What follows belongs to an exercise in optimizing a design on an open flow for small area, a short achievable clock period and few clock cycles per item; a production flow would make more cautious choices. In this exercise RTL edits were held to simulation tests only and were not proved equivalent to the original. Some runs may be left out. An edit can pass the tests and still lose a function that they never use.

`flow/constraint.sdc`:
```
create_clock -name core_clock -period 22.0 [get_ports {clk}]
set_input_delay 4.4000 -clock core_clock [delete_from_list [all_inputs] [get_ports {clk}]]
set_output_delay 4.4000 -clock core_clock [all_outputs]
set_load 0.01 [all_outputs]
```
`flow/design.v`:
```
module geofence_sqrt #(parameter WIDTH = 24) (a, root);
input  [WIDTH-1:0]       a;
output [(WIDTH+1)/2-1:0] root;
localparam RW = (WIDTH+1)/2;
reg [RW-1:0]  q;
reg [RW+3:0]  rem;
reg [RW+3:0]  trial;
reg [2*RW-1:0] x;
integer k;
always @(*) begin
    q = {RW{1'b0}};
    rem = {(RW+4){1'b0}};
    x = {{(2*RW-WIDTH){1'b0}}, a};
    for (k = RW-1; k >= 0; k = k - 1) begin
        rem = {rem[RW+1:0], x[2*RW-1:2*RW-2]};
        x = {x[2*RW-3:0], 2'b00};
        trial = {2'b00, q, 2'b01};
        if (rem >= trial) begin
            rem = rem - trial;
            q = {q[RW-2:0], 1'b1};
        end
        else begin
            q = {q[RW-2:0], 1'b0};
        end
    end
end
assign root = q;
endmodule
module geofence ( clk,reset,X,Y,R,valid,is_inside);
input clk;
input reset;
input [9:0] X;
input [9:0] Y;
input [10:0] R;
output valid;
output is_inside;
parameter read = 4'd0;
parameter get_vec = 4'd1;
parameter cal_out = 4'd2;
parameter reorder = 4'd3; 
parameter cal_diff = 4'd4;
parameter tri_sixarea = 4'd5;
parameter geofence_area = 4'd6;
parameter finish = 4'd7;
parameter cal_square = 4'd8;
parameter cal_radi = 4'd9;
parameter cal_s = 4'd10;
parameter compare = 4'd11;
parameter geo_mul = 4'd12;
parameter waiting = 4'd13;
parameter geo_point = 4'd14;
reg [3:0] state, next_state;
reg [9:0] xtmp[5:0];
reg [9:0] ytmp[5:0];
reg [10:0] rtmp[5:0];
reg [2:0] i,read_cnt5;
reg signed [10:0] vecx[4:0];
reg signed [10:0] vecy[4:0];
reg [2:0] outcnt [4:0];
reg s_done;
wire read_done, cal_done;
wire tri_done,geomul_done;
reg pass_wait, geo_done;
always @(posedge clk, posedge reset) begin
    if (reset) state <= read;
    else state <= next_state;
end
always @(*) begin
    case (state)
        read: begin
            if (read_done) next_state = get_vec;
            else next_state = read;
        end
        get_vec: next_state = cal_out;
        cal_out: begin
            if (cal_done) next_state = reorder;
            else next_state = cal_out;
        end
        reorder : next_state = cal_diff;
        cal_diff: next_state = cal_square;   
        cal_square: next_state = cal_radi;   
        cal_radi:begin                       
            if (s_done) next_state = tri_sixarea;
            else next_state = cal_s;
        end 
        cal_s: next_state = cal_square;      
        tri_sixarea:begin                    
            if (tri_done) next_state = waiting;
            else next_state = cal_diff;
        end
        waiting: next_state = geo_point;     
        geo_point: next_state = geo_mul;     
        geo_mul:begin                        
            next_state = geofence_area;
        end
        geofence_area :begin                 
            if (geo_done) next_state = compare;
            else next_state = geo_point;
        end
        compare: next_state = finish;        
        finish: next_state = read;           
        default: next_state = read;
    endcase
end
reg [11:0] p1,p2,p3,p4;
wire [23:0] x_squar, y_squar;
reg [23:0] sqrsum,sqrsum1;
wire [9:0] next_vecx,next_vecy,pos_x,pos_y;
wire [10:0] next_r,pos_r;
reg signed [23:0] tri_area, total;  
reg [2:0] tri_cnt;
wire [11:0] root1,root0;
wire [11:0] s;
reg [11:0] edge_reg;
always @(posedge clk, posedge reset) begin
    if (reset) tri_cnt <= 3'd0;
    else if (state == tri_sixarea | state == geofence_area) begin
        if (tri_cnt == 3'd5) tri_cnt <= 3'd0;
        else tri_cnt <= tri_cnt + 3'd1;
    end
    else if (state == waiting | state == finish) tri_cnt <= 3'd0;
end
assign next_vecx = (tri_cnt==3'd5)? xtmp[0] : xtmp[tri_cnt+1];
assign next_vecy = (tri_cnt==3'd5)? ytmp[0] : ytmp[tri_cnt+1];
assign next_r = (tri_cnt==3'd5)? rtmp[0] : rtmp[tri_cnt+1];
assign pos_x = xtmp[tri_cnt];
assign pos_y = ytmp[tri_cnt];
assign pos_r = rtmp[tri_cnt];
always @(posedge clk, posedge reset) begin
    if(reset) begin
        p1 <= 12'd0;
        p2 <= 12'd0;
        p3 <= 12'd0;
        p4 <= 12'd0;
    end
    else begin
        case (state)
        cal_diff:begin
            p1 <= (pos_x > next_vecx)? pos_x - next_vecx: next_vecx - pos_x;
            p2 <= (pos_x > next_vecx)? pos_x - next_vecx: next_vecx - pos_x;
            p3 <= (pos_y > next_vecy)? pos_y - next_vecy: next_vecy - pos_y;
            p4 <= (pos_y > next_vecy)? pos_y - next_vecy: next_vecy - pos_y;
        end
        cal_s:begin
            p1 <= s;
            p2 <= (s > pos_r)?s - pos_r : pos_r -s ;
            p3 <= (s > next_r)?s - next_r : next_r -s;
            p4 <= (s > edge_reg)?s - edge_reg : edge_reg - s;
        end
        geo_point:begin
            p1 <= pos_x;         
            p2 <= next_vecy;     
            p3 <= pos_y;         
            p4 <= next_vecx;     
        end
        endcase
    end
end
assign x_squar = p1 * p2;
assign y_squar = p3 * p4;
always @(posedge clk, posedge reset) begin
    if(reset) begin
        sqrsum <= 24'd0;
        sqrsum1 <= 24'd0;
    end
    else if (state== cal_square)begin
       if (s_done)begin
           sqrsum <= x_squar;
           sqrsum1 <= y_squar;
       end
       else begin
           sqrsum <= x_squar + y_squar; 
           sqrsum1 <= 24'd0;
       end
    end
    else if (state == geo_mul) begin
         sqrsum <= x_squar;
        sqrsum1 <= y_squar;
    end
end
wire signed [23:0]part_total;
assign part_total = sqrsum - sqrsum1;
geofence_sqrt #(24) U1(.a(sqrsum), .root(root0));
geofence_sqrt #(24) U2(.a(sqrsum1), .root(root1));
reg [11:0] edge_reg2;
always @(posedge clk, posedge reset) begin
    if (reset) begin
        edge_reg <= 12'd0;
        edge_reg2 <= 12'd0;
    end
    else if (state == cal_radi) begin
        edge_reg <= root0;
        edge_reg2 <= root1;
    end
end
always @(posedge clk, posedge reset) begin
    if (reset) s_done <= 0;
    else if (state == cal_s) s_done <= 1;
    else if (state == tri_sixarea) s_done <= 0; 
end
wire [12:0] s_mul2;
assign s_mul2 = (edge_reg + pos_r + next_r);
assign s = s_mul2 >> 1;
wire [23:0] product_tri;
assign product_tri = edge_reg * edge_reg2;
always @(posedge clk, posedge reset) begin
    if (reset) tri_area <= 24'd0;
    else if (state == tri_sixarea) tri_area <= tri_area + product_tri;
    else if (state == finish) tri_area <= 24'd0;
end
assign tri_done = (tri_cnt == 3'd5);
always @(posedge clk, posedge reset) begin
    if (reset) total <= 24'd0;
    else if (state == geofence_area) total <= total + part_total;
    else if (state == finish) total <= 24'd0;
end
always @(posedge clk, posedge reset) begin
    if (reset) geo_done <= 0;
    else if (state == geo_mul && tri_cnt == 3'd5)geo_done <= 1;
    else if (state == finish) geo_done <= 0;
end
wire compare_flag;
reg c_reg;
wire signed [23:0] total_geo;
assign total_geo = total >> 1;
assign compare_flag = (tri_area > total_geo);
always @(posedge clk, posedge reset) begin
    if (reset) c_reg <= 0;
    else if (state == compare) c_reg <= compare_flag;
    else if (state == read) c_reg <= 0;
end
assign is_inside = ~c_reg;
assign valid = (state == finish);
always @(posedge clk, posedge reset) begin
    if (reset)begin
        for (i=0;i<3'd6;i=i+1)begin
        xtmp[i] <= 10'd0;
        ytmp[i] <= 10'd0;
        rtmp[i] <= 11'd0;
        end
    end
    else if (state == read)begin
        xtmp[read_cnt5] <= X;
        ytmp[read_cnt5] <= Y;
        rtmp[read_cnt5] <= R;
    end
    else if (state == reorder) begin
        xtmp[outcnt[0]+3'd1] <= xtmp[1];
        xtmp[outcnt[1]+3'd1] <= xtmp[2];
        xtmp[outcnt[2]+3'd1] <= xtmp[3];
        xtmp[outcnt[3]+3'd1] <= xtmp[4];
        xtmp[outcnt[4]+3'd1] <= xtmp[5];
        ytmp[outcnt[0]+3'd1] <= ytmp[1];
        ytmp[outcnt[1]+3'd1] <= ytmp[2];
        ytmp[outcnt[2]+3'd1] <= ytmp[3];
        ytmp[outcnt[3]+3'd1] <= ytmp[4];
        ytmp[outcnt[4]+3'd1] <= ytmp[5];
        rtmp[outcnt[0]+3'd1] <= rtmp[1];
        rtmp[outcnt[1]+3'd1] <= rtmp[2];
        rtmp[outcnt[2]+3'd1] <= rtmp[3];
        rtmp[outcnt[3]+3'd1] <= rtmp[4];
        rtmp[outcnt[4]+3'd1] <= rtmp[5];
    end
end
assign read_done = (read_cnt5==3'd5);
always @(posedge clk, posedge reset) begin
    if (reset) read_cnt5 <= 3'd0;
    else if (state == read) read_cnt5 <= read_cnt5 + 3'd1;
    else read_cnt5 <= 3'd0; 
end
wire [9:0]ori_x,ori_y;
wire signed [21:0] outres1,outres2,fin_res;
assign ori_x = xtmp[0];
assign ori_y = ytmp[0];
reg [2:0] vid1,vid2;
always @(posedge clk, posedge reset) begin
    if (reset)begin
        for(i=0;i<5;i=i+1)begin
            vecx[i] <= 10'd0;
            vecy[i] <= 10'd0;
        end      
    end
    else if (state == get_vec)begin
        for(i=0;i<5;i=i+1)begin
           vecx[i] <= xtmp[i+1] - ori_x;
           vecy[i] <= ytmp[i+1] - ori_y;
        end
    end
end
always @(posedge clk, posedge reset) begin
    if (reset)begin
        vid1 <= 3'd0;
        vid2 <= 3'd0;
    end
    else if (state == cal_out) begin
        if (vid2==3'd4)begin
            vid2 <= 3'd0;
            if (vid1==3'd4)vid1 <= 3'd0;
            else vid1 <= vid1 + 3'd1;
        end
        else vid2 <= vid2 + 3'd1;
    end
    else if (state == reorder)begin
        vid1 <= 3'd0;
        vid2 <= 3'd0;
    end
end
assign cal_done = (vid1==3'd4 && vid2==3'd4);
wire signed [10:0] p1_x,p1_y,p2_x,p2_y;
assign p1_x = vecx[vid1];  
assign p1_y = vecy[vid1];  
assign p2_x = vecx[vid2];  
assign p2_y = vecy[vid2];  
assign outres1 = p1_x*p2_y; 
assign outres2 = p1_y*p2_x;
assign fin_res = outres1 - outres2;
always @(posedge clk, posedge reset)begin
    if(reset) begin
        for (i=0;i<5;i=i+1)
            outcnt[i] <= 3'd0; 
    end
    else if (state == cal_out)begin
        if (fin_res < 0) outcnt[vid1] <= outcnt[vid1] + 3'd1;
    end
    else if (state == finish) begin
        for (i=0;i<5;i=i+1)
            outcnt[i] <= 3'd0; 
    end
end
endmodule
```
`flow/config.mk`:
```
export PLATFORM = sky130hd
export DESIGN_NAME = geofence
export DESIGN_NICKNAME = geofence
export VERILOG_FILES = /design/flow/design.v
export SDC_FILE = /design/flow/constraint.sdc
export NUM_CORES = 4
export LEC_CHECK = 0
export CAP_MARGIN = 20
export CORE_MARGIN = 2
export CORE_UTILIZATION = 40
export SLEW_MARGIN = 20
```
`flow/run.sh`:
```
#!/bin/bash
# synth_recipe.tcl (not shown) runs the flow's synth.tcl, then flattens the netlist and writes it again
# the make line also repeats each setting of config.mk as NAME=value (left out here)
make -C /OpenROAD-flow-scripts/flow DESIGN_CONFIG=/design/flow/config.mk WORK_HOME=/design/flow/orfs CLKGATE_MAP_FILE= SYNTH_SCRIPT=/design/flow/synth_recipe.tcl finish
```
**Run 1: M1 wires**

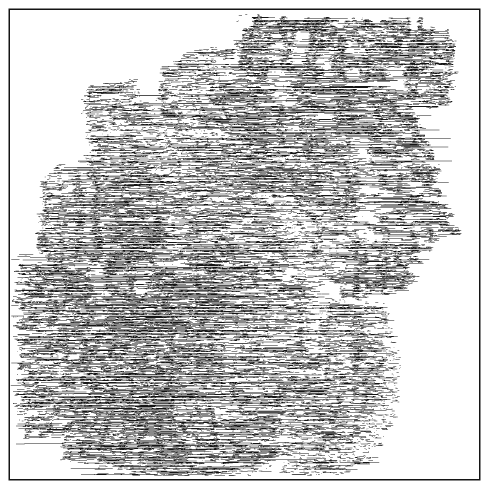
nets with wire on the layer: 10002
main direction: horizontal
wire length on this layer: 121 mm

**Run 1: signal wires on met2**

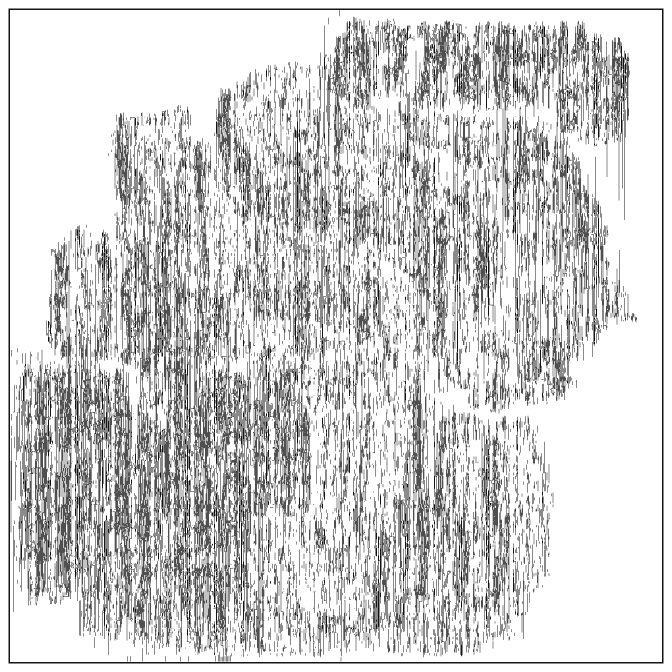
wire length on this layer: 111 mm
share of all routed wire: 42%
main direction: vertical

==> impl_metrics.ini, run 1 <==
[die]
initial_core_util_pct = 40.28
core.rowCount = 161
dieArea_sq_mm = 0.1975
num_io_pins = 35
fp.dieW_um = 444.4
fp.dieH_um = 444.4

[setup_path]
cp.required_ns = 22.55
cp_data_arrival_time_ns = 21.31
slowest_stage = or4b_4
crit_path_end_kind = register
critPathKind = reg -> reg

[logic_synthesis]
yosys_warnings = 8
yosys.area.top_type_share_pct = 16.57
yosysSeqAreaShare_pct = 16.06
ys_seq_elements = 498
ys_types = 120
synth_edf_count = 0
syn_area_sq_mm = 0.07758
synth_ff_type = dfrtp_1
synth-async-reset-ratio_pct = 100.0

[global_route]
grt_pass1_wl_um = 409900
grt_pass1_vias = 68690
grt_util_all_layers_pct = 26.32
grt_max_degree = 218

[timing]
worst_slew_pin_slew_ns = 1.263
slew_viol_final = 0
clock_skew_ns = 0.06002
slew-limit-headroom_pct = 15.77
setup_ws_ns = 1.243
hold_viol_final = 0

[route]
dr.pass1.iters = 6
routed_wl_um = 263700
route.detailed.drc = 0

[layout]
reg.largest.list = rtmp (66), xtmp (60), ytmp (60)
seq_area_sq_mm = 0.01247
fin_area_sq_mm = 0.08355
fillers = 19100
multi_input_area_sq_mm = 0.05921
top_register = rtmp

[clocking]
numCtsBuffers = 70
ctsHoldBuffers = 0
clock-sinks = 498
cts_buffer_depth = 3

[status]
status = no timing/DRC/antenna violations

[hold_path]
hold_path.class = reg -> reg
Testbench counts for the RTL of run 1, summed over its fixed seeds: cycles 230,392, objects 2,400.
**Run 1: the metal 3 layer**

The bar under the picture is 100 um long.
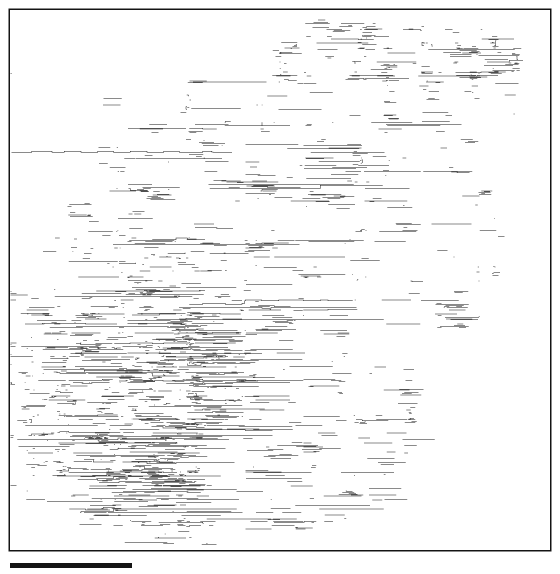
share of all routed wire: 7.6%
longest straight run: 167 um

[run 1: worst paths after layout]
check,slack [ns],depth (start not counted),from,endpoint
worst min-delay path,0.50,2,vecy[0][5],vecy[0][5]
worst min register to register,0.50,2,vecy[0][5],vecy[0][5]
worst max-delay path,1.24,113,sqrsum1[20],edge_reg2[0]
max in group asynchronous,15.42,4,reset,vecy[4][10]
worst max register to register,1.24,113,sqrsum1[20],edge_reg2[0]
min in group asynchronous,4.21,2,reset,rtmp[4][9]
[run 1: critical path: cells and delay by family (launching register included)]
family / cells / cell delay, ns
buffers and inverters: 17 / 2.39
DFF: 1 / 0.47
AOI/OAI and AO/OA: 35 / 6.46
muxes: 2 / 0.64
and+or+nand+nor: 45 / 6.23
adders and majority gates: 11 / 3.59
xor gates and xnor gates: 3 / 0.79
[run 1: placed cells by master, fill, tap and decap left out, drive strengths merged, types with 62 or more instances in the layout]
cell	count
xnor2	313
nor2	822
mux2	74
xor2	87
ha	749
buf	247
a221oi	81
mux2i	262
o21ai	436
nor2b	145
a22oi	122
a31oi	62
a21oi	650
a21o	203
a211oi	301
dfrtp	498
nand2	1050
nand3	83
o31ai	200
clkbuf	92
nor3	111
fa	642
and2	175
o21bai	103
nand2b	99
inv	1048
[run 1: per-stage QoR]
stage	util, %	TNS [ns]	instances
6_report	43.38	0	11890
5_1_grt	43.38	-0.2631	11890
4_1_cts	43.12	0	11860
3_5_place_dp	41.79	-0.1175	11730
3_3_place_gp	41.78	0	11730
2_1_floorplan	-	0	9578
[run 1: Yosys cell counts (28+ instances only)]
cell type  instances
nand2_1         1049
inv_1           1030
nor2_1           819
ha_1             749
a21oi_1          649
fa_1             642
clkbuf_1         508
dfrtp_1          498
o21ai_0          416
xnor2_1          312
a211oi_1         297
mux2i_1          260
a21o_1           203
o31ai_1          196
and2_1           174
nor2b_1          145
a22oi_1          121
nor3_1           109
o21bai_1         103
nand2b_1          99
xor2_1            87
a221oi_1          80
nand3_1           78
mux2_2            67
a31oi_1           62
a22o_1            58
o21a_1            55
clkbuf_2          46
nand4_1           42
buf_1             39
o22ai_1           35
and3_1            34
o22a_1            28
[run 1: per-layer routing]
layer | GRT usage, % | vias up | share of wire [%]
met4 | 10.64 | 2 | 4.3
met1 | 37.94 | 34330 | 46
met2 | 39.38 | 2772 | 42
li1 | - | 32240 | -
met3 | 3.809 | 524 | 7.6
met5 | 0 | - | 0.0049
[run 1: area by class of cell]
class	count	share of cell area (%)
Multi-Input combinational cell	7410	70.87
Timing Repair Buffer	282	2.679
Clock buffer	91	2.348
Tap cell	2526	3.783
Antenna cell	1	0.002995
Clock inverter	37	0.6814
Sequential cell	498	14.92
Inverter	1042	4.710
[run 1: kinds of logic (layout without fill, tap and decap cells)]
family,count (synthesis),in the layout,synth area share [%]
buf+inv,1672,1452,8.285
flops,498,498,16.06
fa+ha+maj,1391,1391,28.65
simple gates,2717,2719,16.00
other cells,1,3,0.004834
mux,336,336,4.474
compound gates,2562,2562,21.99
xor+xnor,400,400,4.526
[run 1: timing repair]
item | 4_1_cts | 5_1_grt
resized for setup | 2 | 76
buffers inserted | 1 | 25
setup endpoints to repair | 1 | 4
pin swaps | 1 | 23
cloned | 0 | 2
## Run 2: files that changed since run 1, shown whole
==> flow/design.v <==
module geofence_sqrt #(parameter [11:0] CUT = 12'b0000_0100_0100) (
    input         clk,
    input  [23:0] a,
    output [11:0] root
);
genvar k;
generate
for (k = 1; k <= 12; k = k + 1) begin : st
    wire [k-1:0]        r_in;
    wire [2*(13-k)-1:0] a_in;
    wire [k:0]          r_out;
    wire [k-1:0]        q_out;
    wire [k+1:0]        rem2;
    wire [k+2:0]        diff;
    wire                ge;
    if (k == 1) begin : f
        assign r_in = 1'b0;
        assign a_in = a;
        assign rem2 = {r_in, a_in[23:22]};
        assign diff = {1'b0, rem2} - 4'd1;
        assign ge = ~diff[k+2];
        assign q_out = ge;
    end else begin : n
        wire [k-2:0] q_in;
        if (CUT[k-2]) begin : c
            reg [k-2:0]         q_r;
            reg [k-1:0]         r_r;
            reg [2*(13-k)-1:0]  a_r;
            always @(posedge clk) begin
                q_r <= st[k-1].q_out;
                r_r <= st[k-1].r_out;
                a_r <= st[k-1].a_in[2*(13-k)-1:0];
            end
            assign q_in = q_r;
            assign r_in = r_r;
            assign a_in = a_r;
        end else begin : w
            assign q_in = st[k-1].q_out;
            assign r_in = st[k-1].r_out;
            assign a_in = st[k-1].a_in[2*(13-k)-1:0];
        end
        assign rem2 = {r_in, a_in[2*(13-k)-1:2*(12-k)]};
        assign diff = {1'b0, rem2} - {2'b00, q_in, 2'b01};
        assign ge = ~diff[k+2];
        assign q_out = {q_in, ge};
    end
    assign r_out = ge ? diff[k:0] : rem2[k:0];
end
endgenerate
reg [11:0] root_r;
always @(posedge clk) root_r <= st[12].q_out;
assign root = root_r;
endmodule
module geofence ( clk,reset,X,Y,R,valid,is_inside);
input clk;
input reset;
input [9:0] X;
input [9:0] Y;
input [10:0] R;
output valid;
output is_inside;
reg [5:0] cyc;
reg valid_r, isin_r;
reg [1:0] opm;    
reg       pm;     
reg [2:0] pa, pb;
reg [1:0] sq;     
reg       rh;     
reg       ce;     
reg [2:0] ci, cj;
reg       acc;    
always @(*) begin
    opm = 2'd0; pm = 1'b0; pa = 3'd0; pb = 3'd0; sq = 2'd0; rh = 1'b0; ce = 1'b0; ci = 3'd0; cj = 3'd0; acc = 1'b0;
    case (cyc)
    6'd0: begin opm = 2'd0; pm = 1'b0; pa = 3'd0; pb = 3'd0; sq = 2'd0; rh = 1'b0; ce = 1'b0; ci = 3'd0; cj = 3'd0; acc = 1'b0; end
    6'd1: begin opm = 2'd0; pm = 1'b0; pa = 3'd0; pb = 3'd0; sq = 2'd0; rh = 1'b0; ce = 1'b0; ci = 3'd0; cj = 3'd0; acc = 1'b0; end
    6'd2: begin opm = 2'd0; pm = 1'b0; pa = 3'd0; pb = 3'd0; sq = 2'd0; rh = 1'b0; ce = 1'b0; ci = 3'd0; cj = 3'd0; acc = 1'b0; end
    6'd3: begin opm = 2'd0; pm = 1'b0; pa = 3'd1; pb = 3'd2; sq = 2'd0; rh = 1'b0; ce = 1'b0; ci = 3'd0; cj = 3'd0; acc = 1'b0; end
    6'd4: begin opm = 2'd0; pm = 1'b0; pa = 3'd1; pb = 3'd3; sq = 2'd0; rh = 1'b0; ce = 1'b0; ci = 3'd0; cj = 3'd0; acc = 1'b0; end
    6'd5: begin opm = 2'd0; pm = 1'b0; pa = 3'd2; pb = 3'd3; sq = 2'd0; rh = 1'b0; ce = 1'b1; ci = 3'd1; cj = 3'd2; acc = 1'b0; end
    6'd6: begin opm = 2'd0; pm = 1'b0; pa = 3'd1; pb = 3'd4; sq = 2'd0; rh = 1'b0; ce = 1'b1; ci = 3'd1; cj = 3'd3; acc = 1'b0; end
    6'd7: begin opm = 2'd0; pm = 1'b0; pa = 3'd2; pb = 3'd4; sq = 2'd0; rh = 1'b0; ce = 1'b1; ci = 3'd2; cj = 3'd3; acc = 1'b0; end
    6'd8: begin opm = 2'd0; pm = 1'b0; pa = 3'd3; pb = 3'd4; sq = 2'd0; rh = 1'b0; ce = 1'b1; ci = 3'd1; cj = 3'd4; acc = 1'b0; end
    6'd9: begin opm = 2'd0; pm = 1'b0; pa = 3'd1; pb = 3'd5; sq = 2'd0; rh = 1'b0; ce = 1'b1; ci = 3'd2; cj = 3'd4; acc = 1'b0; end
    6'd10: begin opm = 2'd0; pm = 1'b0; pa = 3'd2; pb = 3'd5; sq = 2'd0; rh = 1'b0; ce = 1'b1; ci = 3'd3; cj = 3'd4; acc = 1'b0; end
    6'd11: begin opm = 2'd0; pm = 1'b0; pa = 3'd3; pb = 3'd5; sq = 2'd0; rh = 1'b0; ce = 1'b1; ci = 3'd1; cj = 3'd5; acc = 1'b0; end
    6'd12: begin opm = 2'd0; pm = 1'b0; pa = 3'd4; pb = 3'd5; sq = 2'd0; rh = 1'b0; ce = 1'b1; ci = 3'd2; cj = 3'd5; acc = 1'b0; end
    6'd13: begin opm = 2'd0; pm = 1'b0; pa = 3'd0; pb = 3'd0; sq = 2'd0; rh = 1'b0; ce = 1'b1; ci = 3'd3; cj = 3'd5; acc = 1'b0; end
    6'd14: begin opm = 2'd0; pm = 1'b0; pa = 3'd0; pb = 3'd0; sq = 2'd0; rh = 1'b0; ce = 1'b1; ci = 3'd4; cj = 3'd5; acc = 1'b0; end
    6'd15: begin opm = 2'd1; pm = 1'b1; pa = 3'd0; pb = 3'd0; sq = 2'd0; rh = 1'b0; ce = 1'b0; ci = 3'd0; cj = 3'd0; acc = 1'b0; end
    6'd16: begin opm = 2'd0; pm = 1'b0; pa = 3'd0; pb = 3'd0; sq = 2'd0; rh = 1'b0; ce = 1'b0; ci = 3'd0; cj = 3'd0; acc = 1'b0; end
    6'd17: begin opm = 2'd0; pm = 1'b0; pa = 3'd0; pb = 3'd0; sq = 2'd0; rh = 1'b0; ce = 1'b0; ci = 3'd0; cj = 3'd0; acc = 1'b0; end
    6'd18: begin opm = 2'd1; pm = 1'b1; pa = 3'd1; pb = 3'd0; sq = 2'd0; rh = 1'b0; ce = 1'b0; ci = 3'd0; cj = 3'd0; acc = 1'b0; end
    6'd19: begin opm = 2'd0; pm = 1'b1; pa = 3'd0; pb = 3'd0; sq = 2'd0; rh = 1'b1; ce = 1'b0; ci = 3'd0; cj = 3'd0; acc = 1'b0; end
    6'd20: begin opm = 2'd0; pm = 1'b0; pa = 3'd0; pb = 3'd0; sq = 2'd0; rh = 1'b0; ce = 1'b0; ci = 3'd0; cj = 3'd0; acc = 1'b0; end
    6'd21: begin opm = 2'd1; pm = 1'b1; pa = 3'd2; pb = 3'd0; sq = 2'd0; rh = 1'b0; ce = 1'b0; ci = 3'd0; cj = 3'd0; acc = 1'b0; end
    6'd22: begin opm = 2'd2; pm = 1'b1; pa = 3'd1; pb = 3'd0; sq = 2'd0; rh = 1'b1; ce = 1'b0; ci = 3'd0; cj = 3'd0; acc = 1'b0; end
    6'd23: begin opm = 2'd0; pm = 1'b0; pa = 3'd0; pb = 3'd0; sq = 2'd0; rh = 1'b0; ce = 1'b0; ci = 3'd0; cj = 3'd0; acc = 1'b0; end
    6'd24: begin opm = 2'd1; pm = 1'b1; pa = 3'd3; pb = 3'd0; sq = 2'd1; rh = 1'b0; ce = 1'b0; ci = 3'd0; cj = 3'd0; acc = 1'b0; end
    6'd25: begin opm = 2'd2; pm = 1'b1; pa = 3'd2; pb = 3'd0; sq = 2'd2; rh = 1'b1; ce = 1'b0; ci = 3'd0; cj = 3'd0; acc = 1'b0; end
    6'd26: begin opm = 2'd0; pm = 1'b0; pa = 3'd0; pb = 3'd0; sq = 2'd0; rh = 1'b0; ce = 1'b0; ci = 3'd0; cj = 3'd0; acc = 1'b0; end
    6'd27: begin opm = 2'd1; pm = 1'b1; pa = 3'd4; pb = 3'd0; sq = 2'd1; rh = 1'b0; ce = 1'b0; ci = 3'd0; cj = 3'd0; acc = 1'b0; end
    6'd28: begin opm = 2'd2; pm = 1'b1; pa = 3'd3; pb = 3'd0; sq = 2'd2; rh = 1'b1; ce = 1'b0; ci = 3'd0; cj = 3'd0; acc = 1'b0; end
    6'd29: begin opm = 2'd3; pm = 1'b1; pa = 3'd0; pb = 3'd0; sq = 2'd0; rh = 1'b0; ce = 1'b0; ci = 3'd0; cj = 3'd0; acc = 1'b0; end
    6'd30: begin opm = 2'd1; pm = 1'b1; pa = 3'd5; pb = 3'd0; sq = 2'd1; rh = 1'b0; ce = 1'b0; ci = 3'd0; cj = 3'd0; acc = 1'b0; end
    6'd31: begin opm = 2'd2; pm = 1'b1; pa = 3'd4; pb = 3'd0; sq = 2'd2; rh = 1'b1; ce = 1'b0; ci = 3'd0; cj = 3'd0; acc = 1'b1; end
    6'd32: begin opm = 2'd3; pm = 1'b1; pa = 3'd1; pb = 3'd0; sq = 2'd0; rh = 1'b0; ce = 1'b0; ci = 3'd0; cj = 3'd0; acc = 1'b0; end
    6'd33: begin opm = 2'd0; pm = 1'b0; pa = 3'd0; pb = 3'd0; sq = 2'd1; rh = 1'b0; ce = 1'b0; ci = 3'd0; cj = 3'd0; acc = 1'b0; end
    6'd34: begin opm = 2'd2; pm = 1'b1; pa = 3'd5; pb = 3'd0; sq = 2'd2; rh = 1'b1; ce = 1'b0; ci = 3'd0; cj = 3'd0; acc = 1'b1; end
    6'd35: begin opm = 2'd3; pm = 1'b1; pa = 3'd2; pb = 3'd0; sq = 2'd0; rh = 1'b0; ce = 1'b0; ci = 3'd0; cj = 3'd0; acc = 1'b0; end
    6'd36: begin opm = 2'd0; pm = 1'b0; pa = 3'd0; pb = 3'd0; sq = 2'd1; rh = 1'b0; ce = 1'b0; ci = 3'd0; cj = 3'd0; acc = 1'b0; end
    6'd37: begin opm = 2'd2; pm = 1'b0; pa = 3'd0; pb = 3'd0; sq = 2'd2; rh = 1'b0; ce = 1'b0; ci = 3'd0; cj = 3'd0; acc = 1'b1; end
    6'd38: begin opm = 2'd3; pm = 1'b1; pa = 3'd3; pb = 3'd0; sq = 2'd0; rh = 1'b0; ce = 1'b0; ci = 3'd0; cj = 3'd0; acc = 1'b0; end
    6'd39: begin opm = 2'd0; pm = 1'b0; pa = 3'd0; pb = 3'd0; sq = 2'd1; rh = 1'b0; ce = 1'b0; ci = 3'd0; cj = 3'd0; acc = 1'b0; end
    6'd40: begin opm = 2'd0; pm = 1'b0; pa = 3'd0; pb = 3'd0; sq = 2'd2; rh = 1'b0; ce = 1'b0; ci = 3'd0; cj = 3'd0; acc = 1'b1; end
    6'd41: begin opm = 2'd3; pm = 1'b1; pa = 3'd4; pb = 3'd0; sq = 2'd0; rh = 1'b0; ce = 1'b0; ci = 3'd0; cj = 3'd0; acc = 1'b0; end
    6'd42: begin opm = 2'd0; pm = 1'b0; pa = 3'd0; pb = 3'd0; sq = 2'd0; rh = 1'b0; ce = 1'b0; ci = 3'd0; cj = 3'd0; acc = 1'b0; end
    6'd43: begin opm = 2'd0; pm = 1'b0; pa = 3'd0; pb = 3'd0; sq = 2'd0; rh = 1'b0; ce = 1'b0; ci = 3'd0; cj = 3'd0; acc = 1'b1; end
    6'd44: begin opm = 2'd3; pm = 1'b1; pa = 3'd5; pb = 3'd0; sq = 2'd0; rh = 1'b0; ce = 1'b0; ci = 3'd0; cj = 3'd0; acc = 1'b0; end
    6'd45: begin opm = 2'd0; pm = 1'b0; pa = 3'd0; pb = 3'd0; sq = 2'd0; rh = 1'b0; ce = 1'b0; ci = 3'd0; cj = 3'd0; acc = 1'b0; end
    6'd46: begin opm = 2'd0; pm = 1'b0; pa = 3'd0; pb = 3'd0; sq = 2'd0; rh = 1'b0; ce = 1'b0; ci = 3'd0; cj = 3'd0; acc = 1'b1; end
    6'd47: begin opm = 2'd0; pm = 1'b0; pa = 3'd0; pb = 3'd0; sq = 2'd0; rh = 1'b0; ce = 1'b0; ci = 3'd0; cj = 3'd0; acc = 1'b0; end
    default: ;
    endcase
end
always @(posedge clk, posedge reset) begin
    if (reset) begin
        cyc <= 6'd0;
        valid_r <= 1'b0;
    end else begin
        cyc <= (cyc == 6'd47) ? 6'd0 : cyc + 6'd1;
        valid_r <= (cyc == 6'd46);
    end
end
assign valid = valid_r;
assign is_inside = isin_r;
reg [9:0]  px [0:5];
reg [9:0]  py [0:5];
reg [10:0] pr [0:5];
integer n;
always @(posedge clk) begin
    for (n = 0; n < 6; n = n + 1)
        if (cyc == n) begin
            px[n] <= X;
            py[n] <= Y;
            pr[n] <= R;
        end
end
reg [2:0] rank [1:5];
reg [5:0] sa, sb;    
integer m;
always @(*) begin
    sa = 6'd0; sb = 6'd0;
    if (!pm) begin
        sa[pa] = 1'b1;
        sb[pb] = 1'b1;
    end else begin
        sa[0] = (pa == 3'd0);
        sb[0] = (pa == 3'd5);
        for (m = 1; m < 6; m = m + 1) begin
            sa[m] = (rank[m] == pa - 3'd1);
            sb[m] = (rank[m] == pa);
        end
    end
end
reg [9:0]  xa, ya, xb, yb;
reg [10:0] ra, rb;
always @(*) begin
    xa = 10'd0; ya = 10'd0; ra = 11'd0; xb = 10'd0; yb = 10'd0; rb = 11'd0;
    for (m = 0; m < 6; m = m + 1) begin
        xa = xa | (px[m] & {10{sa[m]}});
        ya = ya | (py[m] & {10{sa[m]}});
        ra = ra | (pr[m] & {11{sa[m]}});
        xb = xb | (px[m] & {10{sb[m]}});
        yb = yb | (py[m] & {10{sb[m]}});
        rb = rb | (pr[m] & {11{sb[m]}});
    end
end
wire [11:0] sqo;             
reg  [10:0] rah, rbh;        
reg  [11:0] s_h, a_h;        
reg  [23:0] vh;              
reg  [11:0] t1h;             
reg  [23:0] p1, p2;          
reg         g1, g2;          
reg         gp1, gp2;        
wire [12:0] s2 = sqo + rah + rbh;
always @(posedge clk) begin
    if (rh) begin
        rah <= ra;
        rbh <= rb;
    end
    s_h <= s2[12:1];
    a_h <= sqo;
    vh  <= p2;
    t1h <= sqo;
end
reg [11:0] u1p, u1q, u2p, u2q, u3p, u3q, u4p, u4q;
reg        u3add;
always @(*) begin
    u3add = 1'b0;
    case (opm)
    2'd0: begin  
        u1p = xa;  u1q = px[0];
        u2p = yb;  u2q = py[0];
        u3p = ya;  u3q = py[0];
        u4p = xb;  u4q = px[0];
    end
    2'd1: begin  
        u1p = xa;  u1q = xb;
        u2p = xa;  u2q = xb;
        u3p = ya;  u3q = yb;
        u4p = ya;  u4q = yb;
    end
    2'd2: begin  
        u1p = s_h; u1q = 12'd0;
        u2p = s_h; u2q = rah;
        u3p = s_h; u3q = rbh;
        u4p = s_h; u4q = a_h;
    end
    default: begin  
        u1p = t1h; u1q = 12'd0;
        u2p = sqo; u2q = 12'd0;
        u3p = xa;  u3q = xb; u3add = 1'b1;
        u4p = yb;  u4q = ya;
    end
    endcase
end
wire [12:0] d1 = {1'b0, u1p} - {1'b0, u1q};
wire [12:0] d2 = {1'b0, u2p} - {1'b0, u2q};
wire [12:0] d3 = u3add ? ({1'b0, u3p} + {1'b0, u3q}) : ({1'b0, u3p} - {1'b0, u3q});
wire [12:0] d4 = {1'b0, u4p} - {1'b0, u4q};
wire [11:0] m1 = d1[12] ? -d1[11:0] : d1[11:0];
wire [11:0] m2 = d2[12] ? -d2[11:0] : d2[11:0];
wire [11:0] m3 = d3[12] ? -d3[11:0] : d3[11:0];
wire [11:0] m4 = d4[12] ? -d4[11:0] : d4[11:0];
reg [11:0] o1, o2, o3, o4;
always @(posedge clk) begin
    o1 <= m1; o2 <= m2; o3 <= m3; o4 <= m4;
    g1 <= d1[12] ^ d2[12];
    g2 <= d3[12] ^ d4[12];
    p1 <= o1 * o2;
    p2 <= o3 * o4;
    gp1 <= g1;
    gp2 <= g2;
end
wire p2gt = p2 > p1;
wire p2lt = p2 < p1;
wire ccw = gp2 ? (gp1 ? p2gt : 1'b1) : (gp1 ? 1'b0 : p2lt);
always @(posedge clk) begin
    for (m = 1; m < 6; m = m + 1) begin
        if (cyc == 6'd0)
            rank[m] <= 3'd0;
        else if (ce && ((ccw && cj == m) || (!ccw && ci == m)))
            rank[m] <= rank[m] + 3'd1;
    end
end
reg [23:0] sqi;
always @(*) begin
    case (sq)
    2'd0: sqi = p1 + p2;
    2'd1: sqi = p1;
    default: sqi = vh;
    endcase
end
geofence_sqrt #(.CUT(12'b0001_0010_0100)) U_SQ (.clk(clk), .a(sqi), .root(sqo));
reg [25:0] tacc;
reg [25:0] sacc;
wire [25:0] tnew = tacc + p1;
wire [25:0] snew = gp2 ? sacc - p2 : sacc + p2;
always @(posedge clk) begin
    if (cyc == 6'd0) begin
        tacc <= 26'd0;
        sacc <= 26'd0;
    end else if (acc) begin
        tacc <= tnew;
        sacc <= snew;
    end
    if (cyc == 6'd46)
        isin_r <= !snew[25] && ({tnew, 1'b0} <= {1'b0, snew});
end
endmodule
==> flow/config.mk <==
export PLATFORM = sky130hd
export DESIGN_NAME = geofence
export DESIGN_NICKNAME = geofence
export VERILOG_FILES = /design/flow/design.v
export SDC_FILE = /design/flow/constraint.sdc
export NUM_CORES = 4
export LEC_CHECK = 0
export ABC_CLOCK_PERIOD_IN_PS = 6000
export CAP_MARGIN = 20
export CORE_MARGIN = 2
export CORE_UTILIZATION = 40
export SLEW_MARGIN = 20
**Run 2: signal wires on met2**

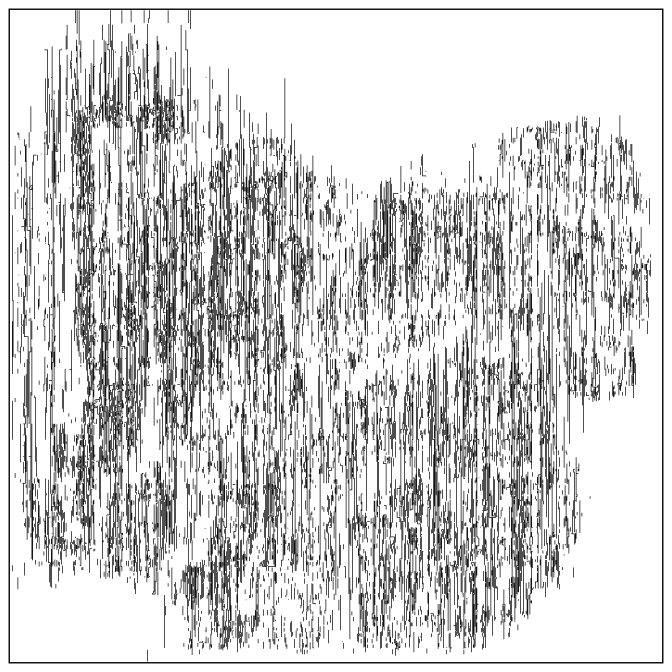
wire length on this layer: 52.9 mm
share of all routed wire: 46%
main direction: vertical
nets with wire on the layer: 4287

==> run 2 against run 1 <==
  * Synthesized area shrank 47%
  * Sequential share of layout area grew 13 points
  * Maximum frequency grew 130%
  * Critical path depth shrank 83
  * Critical path type unchanged
  * Critical endpoint is now o3[1]
  * Flip-flop and latch count grew 20
  * Routed wire length shrank 56%
==> impl_metrics.ini, run 2 <==
[logic_synthesis]
synth_top_family_by_area = adder cells
synth-async-reset-ratio_pct = 1.351
yosysMostFrequentCell = nand2_1
ys_seq_elements = 518
ys_types = 101
synth_compound_gate_area_share_pct = 17.81
synthMuxAreaShare_pct = 1.325
yosys_warnings = 6

[clocking]
cts_resized = 0
ctsHoldBuffers = 0
cts_buffer_depth = 3
post_cts_buffers = 0

[global_route]
grt_pass1_wl_um = 180000

[hold_path]
min_from = U_SQ.st[4].n.c.a_r[2]
hold_path.class = reg -> reg
min_to = U_SQ.st[7].n.c.a_r[2]

[die]
dieArea_sq_mm = 0.1046
core.rowCount = 117
num_io_pins = 35
fp.dieW_um = 323.4

[status]
status = no timing/DRC/antenna violations

[layout]
final_common_cell = nand2_1
reg.largest.list = pr (66), px (60), py (60)
top_register = pr

[timing]
slew-limit-headroom_pct = 31.51
slew_viol_final = 0
hold_viol_final = 0

[route]
dr.pass1.iters = 10

[setup_path]
cp.required_ns = 22.56
Testbench counts for the RTL of run 2, summed over its fixed seeds: cycles 115,192, objects 2,400.
**Run 2: M1 wires**

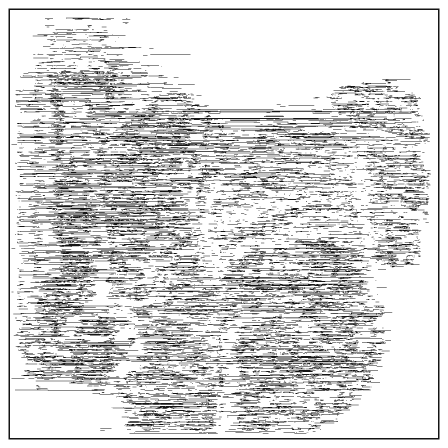
longest straight run: 114 um
share of all routed wire: 44%
nets with wire on the layer: 4785
wire length on this layer: 50.9 mm
main direction: horizontal

run 2: changes by cell type in the layout (fill, tap and decap cells not counted), moves of 174 or more:
cell      delta
edfxtp_1   +209
a21oi_1    -340
inv_1      -614
a211oi_1   -270
dfxtp_1    +302
dfrtp_1    -486
buf_4      -203
fa_1       -424
mux2i_1    -230
o31ai_1    -174
ha_1       -326
o21ai_0    -202
nor2_1     -495
nand2_1    -505
run 2: metrics by stage:
step | hold WS (ns) | area (sq um) | cells | utilization, %
after CTS | 0.3244 | 44650 | 5889 | 44.01
after floorplan | 0.3096 | 40800 | 4526 | -
final | 0.3246 | 44670 | 5889 | 44.03
after global routing | 0.3360 | 44670 | 5889 | 44.03
after detailed placement | 0.3121 | 42560 | 5777 | 41.95
after global placement | 0.3122 | 42550 | 5777 | 41.95
run 2: worst max-delay path by stage:
stage                       from  endpoint  slack, ns  cells after the start
after floorplan           cyc[1]     o3[1]      15.09                     37
after global placement    cyc[2]     o3[1]      13.31                     33
after detailed placement  cyc[1]     o3[1]      13.23                     35
after CTS                 cyc[1]     o3[1]      13.16                     35
after global routing      cyc[2]     o3[1]      12.48                     32
final                     cyc[2]     o3[1]      13.17                     30
run 2: logic make-up (layout without fill, tap and decap cells):
kind of cell,count (synthesis),count (layout)
AOI/OAI and AO/OA,1078,1078
xor gates and xnor gates,253,253
adders and majority gates,621,621
buffers and inverters,604,599
DFF,518,518
muxes,46,46
and+or+nand+nor,1406,1406
run 2: critical path, delay by kind of cell (launching register included):
kind	cells	cell delay, ns
AOI/OAI and AO/OA	16	5.07
and+or+nand+nor	8	1.08
DFF	1	0.99
adders and majority gates	3	0.97
muxes	1	0.35
xor gates and xnor gates	1	0.17
buffers and inverters	1	0.05
run 2: area by class of cell:
type	count	area, sq um	area share [%]
clock buffer	73	1652	3.698
timing repair buffer	74	640.6	1.434
inverter	413	1551	3.474
clock inverter	39	439.2	0.9832
tap	1368	1712	3.832
multi-input combinational	3404	26170	58.60
sequential	518	12500	27.98
run 2: per-layer routing:
metal	up-vias	track usage [%]	wire length, um
li1	15770	-	-
met1	15840	29.58	50930
met2	1088	35.80	52920
met3	226	2.811	7085
met4	0	8.610	4394
met5	-	0	0
--- run 3 (changed files replaced; the others as in run 2) ---
==> flow/design.v <==
module geofence_sqrt #(parameter [11:0] CUT = 12'b0000_0100_0100) (
    input         clk,
    input  [23:0] a,
    output [11:0] root
);
genvar k;
generate
for (k = 1; k <= 12; k = k + 1) begin : st
    wire [k-1:0]        r_in;
    wire [2*(13-k)-1:0] a_in;
    wire [k:0]          r_out;
    wire [k-1:0]        q_out;
    wire [k+1:0]        rem2;
    wire [k+2:0]        diff;
    wire                ge;
    if (k == 1) begin : f
        assign r_in = 1'b0;
        assign a_in = a;
        assign rem2 = {r_in, a_in[23:22]};
        assign diff = {1'b0, rem2} - 4'd1;
        assign ge = ~diff[k+2];
        assign q_out = ge;
    end else begin : n
        wire [k-2:0] q_in;
        if (CUT[k-2]) begin : c
            reg [k-2:0]         q_r;
            reg [k-1:0]         r_r;
            reg [2*(13-k)-1:0]  a_r;
            always @(posedge clk) begin
                q_r <= st[k-1].q_out;
                r_r <= st[k-1].r_out;
                a_r <= st[k-1].a_in[2*(13-k)-1:0];
            end
            assign q_in = q_r;
            assign r_in = r_r;
            assign a_in = a_r;
        end else begin : w
            assign q_in = st[k-1].q_out;
            assign r_in = st[k-1].r_out;
            assign a_in = st[k-1].a_in[2*(13-k)-1:0];
        end
        assign rem2 = {r_in, a_in[2*(13-k)-1:2*(12-k)]};
        assign diff = {1'b0, rem2} - {2'b00, q_in, 2'b01};
        assign ge = ~diff[k+2];
        assign q_out = {q_in, ge};
    end
    assign r_out = ge ? diff[k:0] : rem2[k:0];
end
endgenerate
reg [11:0] root_r;
always @(posedge clk) root_r <= st[12].q_out;
assign root = root_r;
endmodule
module geofence ( clk,reset,X,Y,R,valid,is_inside);
input clk;
input reset;
input [9:0] X;
input [9:0] Y;
input [10:0] R;
output valid;
output is_inside;
reg [5:0] cyc;
reg valid_r, isin_r;
reg [1:0] opm;    
reg       npm;    
reg [2:0] npa, npb;
reg [2:0] nrot;   
reg [1:0] sq;     
reg       rh;     
reg       ce;     
reg [2:0] ci, cj;
reg       acc;    
localparam LAST = 6'd48;
always @(*) begin
    opm = 2'd0; sq = 2'd0; rh = 1'b0; ce = 1'b0; ci = 3'd0; cj = 3'd0; acc = 1'b0;
    npm = 1'b0; npa = 3'd0; npb = 3'd0; nrot = 3'd0;
    case (cyc)
    6'd0: begin opm = 2'd0; sq = 2'd0; rh = 1'b0; ce = 1'b0; ci = 3'd0; cj = 3'd0; acc = 1'b0; npm = 1'b0; npa = 3'd0; npb = 3'd0; nrot = 3'd1; end
    6'd1: begin opm = 2'd0; sq = 2'd0; rh = 1'b0; ce = 1'b0; ci = 3'd0; cj = 3'd0; acc = 1'b0; npm = 1'b0; npa = 3'd0; npb = 3'd0; nrot = 3'd2; end
    6'd2: begin opm = 2'd0; sq = 2'd0; rh = 1'b0; ce = 1'b0; ci = 3'd0; cj = 3'd0; acc = 1'b0; npm = 1'b0; npa = 3'd1; npb = 3'd2; nrot = 3'd3; end
    6'd3: begin opm = 2'd0; sq = 2'd0; rh = 1'b0; ce = 1'b0; ci = 3'd0; cj = 3'd0; acc = 1'b0; npm = 1'b0; npa = 3'd1; npb = 3'd3; nrot = 3'd4; end
    6'd4: begin opm = 2'd0; sq = 2'd0; rh = 1'b0; ce = 1'b0; ci = 3'd0; cj = 3'd0; acc = 1'b0; npm = 1'b0; npa = 3'd2; npb = 3'd3; nrot = 3'd5; end
    6'd5: begin opm = 2'd0; sq = 2'd0; rh = 1'b0; ce = 1'b1; ci = 3'd1; cj = 3'd2; acc = 1'b0; npm = 1'b0; npa = 3'd1; npb = 3'd4; nrot = 3'd0; end
    6'd6: begin opm = 2'd0; sq = 2'd0; rh = 1'b0; ce = 1'b1; ci = 3'd1; cj = 3'd3; acc = 1'b0; npm = 1'b0; npa = 3'd2; npb = 3'd4; nrot = 3'd1; end
    6'd7: begin opm = 2'd0; sq = 2'd0; rh = 1'b0; ce = 1'b1; ci = 3'd2; cj = 3'd3; acc = 1'b0; npm = 1'b0; npa = 3'd3; npb = 3'd4; nrot = 3'd2; end
    6'd8: begin opm = 2'd0; sq = 2'd0; rh = 1'b0; ce = 1'b1; ci = 3'd1; cj = 3'd4; acc = 1'b0; npm = 1'b0; npa = 3'd1; npb = 3'd5; nrot = 3'd3; end
    6'd9: begin opm = 2'd0; sq = 2'd0; rh = 1'b0; ce = 1'b1; ci = 3'd2; cj = 3'd4; acc = 1'b0; npm = 1'b0; npa = 3'd2; npb = 3'd5; nrot = 3'd4; end
    6'd10: begin opm = 2'd0; sq = 2'd0; rh = 1'b0; ce = 1'b1; ci = 3'd3; cj = 3'd4; acc = 1'b0; npm = 1'b0; npa = 3'd3; npb = 3'd5; nrot = 3'd5; end
    6'd11: begin opm = 2'd0; sq = 2'd0; rh = 1'b0; ce = 1'b1; ci = 3'd1; cj = 3'd5; acc = 1'b0; npm = 1'b0; npa = 3'd4; npb = 3'd5; nrot = 3'd0; end
    6'd12: begin opm = 2'd0; sq = 2'd0; rh = 1'b0; ce = 1'b1; ci = 3'd2; cj = 3'd5; acc = 1'b0; npm = 1'b0; npa = 3'd0; npb = 3'd0; nrot = 3'd1; end
    6'd13: begin opm = 2'd0; sq = 2'd0; rh = 1'b0; ce = 1'b1; ci = 3'd3; cj = 3'd5; acc = 1'b0; npm = 1'b0; npa = 3'd0; npb = 3'd0; nrot = 3'd2; end
    6'd14: begin opm = 2'd0; sq = 2'd0; rh = 1'b0; ce = 1'b1; ci = 3'd4; cj = 3'd5; acc = 1'b0; npm = 1'b0; npa = 3'd0; npb = 3'd0; nrot = 3'd3; end
    6'd15: begin opm = 2'd0; sq = 2'd0; rh = 1'b0; ce = 1'b0; ci = 3'd0; cj = 3'd0; acc = 1'b0; npm = 1'b1; npa = 3'd0; npb = 3'd0; nrot = 3'd4; end
    6'd16: begin opm = 2'd1; sq = 2'd0; rh = 1'b0; ce = 1'b0; ci = 3'd0; cj = 3'd0; acc = 1'b0; npm = 1'b0; npa = 3'd0; npb = 3'd0; nrot = 3'd5; end
    6'd17: begin opm = 2'd0; sq = 2'd0; rh = 1'b0; ce = 1'b0; ci = 3'd0; cj = 3'd0; acc = 1'b0; npm = 1'b0; npa = 3'd0; npb = 3'd0; nrot = 3'd0; end
    6'd18: begin opm = 2'd0; sq = 2'd0; rh = 1'b0; ce = 1'b0; ci = 3'd0; cj = 3'd0; acc = 1'b0; npm = 1'b1; npa = 3'd1; npb = 3'd0; nrot = 3'd1; end
    6'd19: begin opm = 2'd1; sq = 2'd0; rh = 1'b0; ce = 1'b0; ci = 3'd0; cj = 3'd0; acc = 1'b0; npm = 1'b1; npa = 3'd0; npb = 3'd0; nrot = 3'd2; end
    6'd20: begin opm = 2'd0; sq = 2'd0; rh = 1'b1; ce = 1'b0; ci = 3'd0; cj = 3'd0; acc = 1'b0; npm = 1'b0; npa = 3'd0; npb = 3'd0; nrot = 3'd3; end
    6'd21: begin opm = 2'd0; sq = 2'd0; rh = 1'b0; ce = 1'b0; ci = 3'd0; cj = 3'd0; acc = 1'b0; npm = 1'b1; npa = 3'd2; npb = 3'd0; nrot = 3'd4; end
    6'd22: begin opm = 2'd1; sq = 2'd0; rh = 1'b0; ce = 1'b0; ci = 3'd0; cj = 3'd0; acc = 1'b0; npm = 1'b1; npa = 3'd1; npb = 3'd0; nrot = 3'd5; end
    6'd23: begin opm = 2'd2; sq = 2'd0; rh = 1'b1; ce = 1'b0; ci = 3'd0; cj = 3'd0; acc = 1'b0; npm = 1'b0; npa = 3'd0; npb = 3'd0; nrot = 3'd0; end
    6'd24: begin opm = 2'd0; sq = 2'd0; rh = 1'b0; ce = 1'b0; ci = 3'd0; cj = 3'd0; acc = 1'b0; npm = 1'b1; npa = 3'd3; npb = 3'd0; nrot = 3'd1; end
    6'd25: begin opm = 2'd1; sq = 2'd1; rh = 1'b0; ce = 1'b0; ci = 3'd0; cj = 3'd0; acc = 1'b0; npm = 1'b1; npa = 3'd2; npb = 3'd0; nrot = 3'd2; end
    6'd26: begin opm = 2'd2; sq = 2'd2; rh = 1'b1; ce = 1'b0; ci = 3'd0; cj = 3'd0; acc = 1'b0; npm = 1'b0; npa = 3'd0; npb = 3'd0; nrot = 3'd3; end
    6'd27: begin opm = 2'd0; sq = 2'd0; rh = 1'b0; ce = 1'b0; ci = 3'd0; cj = 3'd0; acc = 1'b0; npm = 1'b1; npa = 3'd4; npb = 3'd0; nrot = 3'd4; end
    6'd28: begin opm = 2'd1; sq = 2'd1; rh = 1'b0; ce = 1'b0; ci = 3'd0; cj = 3'd0; acc = 1'b0; npm = 1'b1; npa = 3'd3; npb = 3'd0; nrot = 3'd5; end
    6'd29: begin opm = 2'd2; sq = 2'd2; rh = 1'b1; ce = 1'b0; ci = 3'd0; cj = 3'd0; acc = 1'b0; npm = 1'b1; npa = 3'd0; npb = 3'd0; nrot = 3'd0; end
    6'd30: begin opm = 2'd3; sq = 2'd0; rh = 1'b0; ce = 1'b0; ci = 3'd0; cj = 3'd0; acc = 1'b0; npm = 1'b1; npa = 3'd5; npb = 3'd0; nrot = 3'd1; end
    6'd31: begin opm = 2'd1; sq = 2'd1; rh = 1'b0; ce = 1'b0; ci = 3'd0; cj = 3'd0; acc = 1'b0; npm = 1'b1; npa = 3'd4; npb = 3'd0; nrot = 3'd2; end
    6'd32: begin opm = 2'd2; sq = 2'd2; rh = 1'b1; ce = 1'b0; ci = 3'd0; cj = 3'd0; acc = 1'b1; npm = 1'b1; npa = 3'd1; npb = 3'd0; nrot = 3'd3; end
    6'd33: begin opm = 2'd3; sq = 2'd0; rh = 1'b0; ce = 1'b0; ci = 3'd0; cj = 3'd0; acc = 1'b0; npm = 1'b0; npa = 3'd0; npb = 3'd0; nrot = 3'd4; end
    6'd34: begin opm = 2'd0; sq = 2'd1; rh = 1'b0; ce = 1'b0; ci = 3'd0; cj = 3'd0; acc = 1'b0; npm = 1'b1; npa = 3'd5; npb = 3'd0; nrot = 3'd5; end
    6'd35: begin opm = 2'd2; sq = 2'd2; rh = 1'b1; ce = 1'b0; ci = 3'd0; cj = 3'd0; acc = 1'b1; npm = 1'b1; npa = 3'd2; npb = 3'd0; nrot = 3'd0; end
    6'd36: begin opm = 2'd3; sq = 2'd0; rh = 1'b0; ce = 1'b0; ci = 3'd0; cj = 3'd0; acc = 1'b0; npm = 1'b0; npa = 3'd0; npb = 3'd0; nrot = 3'd1; end
    6'd37: begin opm = 2'd0; sq = 2'd1; rh = 1'b0; ce = 1'b0; ci = 3'd0; cj = 3'd0; acc = 1'b0; npm = 1'b0; npa = 3'd0; npb = 3'd0; nrot = 3'd2; end
    6'd38: begin opm = 2'd2; sq = 2'd2; rh = 1'b0; ce = 1'b0; ci = 3'd0; cj = 3'd0; acc = 1'b1; npm = 1'b1; npa = 3'd3; npb = 3'd0; nrot = 3'd3; end
    6'd39: begin opm = 2'd3; sq = 2'd0; rh = 1'b0; ce = 1'b0; ci = 3'd0; cj = 3'd0; acc = 1'b0; npm = 1'b0; npa = 3'd0; npb = 3'd0; nrot = 3'd4; end
    6'd40: begin opm = 2'd0; sq = 2'd1; rh = 1'b0; ce = 1'b0; ci = 3'd0; cj = 3'd0; acc = 1'b0; npm = 1'b0; npa = 3'd0; npb = 3'd0; nrot = 3'd5; end
    6'd41: begin opm = 2'd0; sq = 2'd2; rh = 1'b0; ce = 1'b0; ci = 3'd0; cj = 3'd0; acc = 1'b1; npm = 1'b1; npa = 3'd4; npb = 3'd0; nrot = 3'd0; end
    6'd42: begin opm = 2'd3; sq = 2'd0; rh = 1'b0; ce = 1'b0; ci = 3'd0; cj = 3'd0; acc = 1'b0; npm = 1'b0; npa = 3'd0; npb = 3'd0; nrot = 3'd1; end
    6'd43: begin opm = 2'd0; sq = 2'd0; rh = 1'b0; ce = 1'b0; ci = 3'd0; cj = 3'd0; acc = 1'b0; npm = 1'b0; npa = 3'd0; npb = 3'd0; nrot = 3'd2; end
    6'd44: begin opm = 2'd0; sq = 2'd0; rh = 1'b0; ce = 1'b0; ci = 3'd0; cj = 3'd0; acc = 1'b1; npm = 1'b1; npa = 3'd5; npb = 3'd0; nrot = 3'd3; end
    6'd45: begin opm = 2'd3; sq = 2'd0; rh = 1'b0; ce = 1'b0; ci = 3'd0; cj = 3'd0; acc = 1'b0; npm = 1'b0; npa = 3'd0; npb = 3'd0; nrot = 3'd4; end
    6'd46: begin opm = 2'd0; sq = 2'd0; rh = 1'b0; ce = 1'b0; ci = 3'd0; cj = 3'd0; acc = 1'b0; npm = 1'b0; npa = 3'd0; npb = 3'd0; nrot = 3'd5; end
    6'd47: begin opm = 2'd0; sq = 2'd0; rh = 1'b0; ce = 1'b0; ci = 3'd0; cj = 3'd0; acc = 1'b1; npm = 1'b0; npa = 3'd0; npb = 3'd0; nrot = 3'd0; end
    6'd48: begin opm = 2'd0; sq = 2'd0; rh = 1'b0; ce = 1'b0; ci = 3'd0; cj = 3'd0; acc = 1'b0; npm = 1'b0; npa = 3'd0; npb = 3'd0; nrot = 3'd0; end
    default: ;
    endcase
end
always @(posedge clk, posedge reset) begin
    if (reset) begin
        cyc <= 6'd0;
        valid_r <= 1'b0;
    end else begin
        cyc <= (cyc == LAST) ? 6'd0 : cyc + 6'd1;
        valid_r <= (cyc == LAST - 6'd1);
    end
end
assign valid = valid_r;
assign is_inside = isin_r;
reg [30:0] ring [0:5];
reg [9:0]  x0, y0;    
integer n;
always @(posedge clk) begin
    for (n = 0; n < 5; n = n + 1)
        ring[n] <= ring[n+1];
    ring[5] <= (cyc < 6'd6) ? {X, Y, R} : ring[0];
    if (cyc == 6'd0) begin
        x0 <= X;
        y0 <= Y;
    end
end
reg [2:0] rank [1:5];
reg [5:0] la, lb;    
reg [5:0] na, nb;    
reg [5:0] sa, sb;
integer m;
always @(*) begin
    la = 6'd0; lb = 6'd0;
    if (!npm) begin
        la[npa] = 1'b1;
        lb[npb] = 1'b1;
    end else begin
        la[0] = (npa == 3'd0);
        lb[0] = (npa == 3'd5);
        for (m = 1; m < 6; m = m + 1) begin
            la[m] = (rank[m] == npa - 3'd1);
            lb[m] = (rank[m] == npa);
        end
    end
    for (m = 0; m < 6; m = m + 1) begin
        na[m] = la[(m + nrot) % 6];
        nb[m] = lb[(m + nrot) % 6];
    end
end
always @(posedge clk) begin
    sa <= na;
    sb <= nb;
end
reg [9:0]  xa, ya, xb, yb;
reg [10:0] ra, rb;
always @(*) begin
    xa = 10'd0; ya = 10'd0; ra = 11'd0; xb = 10'd0; yb = 10'd0; rb = 11'd0;
    for (m = 0; m < 6; m = m + 1) begin
        xa = xa | (ring[m][30:21] & {10{sa[m]}});
        ya = ya | (ring[m][20:11] & {10{sa[m]}});
        ra = ra | (ring[m][10:0]  & {11{sa[m]}});
        xb = xb | (ring[m][30:21] & {10{sb[m]}});
        yb = yb | (ring[m][20:11] & {10{sb[m]}});
        rb = rb | (ring[m][10:0]  & {11{sb[m]}});
    end
end
wire [11:0] sqo;             
reg  [10:0] rah, rbh;        
reg  [11:0] s_h, a_h;        
reg  [23:0] vh;              
reg  [11:0] t1h;             
reg  [23:0] p1, p2;          
reg         g1, g2;          
reg         gp1, gp2;        
wire [12:0] s2 = sqo + rah + rbh;
always @(posedge clk) begin
    if (rh) begin
        rah <= ra;
        rbh <= rb;
    end
    s_h <= s2[12:1];
    a_h <= sqo;
    vh  <= p2;
    t1h <= sqo;
end
reg [11:0] u1p, u1q, u2p, u2q, u3p, u3q, u4p, u4q;
reg        u3add;
always @(*) begin
    u3add = 1'b0;
    case (opm)
    2'd0: begin  
        u1p = xa;  u1q = x0;
        u2p = yb;  u2q = y0;
        u3p = ya;  u3q = y0;
        u4p = xb;  u4q = x0;
    end
    2'd1: begin  
        u1p = xa;  u1q = xb;
        u2p = xa;  u2q = xb;
        u3p = ya;  u3q = yb;
        u4p = ya;  u4q = yb;
    end
    2'd2: begin  
        u1p = s_h; u1q = 12'd0;
        u2p = s_h; u2q = rah;
        u3p = s_h; u3q = rbh;
        u4p = s_h; u4q = a_h;
    end
    default: begin  
        u1p = t1h; u1q = 12'd0;
        u2p = sqo; u2q = 12'd0;
        u3p = xa;  u3q = xb; u3add = 1'b1;
        u4p = yb;  u4q = ya;
    end
    endcase
end
wire [12:0] d1 = {1'b0, u1p} - {1'b0, u1q};
wire [12:0] d2 = {1'b0, u2p} - {1'b0, u2q};
wire [12:0] d3 = u3add ? ({1'b0, u3p} + {1'b0, u3q}) : ({1'b0, u3p} - {1'b0, u3q});
wire [12:0] d4 = {1'b0, u4p} - {1'b0, u4q};
wire [11:0] m1 = d1[12] ? -d1[11:0] : d1[11:0];
wire [11:0] m2 = d2[12] ? -d2[11:0] : d2[11:0];
wire [11:0] m3 = d3[12] ? -d3[11:0] : d3[11:0];
wire [11:0] m4 = d4[12] ? -d4[11:0] : d4[11:0];
reg [11:0] o1, o2, o3, o4;
always @(posedge clk) begin
    o1 <= m1; o2 <= m2; o3 <= m3; o4 <= m4;
    g1 <= d1[12] ^ d2[12];
    g2 <= d3[12] ^ d4[12];
    p1 <= o1 * o2;
    p2 <= o3 * o4;
    gp1 <= g1;
    gp2 <= g2;
end
wire p2gt = p2 > p1;
wire p2lt = p2 < p1;
wire ccw = gp2 ? (gp1 ? p2gt : 1'b1) : (gp1 ? 1'b0 : p2lt);
always @(posedge clk) begin
    for (m = 1; m < 6; m = m + 1) begin
        if (cyc == 6'd0)
            rank[m] <= 3'd0;
        else if (ce && ((ccw && cj == m) || (!ccw && ci == m)))
            rank[m] <= rank[m] + 3'd1;
    end
end
reg [23:0] sqi;
always @(*) begin
    case (sq)
    2'd0: sqi = p1 + p2;
    2'd1: sqi = p1;
    default: sqi = vh;
    endcase
end
geofence_sqrt #(.CUT(12'b0001_0010_0100)) U_SQ (.clk(clk), .a(sqi), .root(sqo));
reg [25:0] tacc;
reg [25:0] sacc;
wire [25:0] tnew = tacc + p1;
wire [25:0] snew = gp2 ? sacc - p2 : sacc + p2;
always @(posedge clk) begin
    if (cyc == 6'd0) begin
        tacc <= 26'd0;
        sacc <= 26'd0;
    end else if (acc) begin
        tacc <= tnew;
        sacc <= snew;
    end
    if (cyc == LAST - 6'd1)
        isin_r <= !snew[25] && ({tnew, 1'b0} <= {1'b0, snew});
end
endmodule
**Run 3: M1 wires**

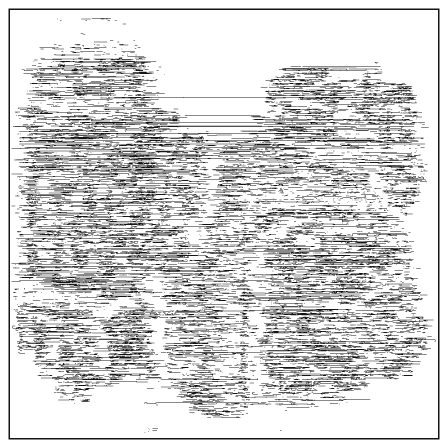
main direction: horizontal
longest straight run: 196 um
share of all routed wire: 47%
nets with wire on the layer: 4961
wire length on this layer: 51.3 mm

==> run 3 against run 2 <==
  * Non-clock buffer count is 10 lower
  * Clock skew up 0.019 ns
  * Design area up 0.16%
  * Largest cell class unchanged
  * Cell count rose by 2.6%
  * Setup slack improved by 1.7 ns
  * Synthesized area rose by 0.31%
  * Still clean on timing, DRC and antenna
  * First-iteration DRC count down 17%
  * Flip-flop and latch count increased by 32
  * Die area increased by 0.30%
  * Critical path type unchanged
  * Global-route usage fell by 1.2 points
  * Routed wire length down 5.2%
==> impl_metrics.ini, run 3 <==
[setup_path]
critPathKind = reg -> reg
r2r-end = U_SQ.root_r[0]
crit_path_end_kind = register
worst-r2r-setup-slack_ns = 14.91
cp_data_arrival_time_ns = 7.58
reg2reg_depth = 29

[logic_synthesis]
synth_top_family_by_area = adder cells
yosys_warnings = 4
synth_edf_count = 43
synthTopCellsByCount = 531 x nand2_1, 500 x dfxtp_1, 420 x ha_1, 420 x inv_1, 333 x a21oi_1
ys_seq_elements = 550
synth_ff_type = dfxtp_1
yosysMostFrequentCell = nand2_1
yosysSeqAreaShare_pct = 28.04

[status]
status = no timing/DRC/antenna violations

[die]
num_io_pins = 35
fp.dieH_um = 323.9
initial_core_util_pct = 40.28

[route]
route.detailed.drc = 0
routed_wl_um = 109300

[timing]
fin_tns_setup_ns = 0
worst_slew_pin_slew_ns = 1.014
slew_viol_final = 0
whs_ns = 0.3244
hold_viol_final = 0

[global_route]
grt_util_all_layers_pct = 20.77
grt_use_met3_pct = 2.260
grt_pass1_vias = 31700
grt_pass1_wl_um = 174000
top_usage_layer = met2
grt_util_met1_pct = 28.96

[hold_path]
min_to = U_SQ.st[7].n.c.a_r[10]

[layout]
top_register = ring

[clocking]
cts_buffer_depth = 3
cts_resized = 0
Testbench counts for the RTL of run 3, summed over its fixed seeds: cycles 117,592, objects 2,400.
**Run 3: the metal 3 layer**

The bar under the picture is 100 um long.
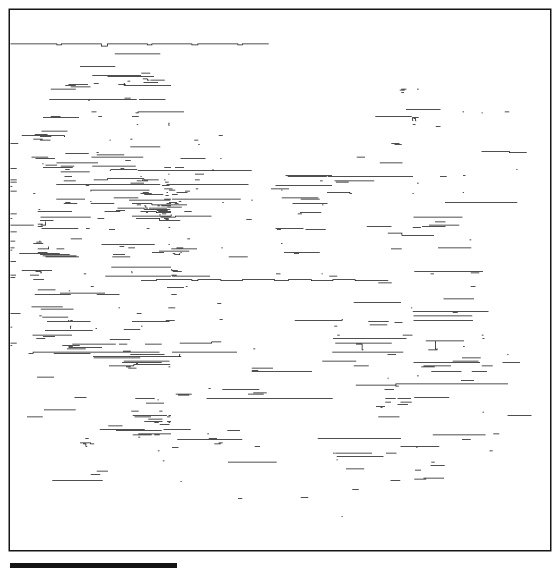
nets with wire on the layer: 283
longest straight run: 75.7 um
share of all routed wire: 4.8%
main direction: horizontal
wire length on this layer: 5240 um

## run 3: cell types whose count changed in the layout (fill, tap and decap cells not counted), moves of 13 or more
cell      before  now
dfxtp_1      302  500
a22oi_1       54  177
a21boi_0      36    7
a221oi_1      12   25
xor2_1        64   96
mux2_2        13   54
a21o_1        69  100
edfxtp_1     209   43
a21oi_1      299  333
nor2_1       317  272
a222oi_1      71    0
ha_1         403  420
xnor2_1      189  204
## run 3: cells by family after synthesis
family,after synthesis
and+or+nand+nor,1354
DFF,550
xor gates and xnor gates,300
muxes,96
adders and majority gates,638
buffers and inverters,621
AOI/OAI and AO/OA,1136
## run 3: stage by stage
| stage | std cells | setup slack, ns | area [sq um] | utilization, % |
|---|---|---|---|---|
| after floorplan | 4695 | 16.27 | 40930 | - |
| after global placement | 5928 | 15.07 | 42470 | 41.81 |
| after detailed placement | 5928 | 15.03 | 42470 | 41.81 |
| after CTS | 6044 | 14.96 | 44740 | 44.03 |
| after global routing | 6044 | 14.24 | 44740 | 44.03 |
| final | 6044 | 14.91 | 44740 | 44.03 |
## run 3: area by class of cell
type	count	area (sq um)
inverter	422	1587
timing repair buffer	64	565.5
sequential	550	11480
clock buffer	76	1694
clock inverter	40	569.3
multi-input combinational	3524	27130
fill	10020	56860
tap	1368	1712
## run 3: critical path: cells and delay by family (launching register included)
kind	cells	cell delay (ns)
compound gates	17	3.94
fa+ha+maj	3	0.95
buf+inv	3	0.90
flops	1	0.33
simple gates	6	0.84
## run 3: worst max-delay path by stage
stage,startpoint,endpoint,slack [ns],depth (start not counted)
floorplan,cyc[1],o4[10],16.27,28
global placement,U_SQ.st[10].n.c.q_r[0],U_SQ.root_r[0],15.07,29
detailed placement,U_SQ.st[10].n.c.q_r[0],U_SQ.root_r[0],15.03,29
CTS,U_SQ.st[10].n.c.q_r[0],U_SQ.root_r[0],14.96,29
global route,U_SQ.st[10].n.c.q_r[0],U_SQ.root_r[0],14.24,29
finish,U_SQ.st[10].n.c.q_r[0],U_SQ.root_r[0],14.91,29
## run 3: metal layers
| layer | vias up | wire length (um) |
|---|---|---|
| li1 | 16080 | - |
| met1 | 15780 | 51340 |
| met2 | 807 | 49870 |
| met3 | 172 | 5242 |
| met4 | 0 | 2885 |
| met5 | - | 0 |
--- run 4 (diff from run 3) ---
==> flow/flow/run.sh (new file) <==
#!/bin/bash
# The standard layout (standard.sh, unchanged synthesis and steps),
# with repair_timing asked for 15 ns of extra setup slack so that it works
# on the paths that set the achieved period. Same clock and constraints.
set -euo pipefail
bash standard.sh SETUP_SLACK_MARGIN=15 finish > flow_make.log 2>&1
==> flow/standard.sh (new file) <==
#!/bin/bash
# synth_recipe.tcl (not shown) runs the flow's synth.tcl, then flattens the netlist and writes it again
# the make line also repeats each setting of config.mk as NAME=value (left out here)
make -C /OpenROAD-flow-scripts/flow DESIGN_CONFIG=/design/flow/config.mk WORK_HOME=/design/flow/orfs CLKGATE_MAP_FILE= SYNTH_SCRIPT=/design/flow/synth_recipe.tcl "${@:-finish}"
removed: flow/run.sh
**Run 4: M1 wires**

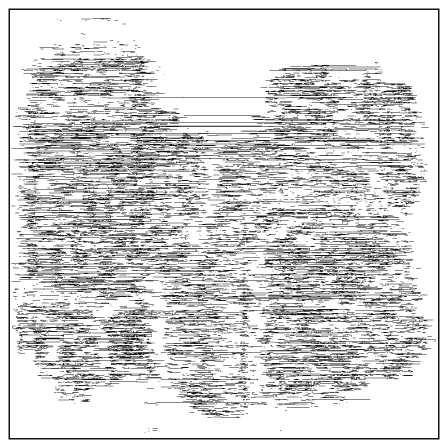
share of all routed wire: 47%
wire length on this layer: 51.6 mm
longest straight run: 196 um

==> run 4 against run 3 <==
  * Still clean on timing, DRC and antenna
  * Flip-flop and latch count is the same
  * Core utilization grew 0.055 points
  * Via count hardly changed
  * Register-to-register slack better by 0.61 ns
  * Setup slack better by 0.61 ns
  * Routed wire length increased by 0.11%
  * First-iteration DRC count down 11%
  * Synthesized area stayed put
  * Maximum frequency up 9.3%
  * Critical path depth shrank 8
  * Critical path type unchanged
  * Highest routed layer unchanged
==> impl_metrics.ini, run 4 <==
[status]
status = no timing/DRC/antenna violations

[setup_path]
cp_data_arrival_time_ns = 7.04
slowest_stage = mux4_2
r2r-end = o3[11]
critPathKind = reg -> reg
crit_path_end_kind = register

[route]
wl_met3_um = 5248
route.detailed.drc = 0
m1WireLength_um = 51580
routed_wl_um = 109500
dr.pass1.iters = 7

[layout]
fin_util_pct = 44.09
multi_input_area_sq_mm = 0.02715
seq_area_sq_mm = 0.01148
reg.largest.list = ring (186), U_SQ.st.n.c.a_r (36)
num_antenna_cells = 0
final_common_cell = nand2_1
top_register = ring

[global_route]
grt_pass1_wl_um = 174000
grt_max_degree = 83

[die]
fp.dieW_um = 323.9
dieArea_sq_mm = 0.1049
fp.dieH_um = 323.9

[timing]
fin_tns_setup_ns = 0
clock_skew_ns = 0.06253
hold_viol_final = 0
slew_viol_final = 0
whs_ns = 0.3240

[logic_synthesis]
synth_edf_count = 43
synthTopCellsByCount = 531 x nand2_1, 500 x dfxtp_1, 420 x ha_1, 420 x inv_1, 333 x a21oi_1
synth-async-reset-ratio_pct = 1.273
yosysMostFrequentCell = nand2_1
ys_seq_elements = 550
yosys_warnings = 4
yosys.area.top_type_share_pct = 24.46

[clocking]
ctsHoldBuffers = 0
numCtsBuffers = 61

[hold_path]
min_from = U_SQ.st[4].n.c.a_r[10]
min_path_cells = 0
hold_path.class = reg -> reg

[place]
placed_cell_area_sq_mm = 0.04247
**Run 4: signal wires on met2**

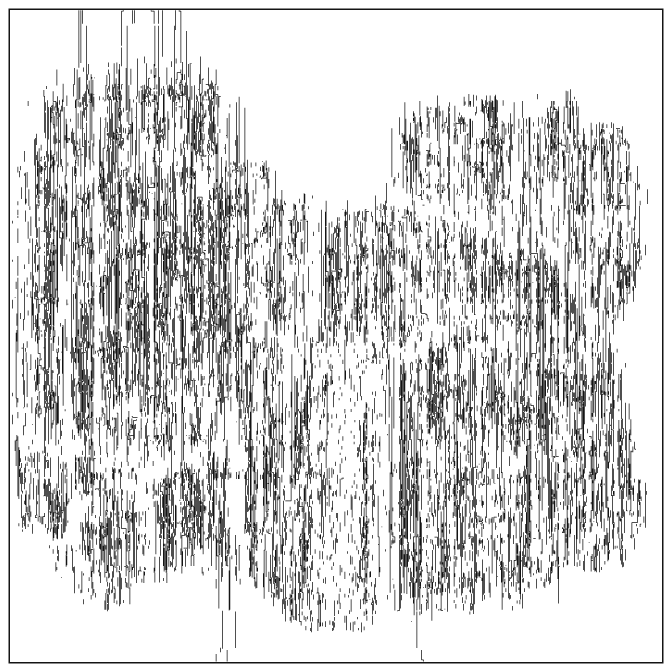
share of all routed wire: 45%
nets with wire on the layer: 4328
wire length on this layer: 49.8 mm
longest straight run: 112 um
main direction: vertical

## run 4: changes by cell type in the layout (fill, tap and decap cells not counted), sizes merged
cell and change:
clkinv -1, buf +3, clkinvlp +1
## run 4: layout make-up
class	count	share of cell area [%]
tap	1368	3.821
clock buffer	76	3.782
multi-input combinational	3524	60.61
sequential	550	25.62
clock inverter	40	1.271
inverter	422	3.550
timing repair buffer	67	1.346
## run 4: cell families after synthesis
kind of cell | count (synthesis) | share of synthesized area (%)
flops | 550 | 28.04
simple gates | 1354 | 15.59
buf+inv | 621 | 5.836
fa+ha+maj | 638 | 23.50
compound gates | 1136 | 18.00
mux | 96 | 2.605
xor+xnor | 300 | 6.420
## run 4: per-stage QoR
stage	cells
after global routing	6047
after global placement	5928
final	6047
after floorplan	4695
after CTS	6044
after detailed placement	5928
## run 4: routing by layer
| layer | up-vias | global-route usage (%) |
|---|---|---|
| li1 | 16090 | - |
| met1 | 15780 | 28.96 |
| met2 | 829 | 33.90 |
| met3 | 167 | 2.260 |
| met4 | 0 | 5.998 |
| met5 | - | 0 |
## run 4: repair_timing
action / CTS / global route
setup endpoints to repair: 1 / 26
buffers inserted: 0 / 3
resized for setup: 1 / 8
## run 4: worst max path at each step
stage	end	startpoint	cells after the start	slack, ns
6_report	o3[11]	cyc[1]	21	15.52
5_1_grt	o3[4]	cyc[1]	25	15.01
4_1_cts	o3[4]	cyc[1]	21	15.32
3_5_place_dp	U_SQ.root_r[0]	U_SQ.st[10].n.c.q_r[0]	29	15.03
3_3_place_gp	U_SQ.root_r[0]	U_SQ.st[10].n.c.q_r[0]	29	15.07
2_1_floorplan	o4[10]	cyc[1]	28	16.27
## run 4: worst max-delay path: cells and delay by family (launching register included)
kind                       cells  cell delay (ns)
AOI/OAI and AO/OA              9             2.05
xor gates and xnor gates       1             0.12
adders and majority gates      2             0.85
buffers and inverters          2             0.64
DFF                            1             0.56
muxes                          2             1.02
and+or+nand+nor                5             1.08
==> run 5: a larger rewrite; changed files in full <==
==> flow/design.v <==
module geofence_sqrt #(parameter [11:0] CUT = 12'b0000_0100_0100) (
    input         clk,
    input  [23:0] a,
    output [11:0] root
);
genvar k;
generate
for (k = 1; k <= 12; k = k + 1) begin : st
    wire [k-1:0]        r_in;
    wire [2*(13-k)-1:0] a_in;
    wire [k:0]          r_out;
    wire [k-1:0]        q_out;
    wire [k+1:0]        rem2;
    wire [k+2:0]        diff;
    wire                ge;
    if (k == 1) begin : f
        assign r_in = 1'b0;
        assign a_in = a;
        assign rem2 = {r_in, a_in[23:22]};
        assign diff = {1'b0, rem2} - 4'd1;
        assign ge = ~diff[k+2];
        assign q_out = ge;
    end else begin : n
        wire [k-2:0] q_in;
        if (CUT[k-2]) begin : c
            reg [k-2:0]         q_r;
            reg [k-1:0]         r_r;
            reg [2*(13-k)-1:0]  a_r;
            always @(posedge clk) begin
                q_r <= st[k-1].q_out;
                r_r <= st[k-1].r_out;
                a_r <= st[k-1].a_in[2*(13-k)-1:0];
            end
            assign q_in = q_r;
            assign r_in = r_r;
            assign a_in = a_r;
        end else begin : w
            assign q_in = st[k-1].q_out;
            assign r_in = st[k-1].r_out;
            assign a_in = st[k-1].a_in[2*(13-k)-1:0];
        end
        assign rem2 = {r_in, a_in[2*(13-k)-1:2*(12-k)]};
        assign diff = {1'b0, rem2} - {2'b00, q_in, 2'b01};
        assign ge = ~diff[k+2];
        assign q_out = {q_in, ge};
    end
    assign r_out = ge ? diff[k:0] : rem2[k:0];
end
endgenerate
reg [11:0] root_r;
always @(posedge clk) root_r <= st[12].q_out;
assign root = root_r;
endmodule
module geofence ( clk,reset,X,Y,R,valid,is_inside);
input clk;
input reset;
input [9:0] X;
input [9:0] Y;
input [10:0] R;
output valid;
output is_inside;
reg [5:0] cyc;
reg valid_r, isin_r;
reg [1:0] opm;    
reg       npm;    
reg [2:0] npa, npb;
reg [2:0] nrot;   
reg [1:0] sq;     
reg       rh;     
reg       ce;     
reg [2:0] ci, cj;
reg       acc;    
localparam LAST = 6'd47;
always @(*) begin
    opm = 2'd0; sq = 2'd0; rh = 1'b0; ce = 1'b0; ci = 3'd0; cj = 3'd0; acc = 1'b0;
    npm = 1'b0; npa = 3'd0; npb = 3'd0; nrot = 3'd0;
    case (cyc)
    6'd0: begin opm = 2'd0; sq = 2'd0; rh = 1'b0; ce = 1'b0; ci = 3'd0; cj = 3'd0; acc = 1'b0; npm = 1'b0; npa = 3'd0; npb = 3'd0; nrot = 3'd1; end
    6'd1: begin opm = 2'd0; sq = 2'd0; rh = 1'b0; ce = 1'b0; ci = 3'd0; cj = 3'd0; acc = 1'b0; npm = 1'b0; npa = 3'd0; npb = 3'd0; nrot = 3'd2; end
    6'd2: begin opm = 2'd0; sq = 2'd0; rh = 1'b0; ce = 1'b0; ci = 3'd0; cj = 3'd0; acc = 1'b0; npm = 1'b0; npa = 3'd1; npb = 3'd2; nrot = 3'd3; end
    6'd3: begin opm = 2'd0; sq = 2'd0; rh = 1'b0; ce = 1'b0; ci = 3'd0; cj = 3'd0; acc = 1'b0; npm = 1'b0; npa = 3'd1; npb = 3'd3; nrot = 3'd4; end
    6'd4: begin opm = 2'd0; sq = 2'd0; rh = 1'b0; ce = 1'b0; ci = 3'd0; cj = 3'd0; acc = 1'b0; npm = 1'b0; npa = 3'd2; npb = 3'd3; nrot = 3'd5; end
    6'd5: begin opm = 2'd0; sq = 2'd0; rh = 1'b0; ce = 1'b1; ci = 3'd1; cj = 3'd2; acc = 1'b0; npm = 1'b0; npa = 3'd1; npb = 3'd4; nrot = 3'd0; end
    6'd6: begin opm = 2'd0; sq = 2'd0; rh = 1'b0; ce = 1'b1; ci = 3'd1; cj = 3'd3; acc = 1'b0; npm = 1'b0; npa = 3'd2; npb = 3'd4; nrot = 3'd1; end
    6'd7: begin opm = 2'd0; sq = 2'd0; rh = 1'b0; ce = 1'b1; ci = 3'd2; cj = 3'd3; acc = 1'b0; npm = 1'b0; npa = 3'd3; npb = 3'd4; nrot = 3'd2; end
    6'd8: begin opm = 2'd0; sq = 2'd0; rh = 1'b0; ce = 1'b1; ci = 3'd1; cj = 3'd4; acc = 1'b0; npm = 1'b0; npa = 3'd1; npb = 3'd5; nrot = 3'd3; end
    6'd9: begin opm = 2'd0; sq = 2'd0; rh = 1'b0; ce = 1'b1; ci = 3'd2; cj = 3'd4; acc = 1'b0; npm = 1'b0; npa = 3'd2; npb = 3'd5; nrot = 3'd4; end
    6'd10: begin opm = 2'd0; sq = 2'd0; rh = 1'b0; ce = 1'b1; ci = 3'd3; cj = 3'd4; acc = 1'b0; npm = 1'b0; npa = 3'd3; npb = 3'd5; nrot = 3'd5; end
    6'd11: begin opm = 2'd0; sq = 2'd0; rh = 1'b0; ce = 1'b1; ci = 3'd1; cj = 3'd5; acc = 1'b0; npm = 1'b0; npa = 3'd4; npb = 3'd5; nrot = 3'd0; end
    6'd12: begin opm = 2'd0; sq = 2'd0; rh = 1'b0; ce = 1'b1; ci = 3'd2; cj = 3'd5; acc = 1'b0; npm = 1'b0; npa = 3'd0; npb = 3'd0; nrot = 3'd1; end
    6'd13: begin opm = 2'd0; sq = 2'd0; rh = 1'b0; ce = 1'b1; ci = 3'd3; cj = 3'd5; acc = 1'b0; npm = 1'b0; npa = 3'd0; npb = 3'd0; nrot = 3'd2; end
    6'd14: begin opm = 2'd0; sq = 2'd0; rh = 1'b0; ce = 1'b1; ci = 3'd4; cj = 3'd5; acc = 1'b0; npm = 1'b1; npa = 3'd0; npb = 3'd0; nrot = 3'd3; end
    6'd15: begin opm = 2'd1; sq = 2'd0; rh = 1'b0; ce = 1'b0; ci = 3'd0; cj = 3'd0; acc = 1'b0; npm = 1'b0; npa = 3'd0; npb = 3'd0; nrot = 3'd4; end
    6'd16: begin opm = 2'd0; sq = 2'd0; rh = 1'b0; ce = 1'b0; ci = 3'd0; cj = 3'd0; acc = 1'b0; npm = 1'b0; npa = 3'd0; npb = 3'd0; nrot = 3'd5; end
    6'd17: begin opm = 2'd0; sq = 2'd0; rh = 1'b0; ce = 1'b0; ci = 3'd0; cj = 3'd0; acc = 1'b0; npm = 1'b1; npa = 3'd1; npb = 3'd0; nrot = 3'd0; end
    6'd18: begin opm = 2'd1; sq = 2'd0; rh = 1'b0; ce = 1'b0; ci = 3'd0; cj = 3'd0; acc = 1'b0; npm = 1'b1; npa = 3'd0; npb = 3'd0; nrot = 3'd1; end
    6'd19: begin opm = 2'd0; sq = 2'd0; rh = 1'b1; ce = 1'b0; ci = 3'd0; cj = 3'd0; acc = 1'b0; npm = 1'b0; npa = 3'd0; npb = 3'd0; nrot = 3'd2; end
    6'd20: begin opm = 2'd0; sq = 2'd0; rh = 1'b0; ce = 1'b0; ci = 3'd0; cj = 3'd0; acc = 1'b0; npm = 1'b1; npa = 3'd2; npb = 3'd0; nrot = 3'd3; end
    6'd21: begin opm = 2'd1; sq = 2'd0; rh = 1'b0; ce = 1'b0; ci = 3'd0; cj = 3'd0; acc = 1'b0; npm = 1'b1; npa = 3'd1; npb = 3'd0; nrot = 3'd4; end
    6'd22: begin opm = 2'd2; sq = 2'd0; rh = 1'b1; ce = 1'b0; ci = 3'd0; cj = 3'd0; acc = 1'b0; npm = 1'b0; npa = 3'd0; npb = 3'd0; nrot = 3'd5; end
    6'd23: begin opm = 2'd0; sq = 2'd0; rh = 1'b0; ce = 1'b0; ci = 3'd0; cj = 3'd0; acc = 1'b0; npm = 1'b1; npa = 3'd3; npb = 3'd0; nrot = 3'd0; end
    6'd24: begin opm = 2'd1; sq = 2'd1; rh = 1'b0; ce = 1'b0; ci = 3'd0; cj = 3'd0; acc = 1'b0; npm = 1'b1; npa = 3'd2; npb = 3'd0; nrot = 3'd1; end
    6'd25: begin opm = 2'd2; sq = 2'd2; rh = 1'b1; ce = 1'b0; ci = 3'd0; cj = 3'd0; acc = 1'b0; npm = 1'b0; npa = 3'd0; npb = 3'd0; nrot = 3'd2; end
    6'd26: begin opm = 2'd0; sq = 2'd0; rh = 1'b0; ce = 1'b0; ci = 3'd0; cj = 3'd0; acc = 1'b0; npm = 1'b1; npa = 3'd4; npb = 3'd0; nrot = 3'd3; end
    6'd27: begin opm = 2'd1; sq = 2'd1; rh = 1'b0; ce = 1'b0; ci = 3'd0; cj = 3'd0; acc = 1'b0; npm = 1'b1; npa = 3'd3; npb = 3'd0; nrot = 3'd4; end
    6'd28: begin opm = 2'd2; sq = 2'd2; rh = 1'b1; ce = 1'b0; ci = 3'd0; cj = 3'd0; acc = 1'b0; npm = 1'b1; npa = 3'd0; npb = 3'd0; nrot = 3'd5; end
    6'd29: begin opm = 2'd3; sq = 2'd0; rh = 1'b0; ce = 1'b0; ci = 3'd0; cj = 3'd0; acc = 1'b0; npm = 1'b1; npa = 3'd5; npb = 3'd0; nrot = 3'd0; end
    6'd30: begin opm = 2'd1; sq = 2'd1; rh = 1'b0; ce = 1'b0; ci = 3'd0; cj = 3'd0; acc = 1'b0; npm = 1'b1; npa = 3'd4; npb = 3'd0; nrot = 3'd1; end
    6'd31: begin opm = 2'd2; sq = 2'd2; rh = 1'b1; ce = 1'b0; ci = 3'd0; cj = 3'd0; acc = 1'b1; npm = 1'b1; npa = 3'd1; npb = 3'd0; nrot = 3'd2; end
    6'd32: begin opm = 2'd3; sq = 2'd0; rh = 1'b0; ce = 1'b0; ci = 3'd0; cj = 3'd0; acc = 1'b0; npm = 1'b0; npa = 3'd0; npb = 3'd0; nrot = 3'd3; end
    6'd33: begin opm = 2'd0; sq = 2'd1; rh = 1'b0; ce = 1'b0; ci = 3'd0; cj = 3'd0; acc = 1'b0; npm = 1'b1; npa = 3'd5; npb = 3'd0; nrot = 3'd4; end
    6'd34: begin opm = 2'd2; sq = 2'd2; rh = 1'b1; ce = 1'b0; ci = 3'd0; cj = 3'd0; acc = 1'b1; npm = 1'b1; npa = 3'd2; npb = 3'd0; nrot = 3'd5; end
    6'd35: begin opm = 2'd3; sq = 2'd0; rh = 1'b0; ce = 1'b0; ci = 3'd0; cj = 3'd0; acc = 1'b0; npm = 1'b0; npa = 3'd0; npb = 3'd0; nrot = 3'd0; end
    6'd36: begin opm = 2'd0; sq = 2'd1; rh = 1'b0; ce = 1'b0; ci = 3'd0; cj = 3'd0; acc = 1'b0; npm = 1'b0; npa = 3'd0; npb = 3'd0; nrot = 3'd1; end
    6'd37: begin opm = 2'd2; sq = 2'd2; rh = 1'b0; ce = 1'b0; ci = 3'd0; cj = 3'd0; acc = 1'b1; npm = 1'b1; npa = 3'd3; npb = 3'd0; nrot = 3'd2; end
    6'd38: begin opm = 2'd3; sq = 2'd0; rh = 1'b0; ce = 1'b0; ci = 3'd0; cj = 3'd0; acc = 1'b0; npm = 1'b0; npa = 3'd0; npb = 3'd0; nrot = 3'd3; end
    6'd39: begin opm = 2'd0; sq = 2'd1; rh = 1'b0; ce = 1'b0; ci = 3'd0; cj = 3'd0; acc = 1'b0; npm = 1'b0; npa = 3'd0; npb = 3'd0; nrot = 3'd4; end
    6'd40: begin opm = 2'd0; sq = 2'd2; rh = 1'b0; ce = 1'b0; ci = 3'd0; cj = 3'd0; acc = 1'b1; npm = 1'b1; npa = 3'd4; npb = 3'd0; nrot = 3'd5; end
    6'd41: begin opm = 2'd3; sq = 2'd0; rh = 1'b0; ce = 1'b0; ci = 3'd0; cj = 3'd0; acc = 1'b0; npm = 1'b0; npa = 3'd0; npb = 3'd0; nrot = 3'd0; end
    6'd42: begin opm = 2'd0; sq = 2'd0; rh = 1'b0; ce = 1'b0; ci = 3'd0; cj = 3'd0; acc = 1'b0; npm = 1'b0; npa = 3'd0; npb = 3'd0; nrot = 3'd1; end
    6'd43: begin opm = 2'd0; sq = 2'd0; rh = 1'b0; ce = 1'b0; ci = 3'd0; cj = 3'd0; acc = 1'b1; npm = 1'b1; npa = 3'd5; npb = 3'd0; nrot = 3'd2; end
    6'd44: begin opm = 2'd3; sq = 2'd0; rh = 1'b0; ce = 1'b0; ci = 3'd0; cj = 3'd0; acc = 1'b0; npm = 1'b0; npa = 3'd0; npb = 3'd0; nrot = 3'd3; end
    6'd45: begin opm = 2'd0; sq = 2'd0; rh = 1'b0; ce = 1'b0; ci = 3'd0; cj = 3'd0; acc = 1'b0; npm = 1'b0; npa = 3'd0; npb = 3'd0; nrot = 3'd4; end
    6'd46: begin opm = 2'd0; sq = 2'd0; rh = 1'b0; ce = 1'b0; ci = 3'd0; cj = 3'd0; acc = 1'b1; npm = 1'b0; npa = 3'd0; npb = 3'd0; nrot = 3'd5; end
    6'd47: begin opm = 2'd0; sq = 2'd0; rh = 1'b0; ce = 1'b0; ci = 3'd0; cj = 3'd0; acc = 1'b0; npm = 1'b0; npa = 3'd0; npb = 3'd0; nrot = 3'd0; end
    default: ;
    endcase
end
always @(posedge clk, posedge reset) begin
    if (reset) begin
        cyc <= 6'd0;
        valid_r <= 1'b0;
    end else begin
        cyc <= (cyc == LAST) ? 6'd0 : cyc + 6'd1;
        valid_r <= (cyc == LAST - 6'd1);
    end
end
assign valid = valid_r;
assign is_inside = isin_r;
reg [30:0] ring [0:5];
reg [9:0]  x0, y0;    
integer n;
always @(posedge clk) begin
    for (n = 0; n < 5; n = n + 1)
        ring[n] <= ring[n+1];
    ring[5] <= (cyc < 6'd6) ? {X, Y, R} : ring[0];
    if (cyc == 6'd0) begin
        x0 <= X;
        y0 <= Y;
    end
end
reg [2:0] rank [1:5];
reg [2:0] rankn [1:5];    
reg [5:0] la, lb;    
reg [5:0] na, nb;    
reg [5:0] sa, sb;
integer m;
always @(*) begin
    la = 6'd0; lb = 6'd0;
    if (!npm) begin
        la[npa] = 1'b1;
        lb[npb] = 1'b1;
    end else begin
        la[0] = (npa == 3'd0);
        lb[0] = (npa == 3'd5);
        for (m = 1; m < 6; m = m + 1) begin
            la[m] = (rankn[m] == npa - 3'd1);
            lb[m] = (rankn[m] == npa);
        end
    end
    for (m = 0; m < 6; m = m + 1) begin
        na[m] = la[(m + nrot) % 6];
        nb[m] = lb[(m + nrot) % 6];
    end
end
always @(posedge clk) begin
    sa <= na;
    sb <= nb;
end
reg [9:0]  xa, ya, xb, yb;
reg [10:0] ra, rb;
always @(*) begin
    xa = 10'd0; ya = 10'd0; ra = 11'd0; xb = 10'd0; yb = 10'd0; rb = 11'd0;
    for (m = 0; m < 6; m = m + 1) begin
        xa = xa | (ring[m][30:21] & {10{sa[m]}});
        ya = ya | (ring[m][20:11] & {10{sa[m]}});
        ra = ra | (ring[m][10:0]  & {11{sa[m]}});
        xb = xb | (ring[m][30:21] & {10{sb[m]}});
        yb = yb | (ring[m][20:11] & {10{sb[m]}});
        rb = rb | (ring[m][10:0]  & {11{sb[m]}});
    end
end
wire [11:0] sqo;             
reg  [10:0] rah, rbh;        
reg  [11:0] s_h, a_h;        
reg  [23:0] vh;              
reg  [11:0] t1h;             
reg  [23:0] p1, p2;          
reg         g1, g2;          
reg         gp1, gp2;        
wire [12:0] s2 = sqo + rah + rbh;
always @(posedge clk) begin
    if (rh) begin
        rah <= ra;
        rbh <= rb;
    end
    s_h <= s2[12:1];
    a_h <= sqo;
    vh  <= p2;
    t1h <= sqo;
end
reg [11:0] u1p, u1q, u2p, u2q, u3p, u3q, u4p, u4q;
reg        u3add;
always @(*) begin
    u3add = 1'b0;
    case (opm)
    2'd0: begin  
        u1p = xa;  u1q = x0;
        u2p = yb;  u2q = y0;
        u3p = ya;  u3q = y0;
        u4p = xb;  u4q = x0;
    end
    2'd1: begin  
        u1p = xa;  u1q = xb;
        u2p = xa;  u2q = xb;
        u3p = ya;  u3q = yb;
        u4p = ya;  u4q = yb;
    end
    2'd2: begin  
        u1p = s_h; u1q = 12'd0;
        u2p = s_h; u2q = rah;
        u3p = s_h; u3q = rbh;
        u4p = s_h; u4q = a_h;
    end
    default: begin  
        u1p = t1h; u1q = 12'd0;
        u2p = sqo; u2q = 12'd0;
        u3p = xa;  u3q = xb; u3add = 1'b1;
        u4p = yb;  u4q = ya;
    end
    endcase
end
wire [12:0] d1 = {1'b0, u1p} - {1'b0, u1q};
wire [12:0] d2 = {1'b0, u2p} - {1'b0, u2q};
wire [12:0] d3 = u3add ? ({1'b0, u3p} + {1'b0, u3q}) : ({1'b0, u3p} - {1'b0, u3q});
wire [12:0] d4 = {1'b0, u4p} - {1'b0, u4q};
wire [11:0] m1 = d1[12] ? -d1[11:0] : d1[11:0];
wire [11:0] m2 = d2[12] ? -d2[11:0] : d2[11:0];
wire [11:0] m3 = d3[12] ? -d3[11:0] : d3[11:0];
wire [11:0] m4 = d4[12] ? -d4[11:0] : d4[11:0];
reg [11:0] o1, o2, o3, o4;
always @(posedge clk) begin
    o1 <= m1; o2 <= m2; o3 <= m3; o4 <= m4;
    g1 <= d1[12] ^ d2[12];
    g2 <= d3[12] ^ d4[12];
    p1 <= o1 * o2;
    p2 <= o3 * o4;
    gp1 <= g1;
    gp2 <= g2;
end
wire p2gt = p2 > p1;
wire p2lt = p2 < p1;
wire ccw = gp2 ? (gp1 ? p2gt : 1'b1) : (gp1 ? 1'b0 : p2lt);
always @(*) begin
    for (m = 1; m < 6; m = m + 1) begin
        if (cyc == 6'd0)
            rankn[m] = 3'd0;
        else if (ce && ((ccw && cj == m) || (!ccw && ci == m)))
            rankn[m] = rank[m] + 3'd1;
        else
            rankn[m] = rank[m];
    end
end
always @(posedge clk) begin
    for (m = 1; m < 6; m = m + 1)
        rank[m] <= rankn[m];
end
reg [23:0] sqi;
always @(*) begin
    case (sq)
    2'd0: sqi = p1 + p2;
    2'd1: sqi = p1;
    default: sqi = vh;
    endcase
end
geofence_sqrt #(.CUT(12'b0001_0010_0100)) U_SQ (.clk(clk), .a(sqi), .root(sqo));
reg [25:0] tacc;
reg [25:0] sacc;
wire [25:0] tnew = tacc + p1;
wire [25:0] snew = gp2 ? sacc - p2 : sacc + p2;
always @(posedge clk) begin
    if (cyc == 6'd0) begin
        tacc <= 26'd0;
        sacc <= 26'd0;
    end else if (acc) begin
        tacc <= tnew;
        sacc <= snew;
    end
    if (cyc == LAST - 6'd1)
        isin_r <= !snew[25] && ({tnew, 1'b0} <= {1'b0, snew});
end
endmodule
==> flow/flow/run.sh <==
#!/bin/bash
# The standard layout (standard.sh, unchanged synthesis and steps),
# with repair_timing asked for 16.5 ns of extra setup slack so that it works
# on the paths that set the achieved period. Same clock and constraints.
set -euo pipefail
bash standard.sh SETUP_SLACK_MARGIN=16.5 finish > flow_make.log 2>&1
**Run 5: placed standard cells**

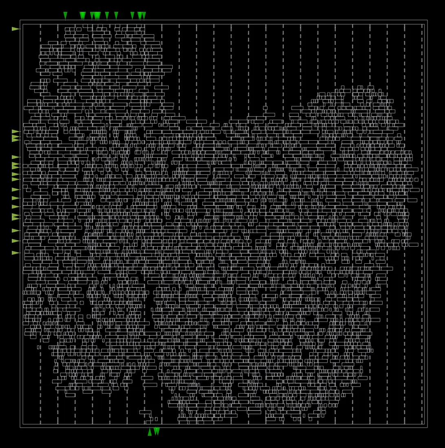
final sequential cell count: 550
# rows: 117
tap cells: 1368

==> run 5 against run 4 <==
  * Register-to-register slack improved by 0.97 ns
  * Non-clock buffer count rose by 105
  * Via count rose by 3.4%
  * Core utilization rose by 2.2 points
  * Synthesized area rose by 0.29%
  * Die area rose by 0.29%
  * Clock-buffer cell count rose by 2
  * Critical endpoint is now is_inside
  * Largest cell class unchanged
==> impl_metrics.ini, run 5 <==
[setup_path]
slowest_stage = edfxtp_1
crit_path_end_kind = output pin
cp_data_arrival_time_ns = 1.20
cp.required_ns = 17.60
r2r-start = o3[5]
worstSetupStartpoint = isin_r
worst-r2r-setup-slack_ns = 16.49
critical_path.top_delay_family = flip-flops
crit_buf_inv = 1

[layout]
final_common_cell = nand2_1
reg.largest.list = ring (186), U_SQ.st.n.c.a_r (36)
top_register = ring
final_cell_mix = 511 x nand2_1, 450 x inv_1, 445 x dfxtp_1, 396 x ha_1, 351 x nor2_1
fillers = 9705
multi_input_area_sq_mm = 0.02818
seq_area_sq_mm = 0.01161

[global_route]
grt_max_degree = 68
grt_util_all_layers_pct = 21.05
grt_pass1_vias = 32690

[logic_synthesis]
synthTopCellsByCount = 517 x nand2_1, 500 x dfxtp_1, 456 x inv_1, 420 x ha_1, 359 x nor2_1
ys_types = 99
synth_ff_type = dfxtp_1
synth_edf_count = 43
yosysMostFrequentCell = nand2_1
ys_seq_elements = 550
yosys_warnings = 5
yosys.area.top_type_share_pct = 24.39

[die]
dieArea_sq_mm = 0.1052
fp.dieH_um = 324.3
initial_core_util_pct = 40.34
num_io_pins = 35

[timing]
slew_viol_final = 0
slew-limit-headroom_pct = 16.53
hold_viol_final = 0
whs_ns = 0.3241

[clocking]
cts_buffer_depth = 3
clock-sinks = 550
ctsHoldBuffers = 0

[route]
routed_wl_um = 115700
dr.pass1.iters = 6
route.detailed.drc = 0

[hold_path]
min_path_cells = 0
min_to = U_SQ.st[7].n.c.a_r[6]
min_from = U_SQ.st[4].n.c.a_r[6]
hold_path.class = reg -> reg

[status]
status = no timing/DRC/antenna violations
Testbench counts for the RTL of run 5, summed over its fixed seeds: cycles 115,192, objects 2,400.
**Run 5: signal wires on met4**

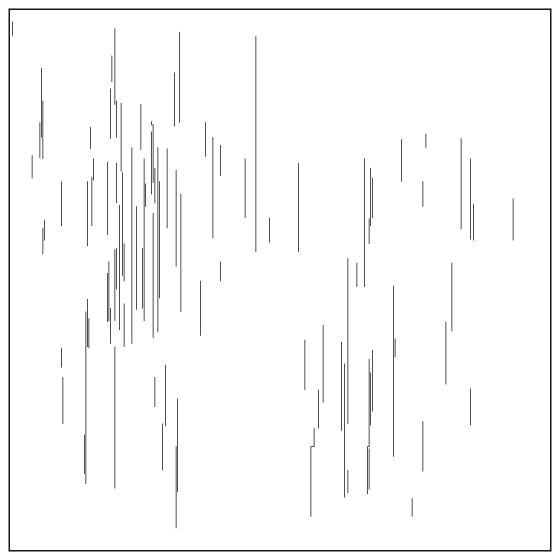
wire length on this layer: 3850 um
nets with wire on the layer: 72
share of all routed wire: 3.3%
main direction: vertical

run 5: changes by cell type after synthesis, sizes merged, moves of 21 or more:
cell	delta
inv	+35
a21o	-26
a21oi	-21
nor3	+31
xor2	-32
nor2	+87
run 5: metal layers:
| layer | up-vias | GRT usage (%) | share of wire, % |
|---|---|---|---|
| li1 | 16510 | - | - |
| met1 | 16390 | 28.01 | 45 |
| met2 | 870 | 35.49 | 47 |
| met3 | 212 | 2.137 | 4.6 |
| met4 | 0 | 7.381 | 3.3 |
| met5 | - | 0 | 0 |
run 5: cell families (layout without fill, tap and decap cells):
| kind of cell | count (synthesis) | in the layout | synth area share [%] |
|---|---|---|---|
| flops | 550 | 550 | 27.96 |
| mux | 87 | 87 | 2.320 |
| simple gates | 1442 | 1443 | 16.46 |
| buf+inv | 653 | 748 | 6.045 |
| compound gates | 1122 | 1125 | 17.95 |
| xor+xnor | 273 | 273 | 5.825 |
| fa+ha+maj | 638 | 638 | 23.44 |
| other cells | 0 | 1 | 0 |
run 5: repair_timing:
action | CTS | global route
hold endpoints to repair | 0 | 0
cloned | 6 | 2
pin swaps | 34 | 83
endpoints found under the setup margin | 70 | 74
resized for setup | 184 | 151
buffers inserted | 52 | 50
run 5: worst max path at each step:
| stage | endpoint | slack, ns | depth (start not counted) |
|---|---|---|---|
| 2_1_floorplan | U_SQ.st[10].n.c.r_r[2] | 16.50 | 29 |
| 3_3_place_gp | o3[4] | 14.71 | 26 |
| 3_5_place_dp | o3[4] | 14.64 | 26 |
| 4_1_cts | is_inside | 16.33 | 1 |
| 5_1_grt | is_inside | 16.36 | 1 |
| 6_report | is_inside | 16.40 | 1 |
run 5: per-stage QoR:
| stage | instance area, sq um | setup WS (ns) | cells | utilization (%) |
|---|---|---|---|---|
| 6_report | 47050 | 16.40 | 6233 | 46.25 |
| 5_1_grt | 47050 | 16.36 | 6232 | 46.24 |
| 4_1_cts | 46020 | 16.33 | 6180 | 45.24 |
| 3_5_place_dp | 42660 | 14.64 | 6006 | 41.93 |
| 3_3_place_gp | 42660 | 14.71 | 6006 | 41.93 |
| 2_1_floorplan | 41110 | 16.50 | 4765 | - |
run 5: final cells by class:
| cell class | count | share of cell area (%) |
|---|---|---|
| inverters | 460 | 3.707 |
| clock inverters | 38 | 1.197 |
| flip-flops and latches | 550 | 24.68 |
| repair buffers | 172 | 3.340 |
| multi-input cells | 3566 | 59.90 |
| clock buffers | 78 | 3.531 |
| diodes | 1 | 0.005318 |
| well taps | 1368 | 3.638 |
--- run 6 (diff from run 5) ---
--- a/flow/design.v
+++ b/flow/design.v
@@ -225,5 +225,5 @@
         u2p = xa;  u2q = xb;
         u3p = ya;  u3q = yb;
-        u4p = ya;  u4q = yb;
+        u4p = yb;  u4q = ya;
     end
     2'd2: begin  
@@ -260,6 +260,5 @@
 end
 wire p2gt = p2 > p1;
-wire p2lt = p2 < p1;
-wire ccw = gp2 ? (gp1 ? p2gt : 1'b1) : (gp1 ? 1'b0 : p2lt);
+wire ccw = gp2 ? (gp1 ? p2gt : 1'b1) : (gp1 ? 1'b0 : !p2gt);
 always @(*) begin
     for (m = 1; m < 6; m = m + 1) begin
@@ -285,18 +284,14 @@
 end
 geofence_sqrt #(.CUT(12'b0001_0010_0100)) U_SQ (.clk(clk), .a(sqi), .root(sqo));
-reg [25:0] tacc;
-reg [25:0] sacc;
-wire [25:0] tnew = tacc + p1;
-wire [25:0] snew = gp2 ? sacc - p2 : sacc + p2;
-always @(posedge clk) begin
-    if (cyc == 6'd0) begin
-        tacc <= 26'd0;
-        sacc <= 26'd0;
-    end else if (acc) begin
-        tacc <= tnew;
-        sacc <= snew;
-    end
+reg  [26:0] dacc;
+wire [26:0] dadd = {2'b00, p1, 1'b0} + (gp2 ? {3'b000, p2} : ~{3'b000, p2}) + {26'd0, ~gp2};
+wire [26:0] dnew = dacc + dadd;
+always @(posedge clk) begin
+    if (cyc == 6'd0)
+        dacc <= 27'd0;
+    else if (acc)
+        dacc <= dnew;
     if (cyc == LAST - 6'd1)
-        isin_r <= !snew[25] && ({tnew, 1'b0} <= {1'b0, snew});
+        isin_r <= dnew[26] || (dnew == 27'd0);
 end
 endmodule
==> flow/flow/run.sh (replaced) <==
#!/bin/bash
# The standard layout (standard.sh, unchanged synthesis and steps),
# with repair_timing asked for 17 ns of extra setup slack so that it works
# on the paths that set the achieved period. Same clock and constraints.
set -euo pipefail
bash standard.sh SETUP_SLACK_MARGIN=17 finish > flow_make.log 2>&1
**Run 6: M1 wires**

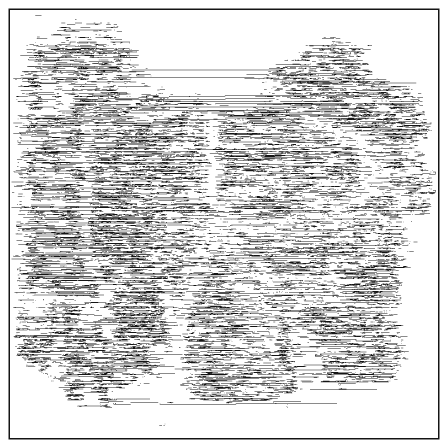
wire length on this layer: 50.3 mm
longest straight run: 161 um

==> run 6 against run 5 <==
  * Critical path type unchanged
  * Non-clock buffer count rose by 157
  * Clock-buffer cell count up 2
  * Flip-flop and latch count decreased by 25
  * Register-to-register slack better by 0.04 ns
  * First-iteration DRC count is 4.9% higher
  * Clock skew increased by 0.011 ns
  * Largest cell class unchanged
  * Routed wire length down 2.5%
  * Cell count down 3.7%
  * Synthesized area decreased by 5.3%
  * Maximum frequency rose by 0.75%
==> impl_metrics.ini, run 6 <==
[setup_path]
critPathKind = reg -> out
crit_buf_inv = 1
cp_data_arrival_time_ns = 1.16
r2r-start = o2[4]
crit_path_end_kind = output pin
worst-r2r-setup-slack_ns = 16.53
reg2reg_depth = 22

[timing]
worst_slew_pin_slew_ns = 0.9201
clock_skew_ns = 0.05996
fin_tns_setup_ns = 0

[logic_synthesis]
synth_edf_count = 43
synth_ff_type = dfxtp_1
yosys.area.top_type_share_pct = 24.45
yosysSeqAreaShare_pct = 28.22
ys_types = 84
synthTopCellsByCount = 521 x nand2_1, 485 x inv_1, 475 x dfxtp_1, 371 x ha_1, 270 x a21oi_1

[global_route]
grt_pass1_wl_um = 171700
grt_max_degree = 54

[layout]
num_antenna_cells = 0
final_cell_mix = 498 x nand2_1, 460 x inv_1, 420 x dfxtp_1, 311 x ha_1, 241 x nor2_1
final_common_cell = nand2_1
reg.largest.list = ring (186), U_SQ.st.n.c.a_r (36), dacc (27)

[clocking]
numCtsBuffers = 59
cts_buffer_depth = 3

[die]
fp.dieW_um = 315.8
initial_core_util_pct = 40.27

[status]
status = no timing/DRC/antenna violations

[hold_path]
min_path_cells = 0
hold_path.class = reg -> reg
min_from = U_SQ.st[4].n.c.a_r[7]

[power_and_ir_drop]
Testbench counts for the RTL of run 6, summed over its fixed seeds: cycles 115,192, objects 2,400.
**Run 6: signal wires on met2**

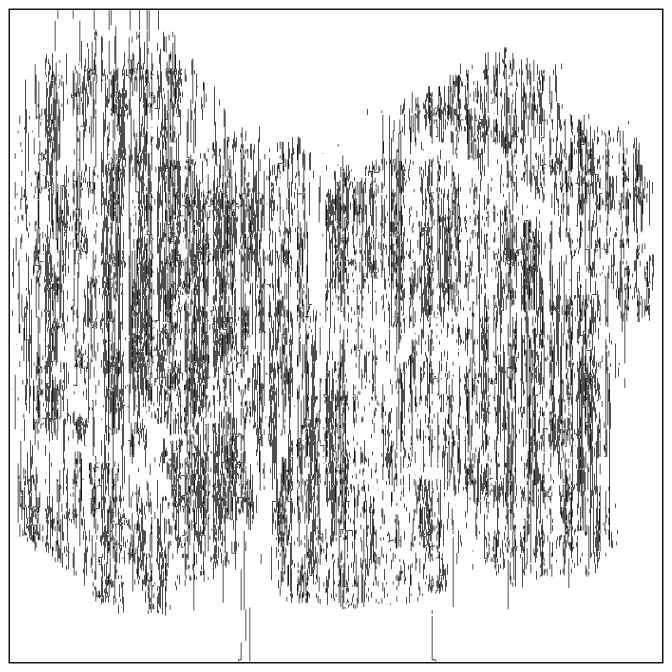
main direction: vertical
share of all routed wire: 46%
longest straight run: 105 um

[run 6: cell count changes after synthesis, moves of 26 or more]
cell     previous run  this run
a21oi_1           314       270
and3_1             43        17
ha_1              420       371
inv_1             456       485
nor2_1            359       260
xnor2_1           209       177
xor2_1             64        91
[run 6: area by class of cell]
cell class / instances / area (sq um) / share of cell area (%)
well taps: 1276 / 1597 / 3.373
repair buffers: 329 / 3166 / 6.688
clock inverters: 28 / 325.3 / 0.6873
inverters: 489 / 1857 / 3.923
clock buffers: 80 / 1637 / 3.458
multi-input cells: 3275 / 27600 / 58.31
flip-flops and latches: 525 / 11150 / 23.56
[run 6: how the worst max path moves through the flow]
stage	start	to	slack, ns	cells after the start
2_1_floorplan	o1[2]	p1[22]	16.81	21
3_3_place_gp	cyc[5]	o2[4]	15.49	24
3_5_place_dp	cyc[5]	o2[4]	15.33	24
4_1_cts	valid_r	valid	16.40	1
5_1_grt	o2[4]	p1[22]	16.37	22
6_report	valid_r	valid	16.44	1
[run 6: what timing repair did]
| action | in CTS | in global routing |
|---|---|---|
| hold buffers | 0 | 0 |
| hold endpoints to repair | 0 | 0 |
| buffers inserted | 154 | 86 |
| resized for setup | 338 | 281 |
| cloned | 12 | 4 |
| pin swaps | 157 | 184 |
| endpoints found under the setup margin | 89 | 96 |
[run 6: layer usage]
| metal | track usage, % | up-vias | wire, um |
|---|---|---|---|
| met5 | 0 | - | 0 |
| met4 | 8.035 | 0 | 4592 |
| met3 | 3.096 | 263 | 5734 |
| met2 | 35.45 | 877 | 52180 |
| met1 | 29.09 | 15640 | 50300 |
| li1 | - | 15610 | - |
[run 6: cell families after synthesis]
logic type      Yosys count  share of synthesized area (%)
compound gates         1002                          16.69
flops                   525                          28.22
fa+ha+maj               612                          24.34
simple gates           1291                          15.33
mux                     101                          2.828
xor+xnor                268                          6.036
buf+inv                 676                          6.550
[run 6: worst reg2reg max path, stage by stage (launching register included)]
cell      delay, ns
dfxtp_4        0.36
buf_6          0.13
and2_4         0.15
fa_1           0.55
ha_2           0.17
inv_2          0.03
fa_1           0.47
inv_1          0.05
fa_1           0.47
fa_1           0.60
ha_4           0.24
o21ai_4        0.07
a21boi_2       0.09
o21ai_2        0.17
a21boi_2       0.09
o21ai_2        0.16
a21boi_2       0.08
o31a_1         0.26
o211a_1        0.23
o21a_1         0.22
o21a_1         0.21
o41a_1         0.35
xor2_2         0.18
[run 6: through the flow]
step	std cells	cell area (sq um)	util, %
2_1_floorplan	4475	39490	-
3_3_place_gp	5638	40740	42.19
3_5_place_dp	5638	40740	42.19
4_1_cts	5912	45440	47.06
5_1_grt	6002	47330	49.02
6_report	6002	47330	49.02
## Run 7: large edit since run 6, in outline
flow/design.v: 297 -> 317 lines; modules unchanged: 1
  geofence: edited, 244 -> 264 lines
==> flow/flow/run.sh (replaced) <==
#!/bin/bash
# The standard layout (standard.sh, unchanged synthesis and steps),
# with repair_timing asked for 16.5 ns of extra setup slack so that it works
# on the paths that set the achieved period. Same clock and constraints.
set -euo pipefail
bash standard.sh SETUP_SLACK_MARGIN=16.5 finish > flow_make.log 2>&1
**Run 7: M1 wires**

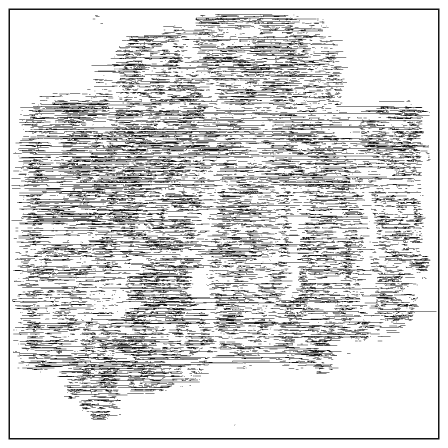
nets with wire on the layer: 5250
share of all routed wire: 45%
wire length on this layer: 53.1 mm
main direction: horizontal

==> run 7 against run 6 <==
  * First-iteration DRC count is 9.4% higher
  * Global-route usage is 0.55 points lower
  * Highest routed layer unchanged
  * Clock skew is 0.020 ns higher
  * Synthesized area is 8.9% higher
  * Critical path type unchanged
  * Cell count is 6.6% higher
  * Flip-flop and latch count is 37 higher
  * Sequential share of layout area is 1.6 points higher
  * Register-to-register slack better by 0.12 ns
  * Die area is 8.8% higher
  * Worst hold slack better by 0.0023 ns
==> impl_metrics.ini, run 7 <==
[status]
status = no timing/DRC/antenna violations

[logic_synthesis]
yosysSeqAreaShare_pct = 28.00
syn_area_sq_mm = 0.04235
synth_ff_type = dfxtp_1
synthMuxAreaShare_pct = 2.689
synthAdderAreaFrac_pct = 22.86
synth_edf_count = 57
synth_top_family_by_area = adder cells
synth_compound_gate_area_share_pct = 18.11
yosys_warnings = 6
yosys.area.top_type_share_pct = 23.54
ys_types = 108
synth-simple-area-share_pct = 15.34
synthTopCellsByCount = 543 x nand2_1, 533 x inv_1, 498 x dfxtp_1, 400 x ha_1, 355 x a21oi_1
ys_seq_elements = 562
yosysMostFrequentCell = nand2_1

[setup_path]
slowest_stage = edfxtp_1
critPathKind = reg -> out
cp.required_ns = 17.60
critical_path.top_delay_family = flip-flops
cp_data_arrival_time_ns = 1.20
crit_path_end_kind = output pin
r2r-end = p1[19]
r2r-start = o2[4]
worstSetupStartpoint = isin_r
crit_buf_inv = 1

[hold_path]
min_path_cells = 0
min_to = U_SQ.st[7].n.c.a_r[2]
hold_path.class = reg -> reg
min_from = U_SQ.st[4].n.c.a_r[2]

[clocking]
ctsHoldBuffers = 0
numCtsBuffers = 61
clock-sinks = 562

[timing]
clock_skew_ns = 0.07991
fin_tns_setup_ns = 0
worst_slew_pin_slew_ns = 0.9882
slew-limit-headroom_pct = 34.12
setup_ws_ns = 16.40
slew_viol_final = 0
hold_viol_final = 0

[layout]
top_register = ring
final_cell_mix = 536 x nand2_1, 527 x inv_1, 453 x dfxtp_1, 384 x ha_1, 331 x a21oi_1
final_common_cell = nand2_1
reg.largest.list = ring (186), U_SQ.st.n.c.a_r (36), af (36)

[die]
num_io_pins = 35
fp.dieH_um = 329.4
core.rowCount = 119

[route]
drt_iter0_markers = 2446
route.detailed.drc = 0
routed_wl_um = 118000

[global_route]
grt_pass1_wl_um = 184200
grt_max_degree = 90

[place]
pre_cts_ws_ns = 15.43
Testbench counts for the RTL of run 7, summed over its fixed seeds: cycles 100,792, objects 2,400.
**Run 7: signal wires on met2**

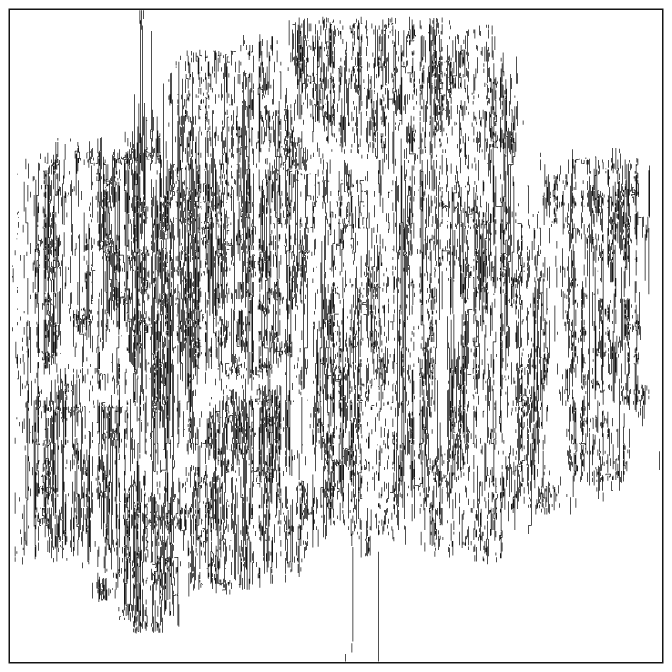
wire length on this layer: 54.9 mm
longest straight run: 99.9 um
share of all routed wire: 47%
nets with wire on the layer: 4552

run 7: worst max-delay path by stage:
| stage | end | cells past startpoint | slack, ns |
|---|---|---|---|
| CTS | is_inside | 1 | 16.34 |
| finish | is_inside | 1 | 16.40 |
| floorplan | o3[11] | 29 | 16.52 |
| detailed placement | o3[10] | 23 | 15.43 |
| global placement | o4[11] | 25 | 15.56 |
| global route | U_SQ.root_r[0] | 30 | 16.26 |
run 7: metrics by stage:
step / std cells / instance area, sq um / hold slack (ns) / utilization (%)
after floorplan: 4928 / 42380 / 0.3096 / -
after global placement: 6188 / 44000 / 0.3098 / 41.86
after detailed placement: 6188 / 44000 / 0.3121 / 41.86
after CTS: 6323 / 46620 / 0.3251 / 44.35
after global routing: 6397 / 47770 / 0.3320 / 45.44
final: 6397 / 47770 / 0.3215 / 45.44
run 7: timing repair:
item,CTS,global route
gates resized for setup,144,156
endpoints found under the setup margin,72,86
cloned,0,4
pin swaps,12,83
setup buffers,20,70
run 7: final cells by class:
type / count / area [sq um] / area share, %
Multi-Input combinational cell: 3618 / 28330 / 59.30
Sequential cell: 562 / 12020 / 25.16
Inverter: 538 / 2026 / 4.241
Tap cell: 1391 / 1740 / 3.643
Clock buffer: 81 / 1704 / 3.567
Timing Repair Buffer: 173 / 1541 / 3.227
Clock inverter: 34 / 410.4 / 0.8591
run 7: routing by layer:
layer  GRT usage (%)  vias up  routed length (um)
met1           28.36    16570               53050
li1                -    16930                   -
met2           35.04      972               54930
met4           7.609        0                4156
met3           2.415      212                5847
met5               0        -                   0
run 7: logic make-up after synthesis:
logic type | after synthesis
compound gates | 1184
xor+xnor | 304
fa+ha+maj | 634
buf+inv | 749
flops | 562
mux | 103
simple gates | 1392

## Gallery

Placed standard cells.
Plate I
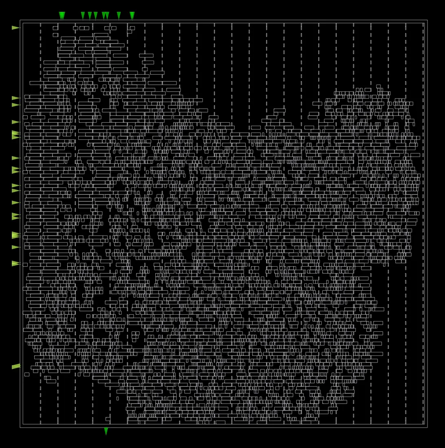
Plate II
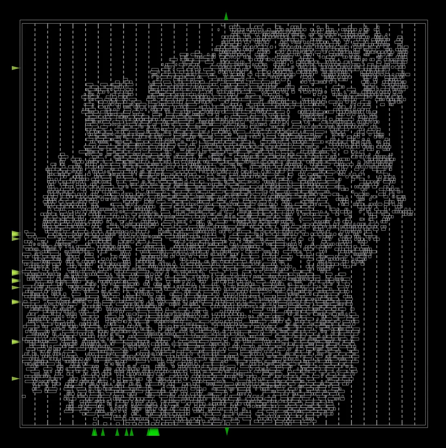
Plate III
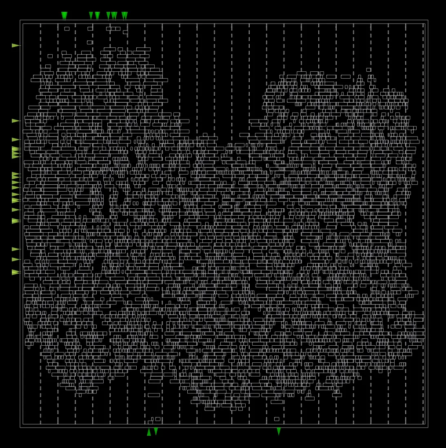
Plate IV
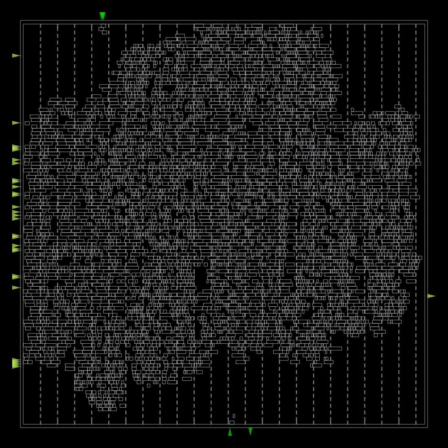
- Plate II = run 1
- Plate III = run 4
- Plate I = run 2
- Plate IV = run 7
Of these, most cells: Plate II


==> screenshots <==
The metal 3 layer.
The bar under the picture is 100 um long.
panel A
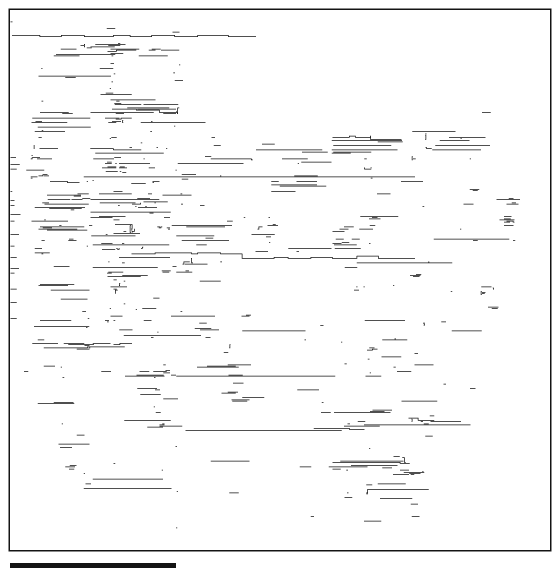
panel B
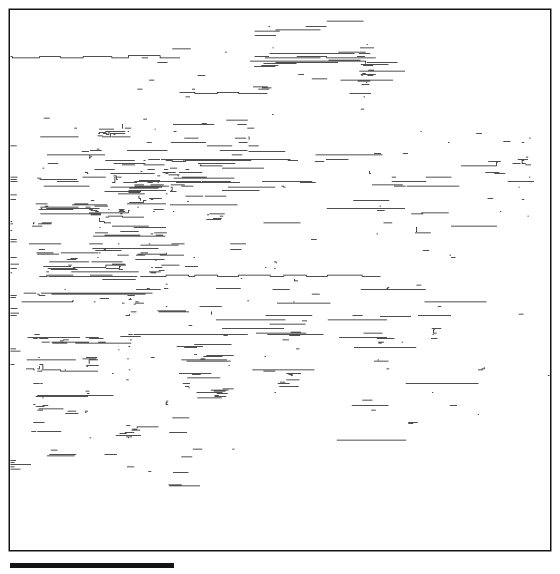
Run 7 is panel B.
Run 5 is panel A.

Key to panel A:
wire length on this layer: 5330 um
share of all routed wire: 4.6%

-- re-timing with driven ports --
No port has a modelled driver above. Below, the same layouts with a new extraction and two added sets of constraints.
Step 1: set_driving_cell puts a clkbuf_16 on clk and a buf_2 on each other input, an assumption about the parent block.
Step 2 also shifts input and output timing later by t, the mid clock arrival at the registers, as if the neighbouring blocks saw the same clock.
Slacks: ideal ports / drivers / drivers and shift; pairs: ideal ports / drivers.
run	t (ns)	setup slack, ns	worst hold slack (ns)	worst setup path at the end	latest minus earliest clock arrival (ns)
run 1	0.768	1.243 / 1.243 / 1.243	0.496 / 0.496 / 0.496	register to register	0.064 / 0.064
run 2	0.740	13.166 / 13.166 / 13.166	0.325 / 0.325 / 0.325	register to register	0.045 / 0.045
run 3	0.712	14.909 / 14.909 / 14.909	0.324 / 0.324 / 0.324	register to register	0.063 / 0.062
run 4	0.712	15.515 / 15.515 / 15.515	0.324 / 0.324 / 0.324	register to register	0.064 / 0.064
run 5	0.734	16.403 / 16.338 / 16.494	0.324 / 0.324 / 0.324	register to register	0.052 / 0.052
run 6	0.724	16.445 / 16.381 / 16.527	0.319 / 0.319 / 0.319	register to register	0.063 / 0.063
run 7	0.722	16.403 / 16.335 / 16.653	0.322 / 0.322 / 0.322	register to register	0.081 / 0.082
After both steps every run listed still meets setup and hold.
